This is an optimization exercise on Yosys and OpenROAD, whose aim is small area and a short achievable clock period, not a production implementation.
Only simulation tests tie the RTL to the original design; equivalence was not proved.
Not every run is shown, and edits may drop behaviour that the tests do not exercise.
No activity file was given, so power comes from the tool's default toggle rates.

--- flow/config.mk ---
export PLATFORM = sky130hd
export DESIGN_NAME = CPU
export DESIGN_NICKNAME = CPU
export VERILOG_FILES = /design/flow/design.v
export SDC_FILE = /design/flow/constraint.sdc
export NUM_CORES = 4
export LEC_CHECK = 0
export CAP_MARGIN = 20
export CORE_MARGIN = 2
export CORE_UTILIZATION = 40
export SETUP_SLACK_MARGIN = 0.2
export SLEW_MARGIN = 20
--- flow/constraint.sdc ---
create_clock -name core_clock -period 14.0 [get_ports {clk}]
set_input_delay 2.8000 -clock core_clock [delete_from_list [all_inputs] [get_ports {clk}]]
set_output_delay 2.8000 -clock core_clock [all_outputs]
set_load 0.01 [all_outputs]
--- flow/design.v ---
`timescale 1ns / 1ps
module ALU( input wire [31:0] in1,input [31:0] in2 , output reg [31:0] out, input wire [5:0] opcode
    );
always@(in1 or in2 or opcode)
begin
	case (opcode)
		6'b000000: out<=in2;  
		6'b000100: if (in1 == in2)begin out <= 32'b1;end else begin out<= 32'b0; end 
		6'b000101: if ($signed(in1) != $signed(in2))begin out <= 32'b1;end else begin out<= 32'b0; end 
		6'b000110: if ($signed(in1) < $signed(in2))begin out <= 32'b1;end else begin out<= 32'b0; end 
		6'b000111: if ($signed(in1) >= $signed(in2))begin out <= 32'b1;end else begin out<= 32'b0; end 
		6'b001000: if (in1 < in2)begin out <= 32'b1;end else begin out<= 32'b0; end 
		6'b001001: if (in1 >= in2)begin out <= 32'b1;end else begin out<= 32'b0; end 
		6'b001010: out<= in1+in2; 
		6'b001011: out<= in1+in2; 
		6'b001100: out<= in1+in2; 
		6'b001101: out<= in1+in2; 
		6'b001110: out<= in1+in2; 
		6'b001111: out<= in1+in2; 
		6'b010000: out<= in1+in2; 
		6'b010001: out<= in1+in2; 
		6'b010010: out<= in1+in2; 
		6'b010011: out<= $signed(in1)<$signed(in2); 
		6'b010100: out<= in1<in2; 
		6'b010101: out<= in1^in2; 
		6'b010110: out<= in1|in2; 
		6'b010111: out<= in1&in2; 
		6'b011000: out<= in1<<in2; 
		6'b011001: out<= in1>>in2; 
		6'b011010: out<= $signed(in1) >>> in2; 
		6'b011011: out<= in1+in2; 
		6'b011100: out<= in1-in2; 
		6'b011101: out<= in1<<in2; 
		6'b011110: out<= $signed(in1)<$signed(in2); 
		6'b011111: out<= in1<in2; 
		6'b100000: out<= in1^in2; 
		6'b100001: out<= in1>>in2; 
		6'b100010: out<= $signed(in1) >>> in2; 
		6'b100011: out<= in1|in2; 
		6'b100100: out<= in1&in2; 
		default out<=0;
	endcase
end
endmodule
`timescale 1ns / 1ps
module decoder(input wire[31:0]instr, output reg[5:0] opcode, output reg[4:0] rs1,output reg[4:0]rs2,output reg[31:0]imm,
output reg[4:0] rd );
always @(*)
begin
if (instr[6:0]== 7'b0110111 )  
begin 
	rd<=instr[11:7];rs1<=5'b0;rs2<=5'b0;
	imm <= instr & 32'hfffff000;
	opcode<= 6'b000000;
end
else if (instr[6:0]== 7'b0010111 )  
begin 
	rd<=instr[11:7];rs1<=5'b0;rs2<=5'b0;
	imm <= instr & 32'hfffff000;
	opcode<= 6'b000001;
end
else if (instr[6:0]== 7'b1101111 )  
begin 
	rd<=instr[11:7];rs1<=5'b0;rs2<=5'b0;
	imm <= {{12{instr[31]}},instr[19:12],instr[20],instr[30:21],1'b0};
	opcode<= 6'b000010;
end
else if (instr[6:0]== 7'b1100111 && instr[14:12]==3'b000)  
begin 
	rd<=instr[11:7]; rs1<=instr[19:15];rs2<=5'b0;
	imm <= {{20{instr[31]}},instr[31:20]};
	opcode<= 6'b000011;
end
else if (instr[6:0]== 7'b1100011 && instr[14:12]==3'b000 )  
begin 
	rs2<=instr[24:20];rs1<=instr[19:15];rd<=5'b0;
	imm <= {{19{instr[31]}},instr[31],instr[7],instr[30:25],instr[11:8],1'b0};
	opcode<= 6'b000100;
end
else if (instr[6:0]== 7'b1100011 && instr[14:12]==3'b001 )  
begin 
	rs2<=instr[24:20];rs1<=instr[19:15];rd<=5'b0;
	imm <= {{20{instr[31]}},instr[7],instr[30:25],instr[11:8],1'b0};
	opcode<= 6'b000101;
end
else if (instr[6:0]== 7'b1100011 && instr[14:12]==3'b100 )  
begin 
	rs2<=instr[24:20];rs1<=instr[19:15];rd<=5'b0;
	imm <= {{20{instr[31]}},instr[7],instr[30:25],instr[11:8],1'b0};
	opcode<= 6'b000110;
end
else if (instr[6:0]== 7'b1100011 && instr[14:12]==3'b101 )  
begin 
	rs2<=instr[24:20];rs1<=instr[19:15];rd<=5'b0;
	imm <= {{20{instr[31]}},instr[7],instr[30:25],instr[11:8],1'b0};
	opcode<= 6'b000111;
end
else if (instr[6:0]== 7'b1100011 && instr[14:12]==3'b110 )  
begin 
	rs2<=instr[24:20];rs1<=instr[19:15];rd<=5'b0;
	imm <= {{20{instr[31]}},instr[7],instr[30:25],instr[11:8],1'b0};
	opcode<= 6'b001000;
end
else if (instr[6:0]== 7'b1100011 && instr[14:12]==3'b111 )  
begin 
	rs2<=instr[24:20];rs1<=instr[19:15];rd<=5'b0;
	imm <= {{20{instr[31]}},instr[7],instr[30:25],instr[11:8],1'b0};
	opcode<= 6'b001001;
end
else if (instr[6:0]== 7'b0000011 && instr[14:12]==3'b000 )  
begin 
	rd<=instr[11:7];rs1<=instr[19:15];rs2<=5'b0;
	imm <= {{20{instr[31]}},instr[31:20]};
	opcode<= 6'b001010;
end
else if (instr[6:0]== 7'b0000011 && instr[14:12]==3'b001 )  
begin 
	rd<=instr[11:7];rs1<=instr[19:15];rs2<=5'b0;
	imm <= {{20{instr[31]}},instr[31:20]};
	opcode<= 6'b001011;
end
else if (instr[6:0]== 7'b0000011 && instr[14:12]==3'b010 )  
begin 
	rd<=instr[11:7];rs1<=instr[19:15];rs2<=5'b0;
	imm <= {{20{instr[31]}},instr[31:20]};
	opcode<= 6'b001100;
end
else if (instr[6:0]== 7'b0000011 && instr[14:12]==3'b100 )  
begin 
	rd<=instr[11:7];rs1<=instr[19:15];rs2<=5'b0;
	imm <= {{20{instr[31]}},instr[31:20]};
	opcode<= 6'b001101;
end
else if (instr[6:0]== 7'b0000011 && instr[14:12]==3'b101 )  
begin 
	rd<=instr[11:7];rs1<=instr[19:15];rs2<=5'b0;
	imm <= {{20{instr[31]}},instr[31:20]};
	opcode<= 6'b001110;
end
else if (instr[6:0]== 7'b0100011 && instr[14:12]==3'b000 )  
begin 
	rs2<=instr[24:20];rs1<=instr[19:15];rd<=5'b0;
	imm <= {{20{instr[31]}},instr[31:25],instr[11:7]};
	opcode<= 6'b001111;
end
else if (instr[6:0]== 7'b0100011 && instr[14:12]==3'b001 )  
begin 
	rs2<=instr[24:20];rs1<=instr[19:15];rd<=5'b0;
	imm <= {{20{instr[31]}},instr[31:25],instr[11:7]};
	opcode<= 6'b010000;
end
else if (instr[6:0]== 7'b0100011 && instr[14:12]==3'b010 )  
begin 
	rs2<=instr[24:20];rs1<=instr[19:15];rd<=5'b0;
	imm <= {{20{instr[31]}},instr[31:25],instr[11:7]};
	opcode<= 6'b010001;
end
else if (instr[6:0]== 7'b0010011 && instr[14:12]==3'b000 )  
begin 
	rd<=instr[11:7];rs1<=instr[19:15];rs2<=5'b0;
	imm <= {{20{instr[31]}},instr[31:20]};
	opcode<= 6'b010010;
end
else if (instr[6:0]== 7'b0010011 && instr[14:12]==3'b010 )  
begin 
	rd<=instr[11:7];rs1<=instr[19:15];rs2<=5'b0;
	imm <= {{20{instr[31]}},instr[31:20]};
	opcode<= 6'b010011;
end
else if (instr[6:0]== 7'b0010011 && instr[14:12]==3'b011 )  
begin 
	rd<=instr[11:7];rs1<=instr[19:15];rs2<=5'b0;
	imm <= {{20'b0},instr[31:20]};
	opcode<= 6'b010100;
end
else if (instr[6:0]== 7'b0010011 && instr[14:12]==3'b100 )  
begin 
	rd<=instr[11:7];rs1<=instr[19:15];rs2<=5'b0;
	imm <= {{20'b0},instr[31:20]};
	opcode<= 6'b010101;
end
else if (instr[6:0]== 7'b0010011 && instr[14:12]==3'b110 )  
begin 
	rd<=instr[11:7];rs1<=instr[19:15];rs2<=5'b0;
	imm <= {{20'b0},instr[31:20]};
	opcode<= 6'b010110;
end
else if (instr[6:0]== 7'b0010011 && instr[14:12]==3'b111 )  
begin 
	rd<=instr[11:7];rs1<=instr[19:15];rs2<=5'b0;
	imm <= {{20'b0},instr[31:20]};
	opcode<= 6'b010111;
end
else if (instr[6:0]== 7'b0010011 && instr[14:12]==3'b001 )  
begin 
	rd<=instr[11:7];rs1<=instr[19:15];rs2<=5'b0;
	imm <= {27'b0,instr[24:20]};
	opcode<= 6'b011000;
end
else if (instr[6:0]== 7'b0010011 && instr[14:12]==3'b101 && instr[31:25]==7'b0000000 )  
begin 
	rd<=instr[11:7];rs1<=instr[19:15];rs2<=5'b0;
	imm <= {27'b0,instr[24:20]};
	opcode<= 6'b011001;
end
else if (instr[6:0]== 7'b0010011 && instr[14:12]==3'b101 && instr[31:25]==7'b0100000 )  
begin 
	rd<=instr[11:7];rs1<=instr[19:15];rs2<=5'b0;
	imm <= {27'b0,instr[24:20]};
	opcode<= 6'b011010;
end
else if (instr[6:0]== 7'b0110011 && instr[14:12]==3'b000 && instr[31:25]==7'b0000000 )  
begin 
	rd<=instr[11:7];rs1<=instr[19:15];rs2 <= instr[24:20];imm<=32'b0;
	opcode<= 6'b011011;
end
else if (instr[6:0]== 7'b0110011 && instr[14:12]==3'b000 && instr[31:25]==7'b0100000 )  
begin 
	rd<=instr[11:7];rs1<=instr[19:15];rs2 <= instr[24:20];imm<=32'b0;
	opcode<= 6'b011100;
end
else if (instr[6:0]== 7'b0110011 && instr[14:12]==3'b001 && instr[31:25]==7'b0000000 )  
begin 
	rd<=instr[11:7];rs1<=instr[19:15];rs2 <= instr[24:20];imm<=32'b0;
	opcode<= 6'b011101;
end
else if (instr[6:0]== 7'b0110011 && instr[14:12]==3'b010 && instr[31:25]==7'b0000000 )  
begin 
	rd<=instr[11:7];rs1<=instr[19:15];rs2 <= instr[24:20];imm<=32'b0;
	opcode<= 6'b011110;
end
else if (instr[6:0]== 7'b0110011 && instr[14:12]==3'b011 && instr[31:25]==7'b0000000 )  
begin 
	rd<=instr[11:7];rs1<=instr[19:15];rs2 <= instr[24:20];imm<=32'b0;
	opcode<= 6'b011111;
end
else if (instr[6:0]== 7'b0110011 && instr[14:12]==3'b100 && instr[31:25]==7'b0000000 )  
begin 
	rd<=instr[11:7];rs1<=instr[19:15];rs2 <= instr[24:20];imm<=32'b0;
	opcode<= 6'b100000;
end
else if (instr[6:0]== 7'b0110011 && instr[14:12]==3'b101 && instr[31:25]==7'b0000000 )  
begin 
	rd<=instr[11:7];rs1<=instr[19:15];rs2 <= instr[24:20];imm<=32'b0;
	opcode<= 6'b100001;
end
else if (instr[6:0]== 7'b0110011 && instr[14:12]==3'b101 && instr[31:25]==7'b0100000 )  
begin 
	rd<=instr[11:7];rs1<=instr[19:15];rs2 <= instr[24:20];imm<=32'b0;
	opcode<= 6'b100010;
end
else if (instr[6:0]== 7'b0110011 && instr[14:12]==3'b110 && instr[31:25]==7'b0000000 )  
begin 
	rd<=instr[11:7];rs1<=instr[19:15];rs2 <= instr[24:20];imm<=32'b0;
	opcode<= 6'b100011;
end
else if (instr[6:0]== 7'b0110011 && instr[14:12]==3'b111 && instr[31:25]==7'b0000000 )  
begin 
	rd<=instr[11:7];rs1<=instr[19:15];rs2 <= instr[24:20];imm<=32'b0;
	opcode<= 6'b100100;
end
else begin rd<=5'b0;rs1<=5'b0;rs2<=5'b0;opcode<=6'b111111;imm<=32'b0;end
end
endmodule
`timescale 1ns / 1ps
module rf_file(input clk,input wire [4:0] rs1,input wire [4:0] rs2,input wire [4:0] rd,input we,input wire [31:0] indata,output wire [31:0] x31,rv1,rv2);
reg [31:0] rfmem[31:0]; 
assign rv1 = (rs1 == 5'd0) ? 32'b0 : rfmem[rs1];  
assign rv2 = (rs2 == 5'd0) ? 32'b0 : rfmem[rs2];
assign x31 = rfmem[31];
always @(posedge clk)  
	begin 
	if (we && (rd != 0))
		begin 
			rfmem[rd]<= indata;
		end
	end
endmodule
`timescale 1ns / 1ps
module CPU(
    input clk,
    input reset,
    output reg [31:0] iaddr,   
    input [31:0] idata,    
    output reg[31:0]  daddr,   
    input [31:0] drdata,   
    output reg[31:0] dwdata,  
    output reg[3:0] we,       
    output [31:0] x31,
    output [31:0] pc
);
wire[31:0] imm;
wire [5:0] opcode;
wire [4:0] rs1,rs2,rd;
wire [31:0] rv1;
wire [31:0] rv2;
wire[31:0] alu_out;
reg [31:0] alu_rv2;
reg we_rf;
reg[31:0]rf_win;
reg [31:0] rv2_buff;
decoder d1(.instr(idata),.rs1(rs1),.rs2(rs2),.rd(rd),.imm(imm),.opcode(opcode));
ALU a1(.in1(rv1),.in2(alu_rv2),.opcode(opcode),.out(alu_out));
rf_file rf1(.x31(x31),.clk(clk),.rs1(rs1),.rs2(rs2),.rd(rd),.we(we_rf),.indata(rf_win),.rv1(rv1),.rv2(rv2));
assign pc = iaddr;
always @(*)begin
if ((opcode>=4 && opcode <=9) || (opcode>=27) )begin alu_rv2<=rv2; end
else begin alu_rv2<= imm; end
if (idata[6:0] == 7'b1100011 || idata[6:0] == 7'b0100011) begin we_rf<= 1'b0; end
else begin we_rf<=1'b1; end
case (opcode)
6'b001111 : if (alu_out[1:0] ==2'b00 )begin we<=4'b0001;end
				else if (alu_out[1:0] ==2'b01 )begin we<=4'b0010;end
				else if (alu_out[1:0] ==2'b10 )begin we<=4'b0100;end
				else begin we<=4'b1000;end
6'b010000 : if (alu_out[1] ==1'b0 )begin we<=4'b0011;end
				else begin we<=4'b1100;end
6'b010001 : we<= 4'b1111; 				
default : we <= 4'b0;
endcase
	case(opcode)
		6'b000001 : rf_win <= iaddr + imm;
		6'b000010 : rf_win <= iaddr + 4;	
		6'b000011 : rf_win <= iaddr + 4;
		6'b001010 : if (daddr[1:0]==2'b00)rf_win <= {{24{drdata[7]}},drdata[7:0]} ;
						else if (daddr[1:0]==2'b01)rf_win <= {{24{drdata[15]}},drdata[15:8]} ;
						else if (daddr[1:0]==2'b10)rf_win <= {{24{drdata[23]}},drdata[23:16]} ;
						else rf_win <= {{24{drdata[31]}},drdata[31:24]} ;
		6'b001011 :	if (daddr[1]==1'b0)rf_win <= {{16{drdata[15]}},drdata[15:0]} ;
						else rf_win <= {{16{drdata[31]}},drdata[31:16]} ;
		6'b001100 : rf_win<= drdata;	
		6'b001101 : if (daddr[1:0]==2'b00)rf_win <= {24'b0,drdata[7:0]} ;
						else if (daddr[1:0]==2'b01)rf_win <= {24'b0,drdata[15:8]} ;
						else if (daddr[1:0]==2'b10)rf_win <= {24'b0,drdata[23:16]} ;
						else rf_win <= {24'b0,drdata[31:24]} ;
		6'b001110 :	if (daddr[1]==1'b0)rf_win <= {16'b0,drdata[15:0]} ;
						else rf_win <= {16'b0,drdata[31:16]} ;		
		default : rf_win <= alu_out;			
	endcase
case(opcode) 
	6'b001111 : rv2_buff <= {4{rv2[7:0]}};    
	6'b010000 : rv2_buff <= {2{rv2[15:0]}};   
	default : rv2_buff <= rv2 ;
endcase
dwdata<= rv2_buff; 
daddr<= alu_out; 
end
always @(posedge clk )
begin 
	if (reset == 1'b0)begin 
	case (opcode)
		6'b000010 : iaddr <= iaddr + imm;
		6'b000011 : iaddr <= rv1+ imm;
		6'b000100 : if (alu_out==32'b1)begin iaddr<= iaddr + imm;end 
						else begin iaddr<= iaddr +4;end
		6'b000101 : if (alu_out==32'b1)begin iaddr<= iaddr + imm;end 
						else begin iaddr<= iaddr +4;end
		6'b000110 : if (alu_out==32'b1)begin iaddr<= iaddr + imm;end 
						else begin iaddr<= iaddr +4;end
		6'b000111 : if (alu_out==32'b1)begin iaddr<= iaddr + imm;end 
						else begin iaddr<= iaddr +4;end
		6'b001000 : if (alu_out==32'b1)begin iaddr<= iaddr + imm;end 
						else begin iaddr<= iaddr +4;end
		6'b001001 : if (alu_out==32'b1)begin iaddr<= iaddr + imm;end 
						else begin iaddr<= iaddr +4;end
		default : iaddr <= iaddr + 4;
	endcase
	end
	else begin iaddr <= 32'b0;end
end
endmodule 
--- flow/run.sh ---
#!/bin/bash
# synth_recipe.tcl (not shown) runs the flow's synth.tcl, then flattens the netlist and writes it again
# the make line also repeats each setting of config.mk as NAME=value (left out here)
make -C /OpenROAD-flow-scripts/flow DESIGN_CONFIG=/design/flow/config.mk WORK_HOME=/design/flow/orfs CLKGATE_MAP_FILE= SYNTH_SCRIPT=/design/flow/synth_recipe.tcl finish
Fig. 1: run 1, metal 4
Scale: 1 px per um.
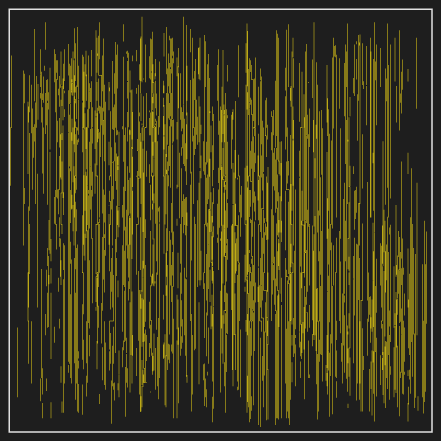
longest straight run	258 um
main direction	vertical
nets with wire on the layer	639
share of all routed wire	12%
wire length on this layer	57.8 mm

Fig. 2: run 1, where the registers sit
Scale: 1.5 px per um. Other cells in grey.
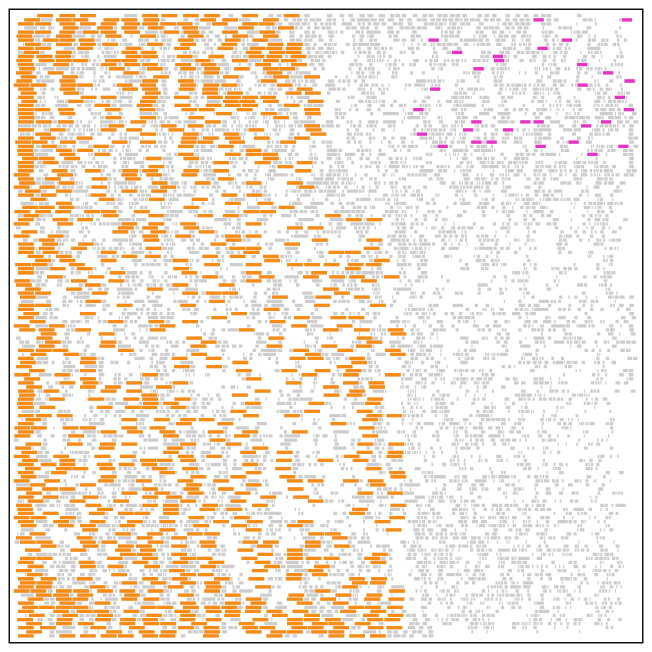
colour	signal	sequential cells
magenta	iaddr	32
orange	rf1.rfmem	1,014

==> PnR_summary.wiki, run 1 <==
{| class="wikitable"
! Metric !! Value
|-
| Result of the run || finished clean
|-
| Die Height || 421 um
|-
| Most frequent standard cell in the layout excluding fill and tap cells || edfxtp_1
|-
| Number of standard cells in the layout, taps in and fillers out || 10,200
|-
| Share of synthesized area spent on multiplexers || 0.108
|-
| WS Path Type || in -> out
|-
| XOR/XNOR Fraction of Synth Area || 0.0128
|-
| Minimum clock period || 13.82 ns
|-
| Total number of nets in the final design || 7,952
|-
| Cell count along the critical path || 32
|-
| Inverters excl. clock || 200
|-
| Fill cell count || 16,000
|-
| Initial antenna violation count || 39
|-
| Signal buffers || 1,343
|-
| Residual DRC count || 0
|-
| Crit path arrival time || 11.02 ns
|-
| Biggest register || rf1.rfmem
|-
| Insertion delay of the later-clocked pin in the worst-skew pair || 0.87 ns
|-
| Most frequent cells in the layout || edfxtp_1 (1,014), buf_4 (1,009), nand2_1 (535)
|-
| Grt ovf || 0
|-
| Top cells by area, synth || edfxtp_1 (44%), mux2i_1 (7.1%), a21oi_1 (3.2%), nand2_1 (2.9%), ha_1 (2.8%)
|-
| Clock Sink Count || 1,046
|-
| Number of I/O port buffers || 229
|-
| Highest-delay cell along the critical path || clkdlybuf4s50_1
|-
| Worst setup slack after placement || -0.437 ns
|-
| Dominant class by area || multi-input gates
|-
| Gate count after technology mapping || 6,799
|}
Fig. 3: run 1, IR drop over the die
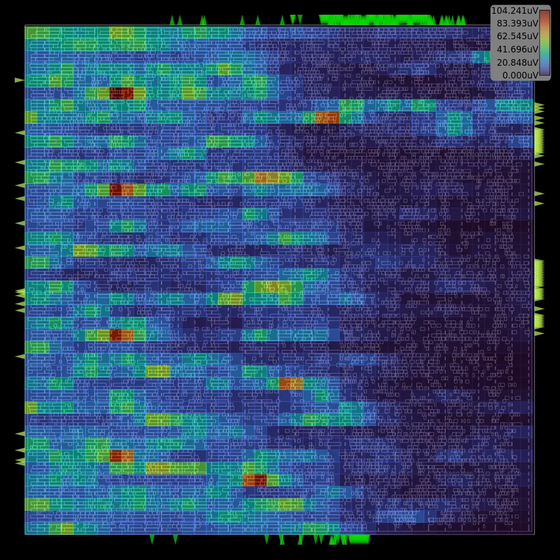
switching power total: 2180 uW
PD cells: 89.7 nW/um2
internal power component: 5650 uW
Pwr Total: 7830 uW

Fig. 4: run 1, port wiring
Scale: 1 px per um.
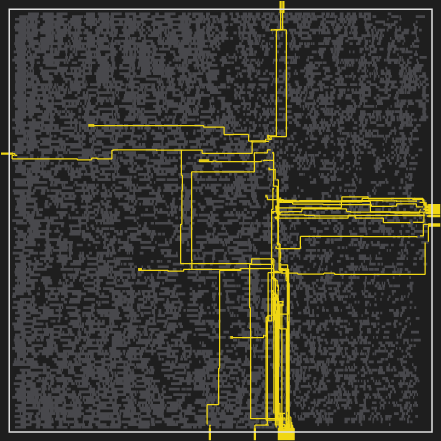

## Run 2: files that changed since run 1, shown whole
removed: flow/run.sh
==> flow/design.v <==
`timescale 1ns / 1ps
module add32(input wire [31:0] a, input wire [31:0] b, output wire [31:0] s);
assign s = a + b;
endmodule
module pfx_node(input wire gi, pi, gj, pj, output wire g, p);
assign g = gi | (pi & gj);
assign p = pi & pj;
endmodule
module pfx_g(input wire gi, pi, gj, output wire g);
assign g = gi | (pi & gj);
endmodule
module pfx_pg(input wire an, b, output wire g, p);
assign g = ~an & b;
assign p = ~an ^ b;
endmodule
module add32n(input wire [31:0] an, input wire [31:0] b, output wire [31:0] s);
wire [31:0] g [0:5];
wire [31:0] p [0:5];
genvar l, i;
generate
	for (i = 0; i < 32; i = i + 1) begin : pg
		pfx_pg n(.an(an[i]), .b(b[i]), .g(g[0][i]), .p(p[0][i]));
	end
	for (l = 0; l < 5; l = l + 1) begin : lv
		for (i = 0; i < 32; i = i + 1) begin : bt
			if (i < (1 << l)) begin : pass
				assign g[l+1][i] = g[l][i];
				assign p[l+1][i] = p[l][i];
			end else if (i < (2 << l)) begin : last
				pfx_g n(.gi(g[l][i]), .pi(p[l][i]), .gj(g[l][i-(1<<l)]), .g(g[l+1][i]));
				assign p[l+1][i] = 1'b0;
			end else begin : full
				pfx_node n(.gi(g[l][i]), .pi(p[l][i]), .gj(g[l][i-(1<<l)]), .pj(p[l][i-(1<<l)]),
				           .g(g[l+1][i]), .p(p[l+1][i]));
			end
		end
	end
endgenerate
assign s = p[0] ^ {g[5][30:0], 1'b0};
endmodule
module alu_addsub(input wire [31:0] a, input wire [31:0] b, input wire sub,
                  output wire [32:0] sum);
assign sum = {1'b0, a} + {1'b0, b ^ {32{sub}}} + {32'b0, sub};
endmodule
module alu_shift(input wire [31:0] in1, input wire [31:0] rv2, input wire [31:0] instr,
                 output wire [31:0] out);
wire [2:0] f3 = instr[14:12];
wire reg_op = instr[5];
wire left = ~f3[2];
wire big = reg_op & (|rv2[31:5]);
wire [4:0] sh = reg_op ? rv2[4:0] : instr[24:20];
wire fill = f3[2] & instr[30] & in1[31];
wire [31:0] src;
wire [31:0] shr;
wire [31:0] shl;
genvar i;
generate
	for (i = 0; i < 32; i = i + 1) begin : g_rev
		assign src[i] = left ? in1[31-i] : in1[i];
		assign shl[i] = shr[31-i];
	end
endgenerate
wire [63:0] ext = {{32{fill}}, src};
wire [63:0] shifted = ext >> sh;
assign shr = big ? {32{fill}} : shifted[31:0];
assign out = left ? shl : shr;
endmodule
module ALU(input wire [31:0] in1_n, input wire [31:0] rv2_n, input wire [31:0] imm,
           input wire [31:0] instr, output reg [31:0] out, output wire br_taken);
wire [31:0] in1 = ~in1_n;
wire [31:0] rv2 = ~rv2_n;
wire [2:0] f3 = instr[14:12];
wire reg_op = instr[5];                  
wire [31:0] op2 = reg_op ? rv2 : imm;
wire sub = ~(f3 == 3'b000 && !instr[6] && !(reg_op && instr[30]));
wire [32:0] sum;
alu_addsub as(.a(in1), .b(op2), .sub(sub), .sum(sum));
wire ltu = ~sum[32];
wire lts = (in1[31] ^ op2[31]) ? in1[31] : ltu;
wire eq = (sum[31:0] == 32'b0);
reg cond;
always @(*) begin
	case (f3[2:1])
		2'b00: cond = eq;
		2'b10: cond = lts;
		default: cond = ltu;
	endcase
end
assign br_taken = cond ^ f3[0];
wire [31:0] shres;
alu_shift shf(.in1(in1), .rv2(rv2), .instr(instr), .out(shres));
always @(*) begin
	case (f3)
		3'b000: out = sum[31:0];
		3'b001: out = shres;
		3'b010: out = {31'b0, lts};
		3'b011: out = {31'b0, ltu};
		3'b100: out = in1 ^ op2;
		3'b101: out = shres;
		3'b110: out = in1 | op2;
		default: out = in1 & op2;
	endcase
end
endmodule
`timescale 1ns / 1ps
module decoder(input wire [31:0] instr,
               output wire is_lui, is_auipc, is_jal, is_jalr, is_br, is_load, is_store,
               output wire is_wr);
wire [6:0] opc = instr[6:0];
wire [2:0] f3 = instr[14:12];
wire [6:0] f7 = instr[31:25];
assign is_lui   = opc == 7'b0110111;
assign is_auipc = opc == 7'b0010111;
assign is_jal   = opc == 7'b1101111;
assign is_jalr  = opc == 7'b1100111 && f3 == 3'b000;
assign is_br    = opc == 7'b1100011 && f3[2:1] != 2'b01;
assign is_load  = opc == 7'b0000011 && f3 != 3'b011 && f3[2:1] != 2'b11;
assign is_store = opc == 7'b0100011 && (f3 == 3'b000 || f3 == 3'b001 || f3 == 3'b010);
wire is_opimm   = opc == 7'b0010011 && (f3 != 3'b101 || f7 == 7'b0000000 || f7 == 7'b0100000);
wire is_op      = opc == 7'b0110011 && (f7 == 7'b0000000 || (f7 == 7'b0100000 && (f3 == 3'b000 || f3 == 3'b101)));
assign is_wr    = is_lui | is_auipc | is_jal | is_jalr | is_load | is_opimm | is_op;
endmodule
`timescale 1ns / 1ps
module rf_aoi3(input wire [2:0] s, input wire [2:0] d, output wire qn);
assign qn = ~|(s & d);
endmodule
module rf_nand2(input wire s, input wire d, output wire qn);
assign qn = ~(s & d);
endmodule
module rf_rdbit(input wire [31:1] sel, input wire [31:1] d, output wire qn);
wire [10:0] t;
genvar j;
generate
	for (j = 0; j < 10; j = j + 1) begin : g3
		rf_aoi3 a(.s(sel[3*j+1 +: 3]), .d(d[3*j+1 +: 3]), .qn(t[j]));
	end
endgenerate
rf_nand2 a10(.s(sel[31]), .d(d[31]), .qn(t[10]));
assign qn = &t;
endmodule
module rf_file(input clk, input wire [4:0] rs1, input wire [4:0] rs2, input wire [4:0] rd,
               input we, input wire [31:0] indata, output wire [31:0] x31, rv1_n, rv2_n);
reg [32*32-1:32] rf;    
wire [31:1] sel1, sel2;
genvar i, b;
generate
	for (i = 1; i < 32; i = i + 1) begin : g_dec
		assign sel1[i] = (rs1 == i);
		assign sel2[i] = (rs2 == i);
	end
	for (i = 1; i < 32; i = i + 1) begin : g_wr
		always @(posedge clk)
			if (we && rd == i)
				rf[32*i +: 32] <= indata;
	end
	for (b = 0; b < 32; b = b + 1) begin : g_rd
		wire [31:1] col;
		for (i = 1; i < 32; i = i + 1) begin : g_col
			assign col[i] = rf[32*i + b];
		end
		rf_rdbit u1(.sel(sel1), .d(col), .qn(rv1_n[b]));
		rf_rdbit u2(.sel(sel2), .d(col), .qn(rv2_n[b]));
	end
endgenerate
assign x31 = rf[32*31 +: 32];
endmodule
`timescale 1ns / 1ps
module CPU(
    input clk,
    input reset,
    output reg [31:0] iaddr,
    input [31:0] idata,
    output [31:0] daddr,
    input [31:0] drdata,
    output [31:0] dwdata,
    output [3:0] we,
    output [31:0] x31,
    output [31:0] pc
);
wire is_lui, is_auipc, is_jal, is_jalr, is_br, is_load, is_store, is_wr;
wire [31:0] rv1_n, rv2_n, alu_out;
wire br_taken;
wire [6:0] opc = idata[6:0];
wire [2:0] f3 = idata[14:12];
decoder d1(.instr(idata), .is_lui(is_lui), .is_auipc(is_auipc), .is_jal(is_jal), .is_jalr(is_jalr),
           .is_br(is_br), .is_load(is_load), .is_store(is_store), .is_wr(is_wr));
wire [31:0] imm_i = {{20{idata[31]}}, idata[31:20]};
wire [31:0] imm_s = {{20{idata[31]}}, idata[31:25], idata[11:7]};
wire [31:0] imm_b = {{20{idata[31]}}, idata[7], idata[30:25], idata[11:8], 1'b0};
wire [31:0] imm_j = {{12{idata[31]}}, idata[19:12], idata[20], idata[30:21], 1'b0};
wire [31:0] imm_u = {idata[31:12], 12'b0};
wire [31:0] imm_ls = (opc[5] & ~opc[2]) ? imm_s : imm_i;
wire [31:0] imm_alu = (f3 == 3'b000 || f3 == 3'b010) ? imm_i : {20'b0, idata[31:20]};
wire [31:0] imm_pc = ~opc[2] ? imm_b : (opc[3] ? imm_j : imm_u);
reg [31:0] rf_win;
rf_file rf1(.x31(x31), .clk(clk), .rs1(idata[19:15]), .rs2(idata[24:20]), .rd(idata[11:7]),
            .we(is_wr), .indata(rf_win), .rv1_n(rv1_n), .rv2_n(rv2_n));
wire [31:0] rv2 = ~rv2_n;
ALU a1(.in1_n(rv1_n), .rv2_n(rv2_n), .imm(imm_alu), .instr(idata), .out(alu_out), .br_taken(br_taken));
assign pc = iaddr;
add32n u_dadd(.an(rv1_n), .b(imm_ls), .s(daddr));
assign we = !is_store ? 4'b0000 :
            f3[1] ? 4'b1111 :
            f3[0] ? (daddr[1] ? 4'b1100 : 4'b0011) :
            (4'b0001 << daddr[1:0]);
assign dwdata[7:0]   = rv2[7:0];
assign dwdata[15:8]  = (f3[1:0] == 2'b00) ? rv2[7:0] : rv2[15:8];
assign dwdata[23:16] = f3[1] ? rv2[23:16] : rv2[7:0];
assign dwdata[31:24] = f3[1] ? rv2[31:24] : (f3[0] ? rv2[15:8] : rv2[7:0]);
wire [31:0] pcrel;
add32 u_padd(.a(iaddr), .b(imm_pc), .s(pcrel));
wire [31:0] pc4 = iaddr + 32'd4;
wire [15:0] ldh = daddr[1] ? drdata[31:16] : drdata[15:0];
wire [7:0]  ldb = daddr[0] ? ldh[15:8] : ldh[7:0];
wire [31:0] ld  = f3[1] ? drdata :
                  f3[0] ? {{16{~f3[2] & ldh[15]}}, ldh} :
                          {{24{~f3[2] & ldb[7]}}, ldb};
always @(*) begin
	if (is_load) rf_win = ld;
	else if (is_lui) rf_win = imm_u;
	else if (is_auipc) rf_win = pcrel;
	else if (is_jal | is_jalr) rf_win = pc4;
	else rf_win = alu_out;
end
always @(posedge clk) begin
	if (reset) iaddr <= 32'b0;
	else if (is_jalr) iaddr <= daddr;
	else if (is_jal || (is_br && br_taken)) iaddr <= pcrel;
	else iaddr <= pc4;
end
endmodule
==> flow/flow/run.sh <==
#!/bin/bash
# The standard layout, except that the input and output port buffers are
# buf_4 cells instead of the delay buffers buffer_ports picks by default.
set -euo pipefail
cd "$(dirname "$0")/.."
bash standard.sh "BUFFER_PORTS_ARGS=-buffer_cell sky130_fd_sc_hd__buf_4" finish > standard_flow.log 2>&1
==> flow/standard.sh <==
#!/bin/bash
# synth_recipe.tcl (not shown) runs the flow's synth.tcl, then flattens the netlist and writes it again
# the make line also repeats each setting of config.mk as NAME=value (left out here)
make -C /OpenROAD-flow-scripts/flow DESIGN_CONFIG=/design/flow/config.mk WORK_HOME=/design/flow/orfs CLKGATE_MAP_FILE= SYNTH_SCRIPT=/design/flow/synth_recipe.tcl "${@:-finish}"
==> flow/config.mk <==
export PLATFORM = sky130hd
export DESIGN_NAME = CPU
export DESIGN_NICKNAME = CPU
export VERILOG_FILES = /design/flow/design.v
export SDC_FILE = /design/flow/constraint.sdc
export NUM_CORES = 4
export LEC_CHECK = 0
export CAP_MARGIN = 20
export CORE_MARGIN = 2
export CORE_UTILIZATION = 45
export SETUP_SLACK_MARGIN = 4
export SLEW_MARGIN = 20
export SYNTH_HIERARCHICAL = 1
export TNS_END_PERCENT = 5
Fig. 5: run 2, port wiring
Scale: 1.5 px per um.
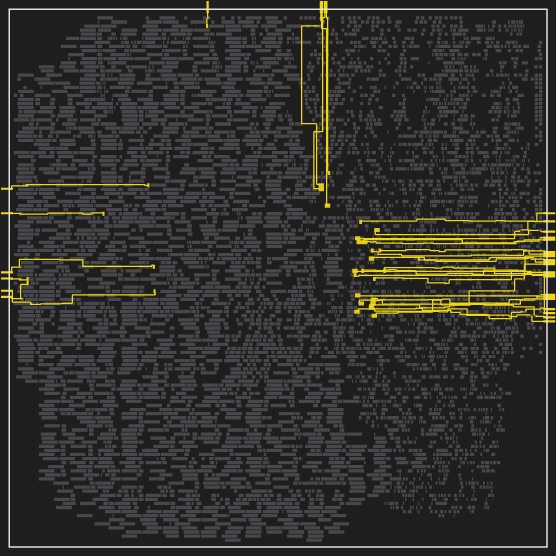
colour	port	bits	direction	edge	end cells	buffers	wire
yellow	dwdata	32	output	21 right, 6 left, 5 top	32	32	3,640 um

Fig. 6: run 2, metal 4
Scale: 1.5 px per um.
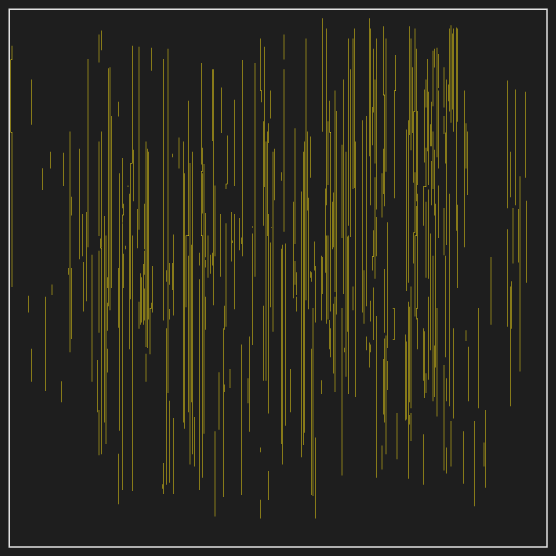
wire length on this layer	19,900 um
longest straight run	229 um

Fig. 7: run 2, metal 2
Scale: 1 px per um.
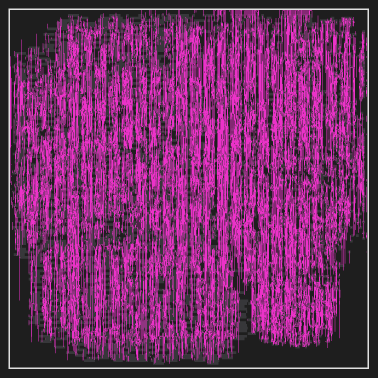
main direction	vertical
share of all routed wire	43%
nets with wire on the layer	4,556
wire length on this layer	112 mm
longest straight run	169 um

Fig. 8: run 2, IR drop over the die
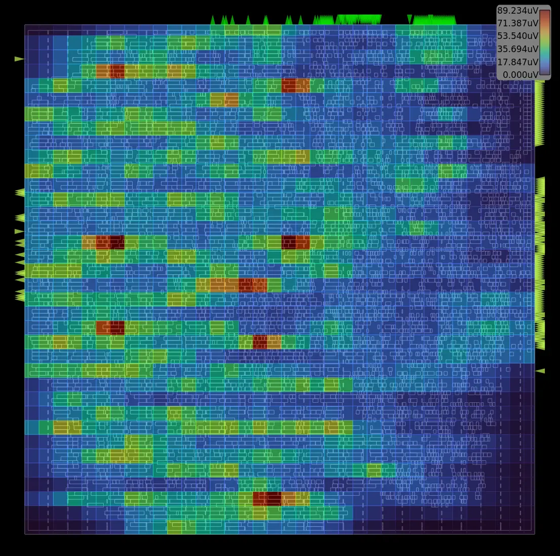
Pwr Total: 8410 uW
PD cells: 129 nW/um2
internal power component: 5660 uW
switching power total: 2750 uW

==> PnR_summary.wiki, run 2 <==
{| class="wikitable"
! Metric !! Value
|-
| Inverters excl. clock || 195
|-
| Most frequent standard cell in the layout excluding fill and tap cells || edfxtp_1
|-
| Residual DRC count || 0
|-
| Top cells by area, synth || edfxtp_1 (53%), a222oi_1 (11%), ha_1 (3.6%), a21o_1 (2.5%), nor2_1 (2.0%)
|-
| Crit path arrival time || 7.45 ns
|-
| Count of different cell masters after synthesis || 112
|-
| Gate count after technology mapping || 4,615
|-
| Dominant class by area || flip-flops and latches
|-
| Signal buffers || 433
|-
| Die Height || 358 um
|-
| Cell count along the critical path || 14
|-
| Count of standard-cell rows || 129
|-
| Highest-delay cell along the critical path || xor2_1
|-
| Insertion delay of the later-clocked pin in the worst-skew pair || 0.75 ns
|-
| Via count of the first global-routing pass || 45,100
|-
| Biggest register || rf1.rf
|-
| Delay of the slowest critical-path stage || 0.77 ns
|-
| Clock Sink Count || 1,024
|-
| Most frequent cells in the layout || edfxtp_1 (992), a222oi_1 (642), buf_4 (423)
|-
| Via count of the routed design || 49,300
|-
| Fill cell count || 10,700
|-
| Most frequent cells after synthesis || edfxtp_1 (992), a222oi_1 (642), nor2_1 (298)
|-
| Synth warnings || 10
|-
| Result of the run || finished clean
|-
| Share of synthesized area spent on multiplexers || 0.0330
|-
| Mean area per synthesized cell || 12.2 um2
|-
| Worst setup slack for register-to-register paths || 6.75 ns
|-
| Minimum clock period || 10.25 ns
|-
| Worst setup slack after placement || 2.60 ns
|-
| Grt ovf || 0
|-
| XOR/XNOR Fraction of Synth Area || 0.0206
|}
Fig. 9: run 2, where the registers sit
Scale: 1.5 px per um. Other cells in grey.
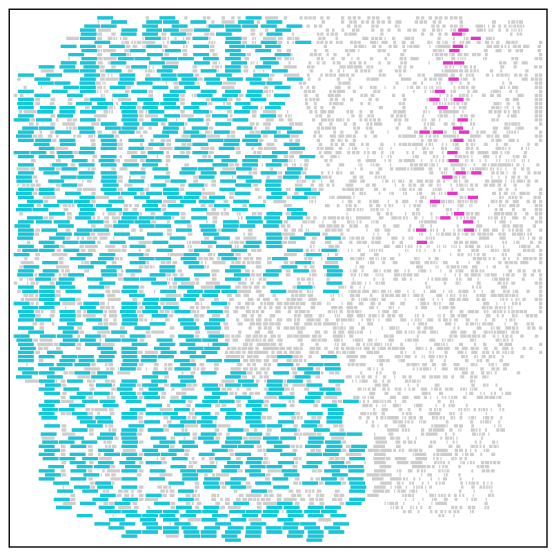

==> run 3: changes to the inputs <==
==> flow/run.sh (new file) <==
#!/bin/bash
# synth_recipe.tcl (not shown) runs the flow's synth.tcl, then flattens the netlist and writes it again
# the make line also repeats each setting of config.mk as NAME=value (left out here)
make -C /OpenROAD-flow-scripts/flow DESIGN_CONFIG=/design/flow/config.mk WORK_HOME=/design/flow/orfs CLKGATE_MAP_FILE= SYNTH_SCRIPT=/design/flow/synth_recipe.tcl finish
removed: flow/flow/run.sh
removed: flow/standard.sh
Fig. 10: run 3, where the registers sit
Scale: 1.5 px per um. Other cells in grey.
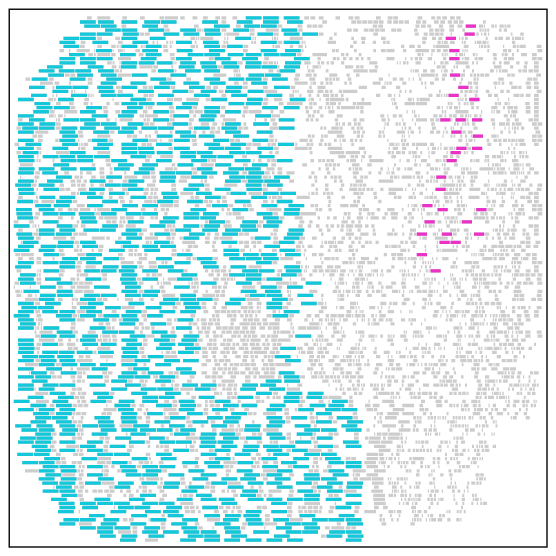
colour	signal	sequential cells
magenta	iaddr	32
cyan	rf1.rf	992

Fig. 11: run 3, port wiring
Scale: 1.5 px per um.
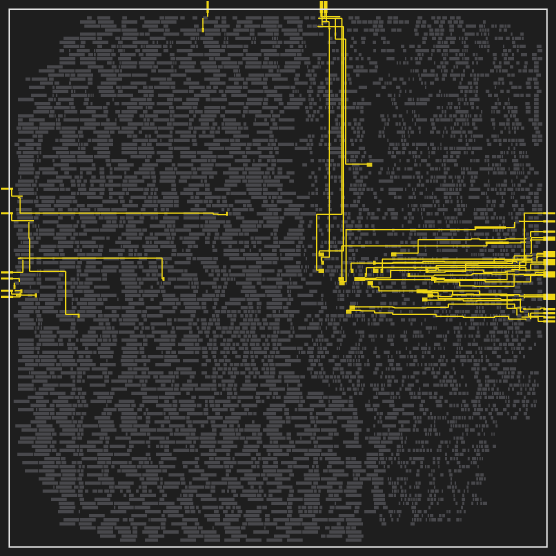
colour	port	bits	direction	edge	end cells	buffers	wire
yellow	dwdata	32	output	21 right, 6 left, 5 top	32	32	3,680 um

==> PnR_summary.wiki, run 3 <==
{| class="wikitable"
! Metric !! Value
|-
| Fill cell count || 10,600
|-
| Internal power component || 5710 uW
|-
| Max-slew violation total from the final report || 3
|-
| Pwr Total || 8510 uW
|-
| Layout check faults || max-capacitance violations, max-slew violations
|-
| Gate count after technology mapping || 4,615
|-
| Minimum clock period || 10.27 ns
|-
| Dominant class by area || flip-flops and latches
|-
| Crit path arrival time || 7.47 ns
|-
| Residual DRC count || 0
|-
| Synth warnings || 10
|-
| XOR/XNOR Fraction of Synth Area || 0.0206
|-
| Max-cap check violation count || 1
|-
| Biggest register || rf1.rf
|-
| Total number of nets in the final design || 5,243
|-
| Highest-delay cell along the critical path || clkdlybuf4s50_1
|-
| Clock Sink Count || 1,024
|-
| Via count of the routed design || 50,200
|-
| Count of different cell masters after synthesis || 112
|-
| Mean area per synthesized cell || 12.2 um2
|-
| PD cells || 128 nW/um2
|-
| Top cells by area, synth || edfxtp_1 (53%), a222oi_1 (11%), ha_1 (3.6%), a21o_1 (2.5%), nor2_1 (2.0%)
|-
| Share of synthesized area spent on multiplexers || 0.0330
|-
| Number of I/O port buffers || 229
|-
| Result of the run || complete, but fails checks
|-
| Via count of the first global-routing pass || 46,400
|}
Fig. 12: run 3, metal 4
Scale: 1.5 px per um.
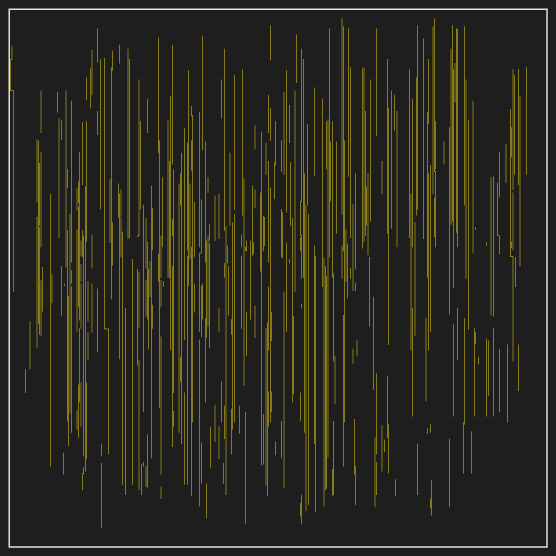
wire length on this layer	22.3 mm
main direction	vertical
nets with wire on the layer	271

Fig. 13: run 3, metal 2
Scale: 1 px per um.
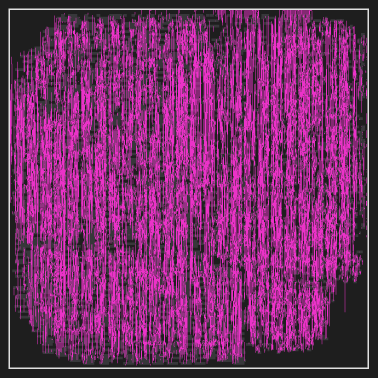
share of all routed wire	43%
longest straight run	204 um

Fig. 14: run 3, IR drop over the die
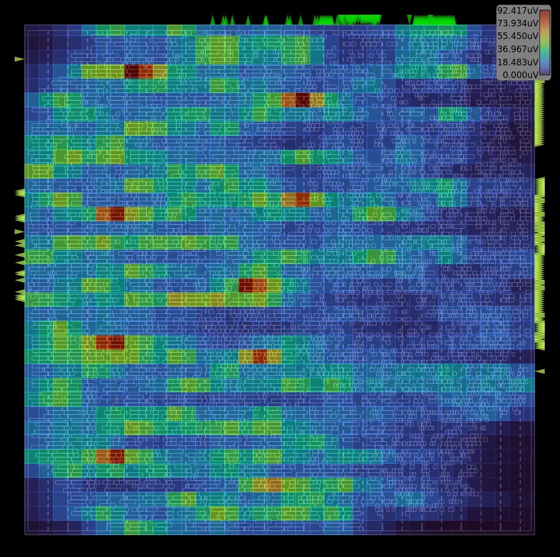

==> run 4: changes to the inputs <==
--- a/flow/design.v
+++ b/flow/design.v
@@ -9,9 +9,11 @@
 module pfx_g(input wire gi, pi, gj, output wire g);
 assign g = gi | (pi & gj);
 endmodule
-module pfx_pg(input wire an, b, output wire g, p);
+module pfx_g0(input wire an, b, output wire g);
 assign g = ~an & b;
-assign p = ~an ^ b;
+endmodule
+module pfx_p0(input wire an, b, output wire p);
+assign p = ~(an ^ b);
 endmodule
 module add32n(input wire [31:0] an, input wire [31:0] b, output wire [31:0] s);
 wire [31:0] g [0:5];
@@ -19,7 +21,8 @@
 genvar l, i;
 generate
 	for (i = 0; i < 32; i = i + 1) begin : pg
-		pfx_pg n(.an(an[i]), .b(b[i]), .g(g[0][i]), .p(p[0][i]));
+		pfx_g0 ng(.an(an[i]), .b(b[i]), .g(g[0][i]));
+		pfx_p0 np(.an(an[i]), .b(b[i]), .p(p[0][i]));
 	end
 	for (l = 0; l < 5; l = l + 1) begin : lv
 		for (i = 0; i < 32; i = i + 1) begin : bt
@@ -38,9 +41,43 @@
 endgenerate
 assign s = p[0] ^ {g[5][30:0], 1'b0};
 endmodule
-module alu_addsub(input wire [31:0] a, input wire [31:0] b, input wire sub,
+module alu_addsub(input wire [31:0] an, input wire [31:0] b, input wire sub,
                   output wire [32:0] sum);
-assign sum = {1'b0, a} + {1'b0, b ^ {32{sub}}} + {32'b0, sub};
+wire [31:0] bx = b ^ {32{sub}};
+wire [31:0] g [0:5];
+wire [31:0] p [0:5];
+wire [31:0] p0;
+wire g00;
+genvar l, i;
+generate
+	for (i = 0; i < 32; i = i + 1) begin : pg
+		if (i == 0) begin : b0
+			pfx_g0 ng(.an(an[0]), .b(bx[0]), .g(g00));
+		end else begin : bn
+			pfx_g0 ng(.an(an[i]), .b(bx[i]), .g(g[0][i]));
+		end
+		pfx_p0 np(.an(an[i]), .b(bx[i]), .p(p0[i]));
+	end
+endgenerate
+pfx_g ncin(.gi(g00), .pi(p0[0]), .gj(sub), .g(g[0][0]));
+assign p[0] = p0;
+generate
+	for (l = 0; l < 5; l = l + 1) begin : lv
+		for (i = 0; i < 32; i = i + 1) begin : bt
+			if (i < (1 << l)) begin : pass
+				assign g[l+1][i] = g[l][i];
+				assign p[l+1][i] = p[l][i];
+			end else if (i < (2 << l)) begin : last
+				pfx_g n(.gi(g[l][i]), .pi(p[l][i]), .gj(g[l][i-(1<<l)]), .g(g[l+1][i]));
+				assign p[l+1][i] = 1'b0;
+			end else begin : full
+				pfx_node n(.gi(g[l][i]), .pi(p[l][i]), .gj(g[l][i-(1<<l)]), .pj(p[l][i-(1<<l)]),
+				           .g(g[l+1][i]), .p(p[l+1][i]));
+			end
+		end
+	end
+endgenerate
+assign sum = {g[5][31], p0 ^ {g[5][30:0], sub}};
 endmodule
 module alu_shift(input wire [31:0] in1, input wire [31:0] rv2, input wire [31:0] instr,
                  output wire [31:0] out);
@@ -74,10 +111,10 @@
 wire [31:0] op2 = reg_op ? rv2 : imm;
 wire sub = ~(f3 == 3'b000 && !instr[6] && !(reg_op && instr[30]));
 wire [32:0] sum;
-alu_addsub as(.a(in1), .b(op2), .sub(sub), .sum(sum));
+alu_addsub as(.an(in1_n), .b(op2), .sub(sub), .sum(sum));
 wire ltu = ~sum[32];
 wire lts = (in1[31] ^ op2[31]) ? in1[31] : ltu;
-wire eq = (sum[31:0] == 32'b0);
+wire eq = (in1 == op2);
 reg cond;
 always @(*) begin
 	case (f3[2:1])
==> flow/flow/run.sh (new file) <==
#!/bin/bash
# The standard layout, except that the input and output port buffers are
# buf_4 cells instead of the delay buffers buffer_ports picks by default.
set -euo pipefail
cd "$(dirname "$0")/.."
bash standard.sh "BUFFER_PORTS_ARGS=-buffer_cell sky130_fd_sc_hd__buf_4" finish > standard_flow.log 2>&1
==> flow/standard.sh (new file) <==
#!/bin/bash
# synth_recipe.tcl (not shown) runs the flow's synth.tcl, then flattens the netlist and writes it again
# the make line also repeats each setting of config.mk as NAME=value (left out here)
make -C /OpenROAD-flow-scripts/flow DESIGN_CONFIG=/design/flow/config.mk WORK_HOME=/design/flow/orfs CLKGATE_MAP_FILE= SYNTH_SCRIPT=/design/flow/synth_recipe.tcl "${@:-finish}"
--- a/flow/config.mk
+++ b/flow/config.mk
@@ -8,6 +8,8 @@
 export CAP_MARGIN = 20
 export CORE_MARGIN = 2
 export CORE_UTILIZATION = 45
+export CTS_CLUSTER_DIAMETER = 60
+export CTS_CLUSTER_SIZE = 30
 export SETUP_SLACK_MARGIN = 4
 export SLEW_MARGIN = 20
 export SYNTH_HIERARCHICAL = 1
removed: flow/run.sh
Fig. 15: run 4, IR drop over the die
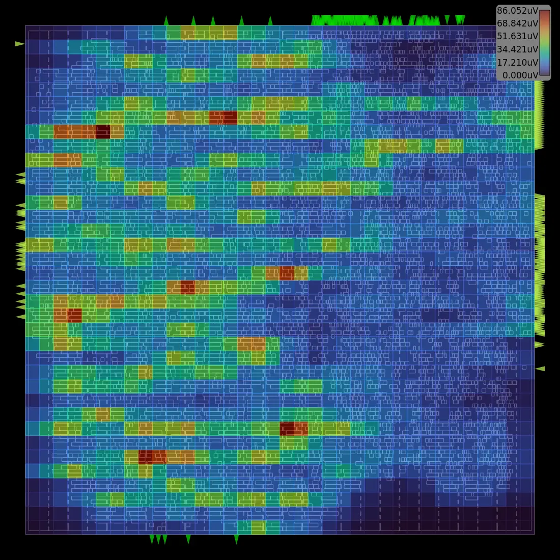
PD cells: 127 nW/um2
switching power total: 2860 uW
internal power component: 5440 uW
Pwr Total: 8310 uW

Fig. 16: run 4, metal 2
Scale: 1 px per um.
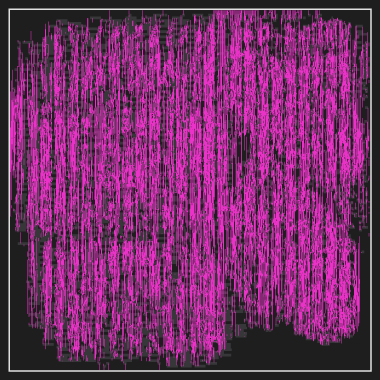
share of all routed wire	43%
nets with wire on the layer	4,582
longest straight run	164 um

Fig. 17: run 4, where the registers sit
Scale: 1.5 px per um. Other cells in grey.
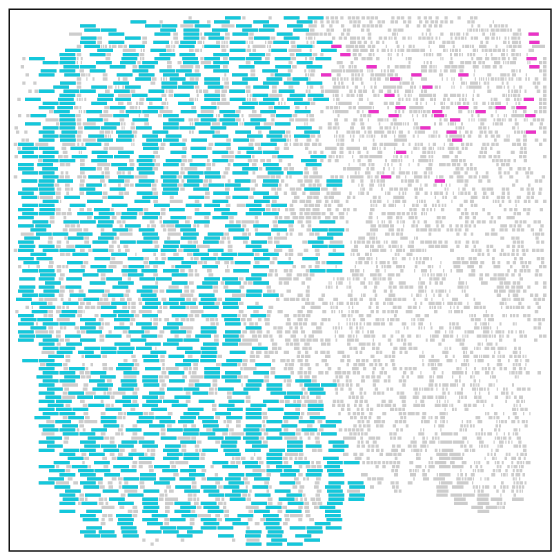
colour	signal	sequential cells
cyan	rf1.rf	992
magenta	iaddr	32

Fig. 18: run 4, port wiring
Scale: 1 px per um.
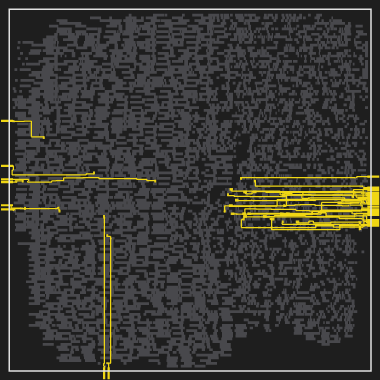
colour	port	bits	direction	edge	end cells	buffers	wire
yellow	dwdata	32	output	24 right, 6 left, 2 bottom	32	32	3,490 um

==> PnR_summary.wiki, run 4 <==
{| class="wikitable"
! Metric !! Value
|-
| Worst setup slack after placement || 3.00 ns
|-
| Max-slew violation total from the final report || 0
|-
| Share of the core filled with cells in the final layout || 0.522
|-
| Final Hold Viols || 0
|-
| Adder and majority gate portion of the synthesized area || 0.0214
|-
| Highest-delay cell along the critical path || nor2_2
|-
| WS Path Type || in -> out
|-
| Most frequent cells after synthesis || edfxtp_1 (992), a222oi_1 (641), nor2_1 (312)
|-
| Die Height || 360 um
|-
| Final weighted congestion in routability-driven placement || 1.09
|-
| Critical Path End Type || output pin
|-
| Number of standard cells in the layout, taps in and fillers out || 6,744
|-
| Post-synthesis cell area || 57,100 um2
|-
| Share of synthesized area spent on multiplexers || 0.0279
|-
| Inverters excl. clock || 150
|-
| Sequential-cell power consumption || 3500 uW
|-
| Count of standard-cell rows || 130
|-
| Top-area cell type share of the netlist area || 0.522
|-
| Total of hold buffers inserted after clock tree synthesis || 0
|-
| Total number of nets in the final design || 5,182
|-
| XOR/XNOR Fraction of Synth Area || 0.0311
|-
| Flip-flop and latch count after synthesis || 1,024
|-
| Share of the cycle needed by the critical path after routing || 0.731
|-
| Share of power burned in registers || 0.422
|-
| Synth warnings || 11
|-
| Minimum clock period || 10.23 ns
|-
| Mean area per synthesized cell || 12.2 um2
|-
| Residual DRC count || 0
|-
| Number of I/O port buffers || 229
|-
| Most frequent standard cell in the layout excluding fill and tap cells || edfxtp_1
|-
| Via count of the first global-routing pass || 46,000
|-
| Cell count along the critical path || 15
|-
| Signal buffers || 451
|-
| Gate count after technology mapping || 4,694
|-
| Count of different cell masters after synthesis || 99
|-
| Crit path arrival time || 7.43 ns
|-
| Fill cell count || 10,900
|-
| Insertion delay of the later-clocked pin in the worst-skew pair || 0.73 ns
|-
| Grt ovf || 0
|-
| Kind of start point of the critical path || input pin
|-
| Simple-gate portion of the synthesized area || 0.135
|-
| Most frequent cells in the layout || edfxtp_1 (992), a222oi_1 (641), buf_4 (441)
|-
| Top cells by area, synth || edfxtp_1 (52%), a222oi_1 (11%), a21o_1 (3.7%), and2_1 (2.2%), ha_1 (2.1%)
|-
| Max-cap check violation count || 0
|-
| Transition time at the pin with the least slew margin || 1.18 ns
|-
| Initial antenna violation count || 10
|-
| Biggest register || rf1.rf
|-
| Global-route track usage on met1 || 0.503
|-
| Result of the run || finished clean
|-
| Combinational fraction of design power || 0.272
|-
| Clock Sink Count || 1,024
|-
| Hold Path Class || reg -> reg
|-
| Via count of the routed design || 50,100
|-
| Count of clock-net buffers in the final layout || 88
|-
| Worst setup slack for register-to-register paths || 6.77 ns
|-
| Delay of the slowest critical-path stage || 0.96 ns
|-
| Dominant class by area || flip-flops and latches
|}
Fig. 19: run 4, metal 4
Scale: 1 px per um.
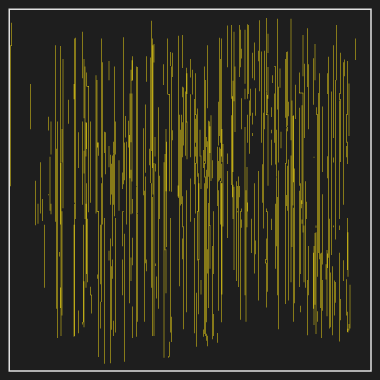

==> run 5: changes to the inputs <==
--- a/flow/config.mk
+++ b/flow/config.mk
@@ -7,7 +7,7 @@
 export LEC_CHECK = 0
 export CAP_MARGIN = 20
 export CORE_MARGIN = 2
-export CORE_UTILIZATION = 45
+export CORE_UTILIZATION = 55
 export CTS_CLUSTER_DIAMETER = 60
 export CTS_CLUSTER_SIZE = 30
 export SETUP_SLACK_MARGIN = 4
Fig. 20: run 5, metal 4
Scale: 1.5 px per um.
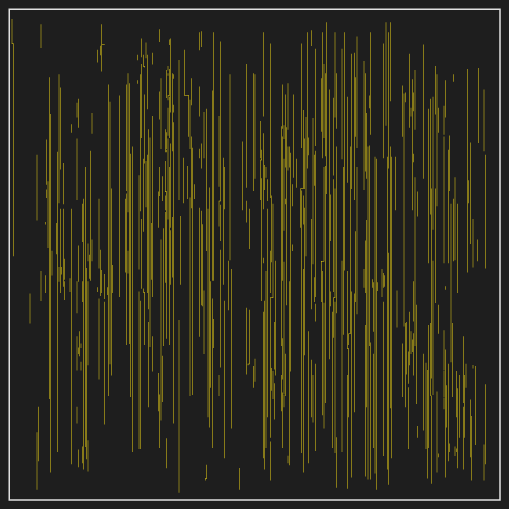
share of all routed wire	9.3%
wire length on this layer	23.7 mm
main direction	vertical
nets with wire on the layer	336
longest straight run	239 um

Fig. 21: run 5, where the registers sit
Scale: 1.5 px per um. Other cells in grey.
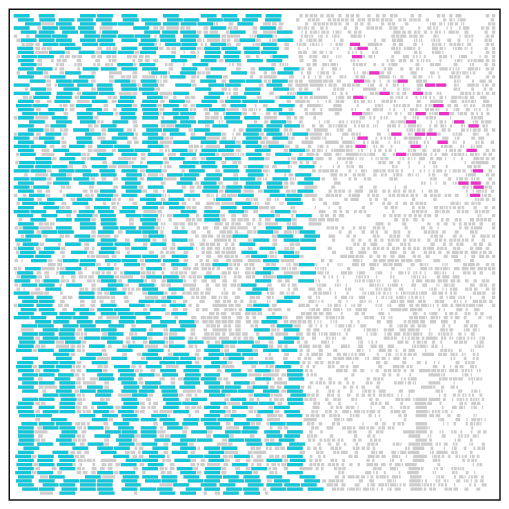
colour	signal	sequential cells
magenta	iaddr	32
cyan	rf1.rf	992

==> PnR_summary.wiki, run 5 <==
{| class="wikitable"
! Metric !! Value
|-
| Fill cell count || 8,186
|-
| Internal power component || 5370 uW
|-
| Count of clock-net buffers in the final layout || 80
|-
| Insertion delay of the later-clocked pin in the worst-skew pair || 0.73 ns
|-
| Most frequent cells in the layout || edfxtp_1 (992), a222oi_1 (641), buf_4 (412)
|-
| Post-synthesis cell area || 57,100 um2
|-
| Pwr Total || 8200 uW
|-
| Total of hold buffers inserted after clock tree synthesis || 0
|-
| Final Hold Viols || 0
|-
| Sequential-cell power consumption || 3500 uW
|-
| Share of power burned in registers || 0.427
|-
| Dominant class by area || flip-flops and latches
|-
| Highest-delay cell along the critical path || a21oi_1
|-
| Result of the run || finished clean
|-
| Gate count after technology mapping || 4,694
|-
| Inverters excl. clock || 150
|-
| Max-slew violation total from the final report || 0
|-
| WS Path Type || in -> reg
|-
| Number of failing setup endpoints in the final timing report || 0
|-
| Share of synthesized area spent on multiplexers || 0.0279
|-
| Combinational fraction of design power || 0.271
|-
| Kind of start point of the critical path || input pin
|-
| Final weighted congestion in routability-driven placement || 1.08
|-
| Hold Path Class || reg -> reg
|-
| Total number of nets in the final design || 5,140
|-
| Count of standard-cell rows || 118
|-
| Flip-flop and latch count after synthesis || 1,024
|-
| Share of the cycle needed by the critical path after routing || 0.739
|-
| Switching power total || 2830 uW
|-
| Crit path arrival time || 10.77 ns
|-
| Grt ovf || 0
|-
| Count of different cell masters after synthesis || 99
|-
| DP Area || 61,600 um2
|-
| Via count of the routed design || 50,300
|-
| Worst setup slack for register-to-register paths || 6.64 ns
|-
| Global-route track usage on met1 || 0.587
|-
| Minimum clock period || 10.34 ns
|-
| Most frequent cells after synthesis || edfxtp_1 (992), a222oi_1 (641), nor2_1 (312)
|-
| Critical Path End Type || flop
|-
| Number of standard cells in the layout, taps in and fillers out || 6,424
|-
| Most frequent standard cell in the layout excluding fill and tap cells || edfxtp_1
|-
| Share of the core filled with cells in the final layout || 0.629
|-
| Adder and majority gate portion of the synthesized area || 0.0214
|-
| Top cells by area, synth || edfxtp_1 (52%), a222oi_1 (11%), a21o_1 (3.7%), and2_1 (2.2%), ha_1 (2.1%)
|-
| Mean area per synthesized cell || 12.2 um2
|-
| Residual DRC count || 0
|-
| Via count of the first global-routing pass || 45,900
|-
| Simple-gate portion of the synthesized area || 0.135
|-
| Top-area cell type share of the netlist area || 0.522
|-
| Max-cap check violation count || 0
|-
| XOR/XNOR Fraction of Synth Area || 0.0311
|-
| Biggest register || rf1.rf
|-
| Sequential cell area in the final layout || 30,400 um2
|-
| Cell count along the critical path || 21
|-
| Delay of the slowest critical-path stage || 0.72 ns
|-
| Die Height || 326 um
|-
| Number of I/O port buffers || 229
|}
Fig. 22: run 5, port wiring
Scale: 1.5 px per um.
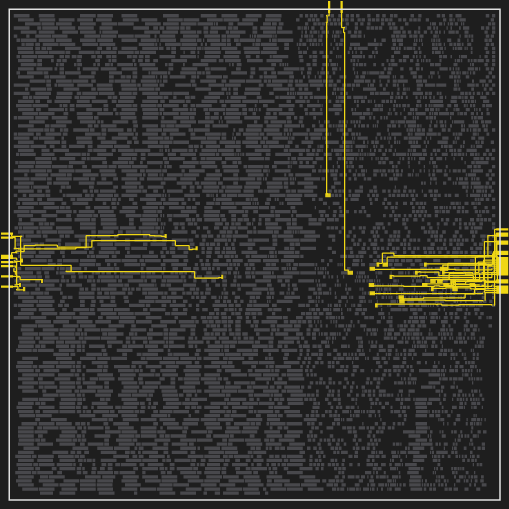
colour	port	bits	direction	edge	end cells	buffers	wire
yellow	dwdata	32	output	22 right, 8 left, 2 top	32	32	2,320 um

Fig. 23: run 5, metal 2
Scale: 1 px per um.
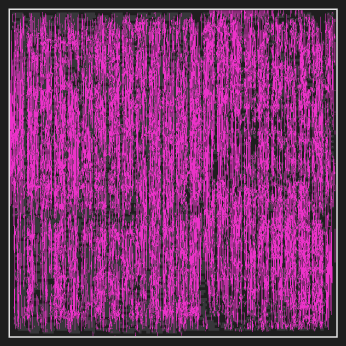
share of all routed wire	43%
main direction	vertical

Fig. 24: run 5, IR drop over the die
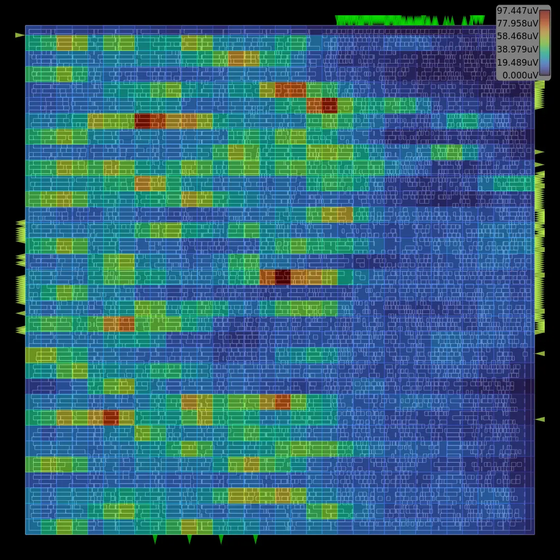

==> run 6: changes to the inputs <==
--- a/flow/config.mk
+++ b/flow/config.mk
@@ -10,7 +10,7 @@
 export CORE_UTILIZATION = 55
 export CTS_CLUSTER_DIAMETER = 60
 export CTS_CLUSTER_SIZE = 30
-export SETUP_SLACK_MARGIN = 4
+export SETUP_SLACK_MARGIN = 5
 export SLEW_MARGIN = 20
 export SYNTH_HIERARCHICAL = 1
-export TNS_END_PERCENT = 5
+export TNS_END_PERCENT = 10
Fig. 25: run 6, IR drop over the die
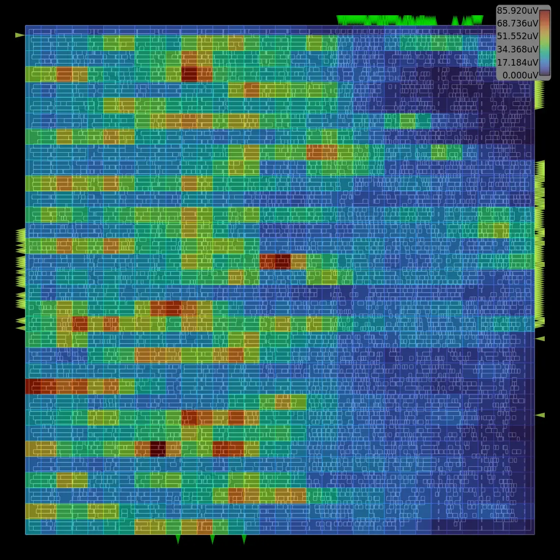
internal power component: 5560 uW
Pwr Total: 8510 uW
PD cells: 124 nW/um2
switching power total: 2950 uW

Fig. 26: run 6, port wiring
Scale: 1.5 px per um.
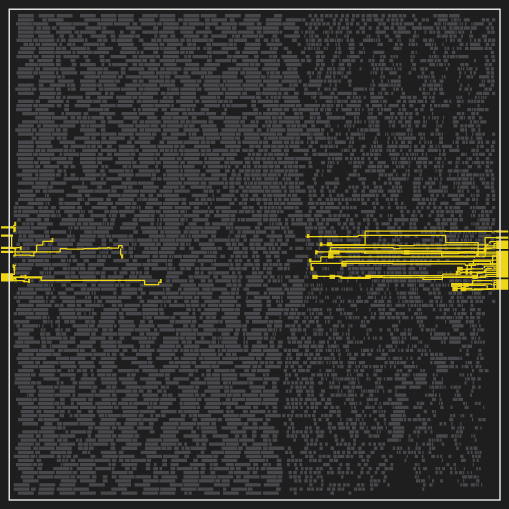
colour	port	bits	direction	edge	end cells	buffers	wire
yellow	dwdata	32	output	24 right, 8 left	32	32	2,230 um

Fig. 27: run 6, metal 2
Scale: 1 px per um.
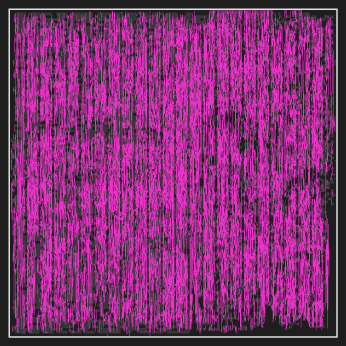
main direction	vertical
wire length on this layer	109 mm
nets with wire on the layer	4,779

Fig. 28: run 6, where the registers sit
Scale: 1.5 px per um. Other cells in grey.
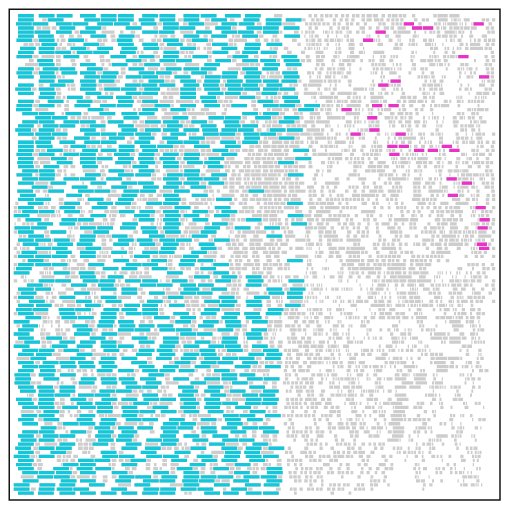
colour	signal	sequential cells
magenta	iaddr	32
cyan	rf1.rf	992

==> PnR_summary.wiki, run 6 <==
{| class="wikitable"
! Metric !! Value
|-
| Clock Sink Count || 1,024
|-
| Insertion delay of the later-clocked pin in the worst-skew pair || 0.70 ns
|-
| Via count of the first global-routing pass || 47,900
|-
| Cell count along the critical path || 18
|-
| Top cells by area, synth || edfxtp_1 (52%), a222oi_1 (11%), a21o_1 (3.7%), and2_1 (2.2%), ha_1 (2.1%)
|-
| Count of standard-cell rows || 118
|-
| Sequential-cell power consumption || 3500 uW
|-
| Most frequent cells after synthesis || edfxtp_1 (992), a222oi_1 (641), nor2_1 (312)
|-
| WS Path Type || in -> out
|-
| Number of standard cells in the layout, taps in and fillers out || 6,630
|-
| Result of the run || finished clean
|-
| Adder and majority gate portion of the synthesized area || 0.0214
|-
| Minimum clock period || 9.79 ns
|-
| Most frequent cells in the layout || edfxtp_1 (992), a222oi_1 (641), buf_4 (475)
|-
| Hold Path Class || reg -> reg
|-
| Synth warnings || 11
|-
| Signal buffers || 611
|-
| Biggest register || rf1.rf
|-
| Most frequent standard cell in the layout excluding fill and tap cells || edfxtp_1
|-
| Delay of the slowest critical-path stage || 0.82 ns
|-
| Simple-gate portion of the synthesized area || 0.135
|-
| Max-slew violation total from the final report || 0
|-
| Post-synthesis cell area || 57,100 um2
|-
| Final weighted congestion in routability-driven placement || 1.08
|-
| Gate count after technology mapping || 4,694
|-
| Worst setup slack after placement || 3.04 ns
|-
| Dominant class by area || flip-flops and latches
|-
| Share of the cycle needed by the critical path after routing || 0.700
|-
| Initial antenna violation count || 7
|-
| Kind of start point of the critical path || input pin
|-
| Grt ovf || 0
|-
| Share of the core filled with cells in the final layout || 0.664
|}
Fig. 29: run 6, metal 4
Scale: 1.5 px per um.
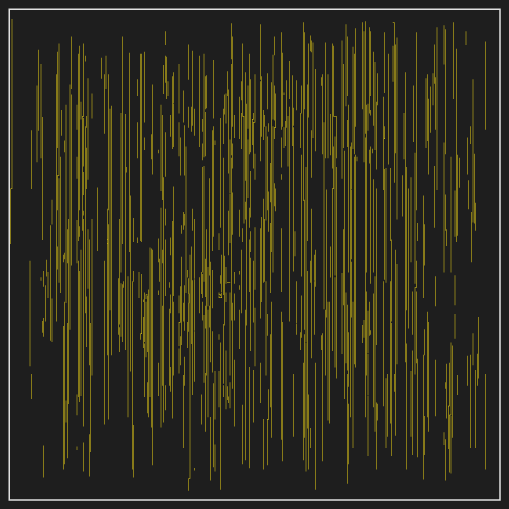

==> run 7: changes to the inputs <==
--- a/flow/config.mk
+++ b/flow/config.mk
@@ -7,7 +7,7 @@
 export LEC_CHECK = 0
 export CAP_MARGIN = 20
 export CORE_MARGIN = 2
-export CORE_UTILIZATION = 55
+export CORE_UTILIZATION = 45
 export CTS_CLUSTER_DIAMETER = 60
 export CTS_CLUSTER_SIZE = 30
 export SETUP_SLACK_MARGIN = 5
Fig. 30: run 7, metal 4
Scale: 1 px per um.
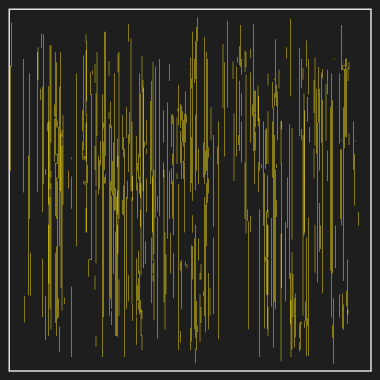
wire length on this layer	22.7 mm
longest straight run	263 um
share of all routed wire	8.0%

Fig. 31: run 7, where the registers sit
Scale: 1.5 px per um. Other cells in grey.
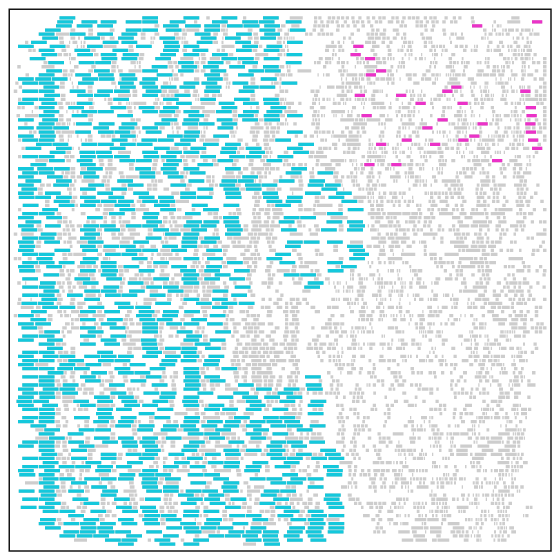
colour	signal	sequential cells
magenta	iaddr	32
cyan	rf1.rf	992

Fig. 32: run 7, metal 2
Scale: 1 px per um.
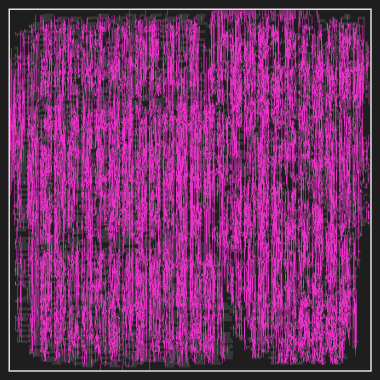
longest straight run	170 um
nets with wire on the layer	4,745
share of all routed wire	44%

Fig. 33: run 7, IR drop over the die
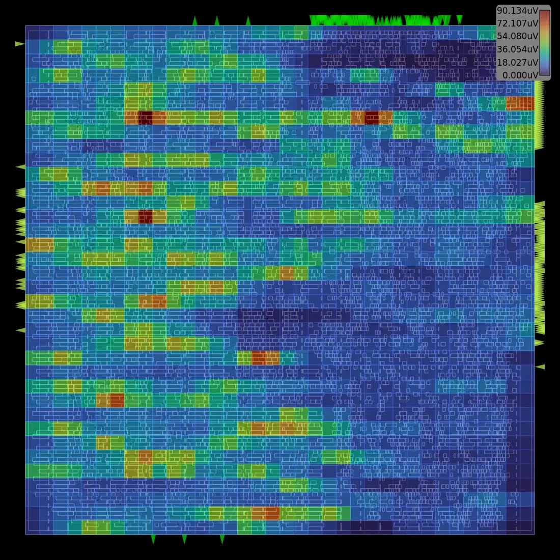
switching power total: 3060 uW
internal power component: 5620 uW
Pwr Total: 8680 uW
PD cells: 125 nW/um2

==> PnR_summary.wiki, run 7 <==
{| class="wikitable"
! Metric !! Value
|-
| Critical Path End Type || output pin
|-
| Global-route track usage on met1 || 0.536
|-
| Mean area per synthesized cell || 12.2 um2
|-
| Flip-flop and latch count after synthesis || 1,024
|-
| Number of failing setup endpoints in the final timing report || 0
|-
| Cell count along the critical path || 17
|-
| Delay of the slowest critical-path stage || 0.65 ns
|-
| Inverters excl. clock || 150
|-
| Synth warnings || 11
|-
| Top-area cell type share of the netlist area || 0.522
|-
| Crit path arrival time || 6.81 ns
|-
| Dominant class by area || flip-flops and latches
|-
| XOR/XNOR Fraction of Synth Area || 0.0311
|-
| Share of power burned in registers || 0.404
|-
| Hold Path Class || reg -> reg
|-
| Insertion delay of the later-clocked pin in the worst-skew pair || 0.75 ns
|-
| Final weighted congestion in routability-driven placement || 1.02
|-
| Sequential cell area in the final layout || 30,400 um2
|-
| Residual DRC count || 0
|-
| Number of standard cells in the layout, taps in and fillers out || 6,936
|-
| Gate count after technology mapping || 4,694
|-
| Max-cap check violation count || 0
|-
| Result of the run || finished clean
|-
| Via count of the routed design || 51,400
|-
| Max-slew violation total from the final report || 0
|-
| Worst setup slack for register-to-register paths || 7.24 ns
|-
| Die Height || 360 um
|-
| Signal buffers || 636
|-
| Most frequent cells in the layout || edfxtp_1 (992), a222oi_1 (641), buf_4 (515)
|-
| DP Area || 62,000 um2
|-
| Via count of the first global-routing pass || 46,500
|-
| Most frequent standard cell in the layout excluding fill and tap cells || edfxtp_1
|-
| Count of clock-net buffers in the final layout || 89
|-
| Initial antenna violation count || 14
|-
| Minimum clock period || 9.61 ns
|-
| Worst setup slack after placement || 2.94 ns
|-
| Clock Sink Count || 1,024
|-
| Combinational fraction of design power || 0.297
|-
| Count of standard-cell rows || 130
|-
| Count of different cell masters after synthesis || 99
|-
| Transition time at the pin with the least slew margin || 1.35 ns
|-
| Kind of start point of the critical path || input pin
|-
| Share of the core filled with cells in the final layout || 0.551
|-
| Biggest register || rf1.rf
|-
| Post-synthesis cell area || 57,100 um2
|-
| Sequential-cell power consumption || 3500 uW
|-
| Top cells by area, synth || edfxtp_1 (52%), a222oi_1 (11%), a21o_1 (3.7%), and2_1 (2.2%), ha_1 (2.1%)
|-
| Adder and majority gate portion of the synthesized area || 0.0214
|-
| Share of synthesized area spent on multiplexers || 0.0279
|}

[static timing again, ports no longer ideal]
The flow's constraints put no driver on any port. The routed layouts listed below were extracted and timed again, unchanged, in two steps.
Step 1, drivers: a clkbuf_16 drives clk and a buf_2 each remaining input, both assumed.
Step 2 also shifts input and output timing later by t, the mid clock arrival at the registers, as if the neighbouring blocks saw the same clock.
a / b / c = ideal ports / drivers / drivers and shift; a / b = the first two.
| run | shift t [ns] | setup slack, ns | latest minus earliest clock arrival (ns) | slew at the worst register clock pin (ns) | pins driven straight from the clock port |
|---|---|---|---|---|---|
| run 1 | 0.916 | 0.179 / 0.152 / 0.152 | 0.095 / 0.095 | 0.08 / 0.08 | 1 |
| run 2 | 0.801 | 3.749 / 3.716 / 3.169 | 0.057 / 0.058 | 0.08 / 0.08 | 1 |
| run 3 | 0.800 | 3.733 / 3.685 / 3.207 | 0.066 / 0.065 | 0.07 / 0.07 | 1 |
| run 4 | 0.800 | 3.771 / 3.677 / 3.058 | 0.028 / 0.028 | 0.09 / 0.09 | 1 |
| run 5 | 0.783 | 3.660 / 3.705 / 2.941 | 0.082 / 0.082 | 0.10 / 0.10 | 1 |
| run 6 | 0.751 | 4.206 / 4.046 / 3.705 | 0.050 / 0.050 | 0.10 / 0.10 | 1 |
| run 7 | 0.799 | 4.395 / 4.218 / 3.655 | 0.065 / 0.065 | 0.10 / 0.10 | 1 |
For run 7, which loses most, drivers alone change the setup slack by -0.177 ns; drivers and shift together by -0.740 ns.
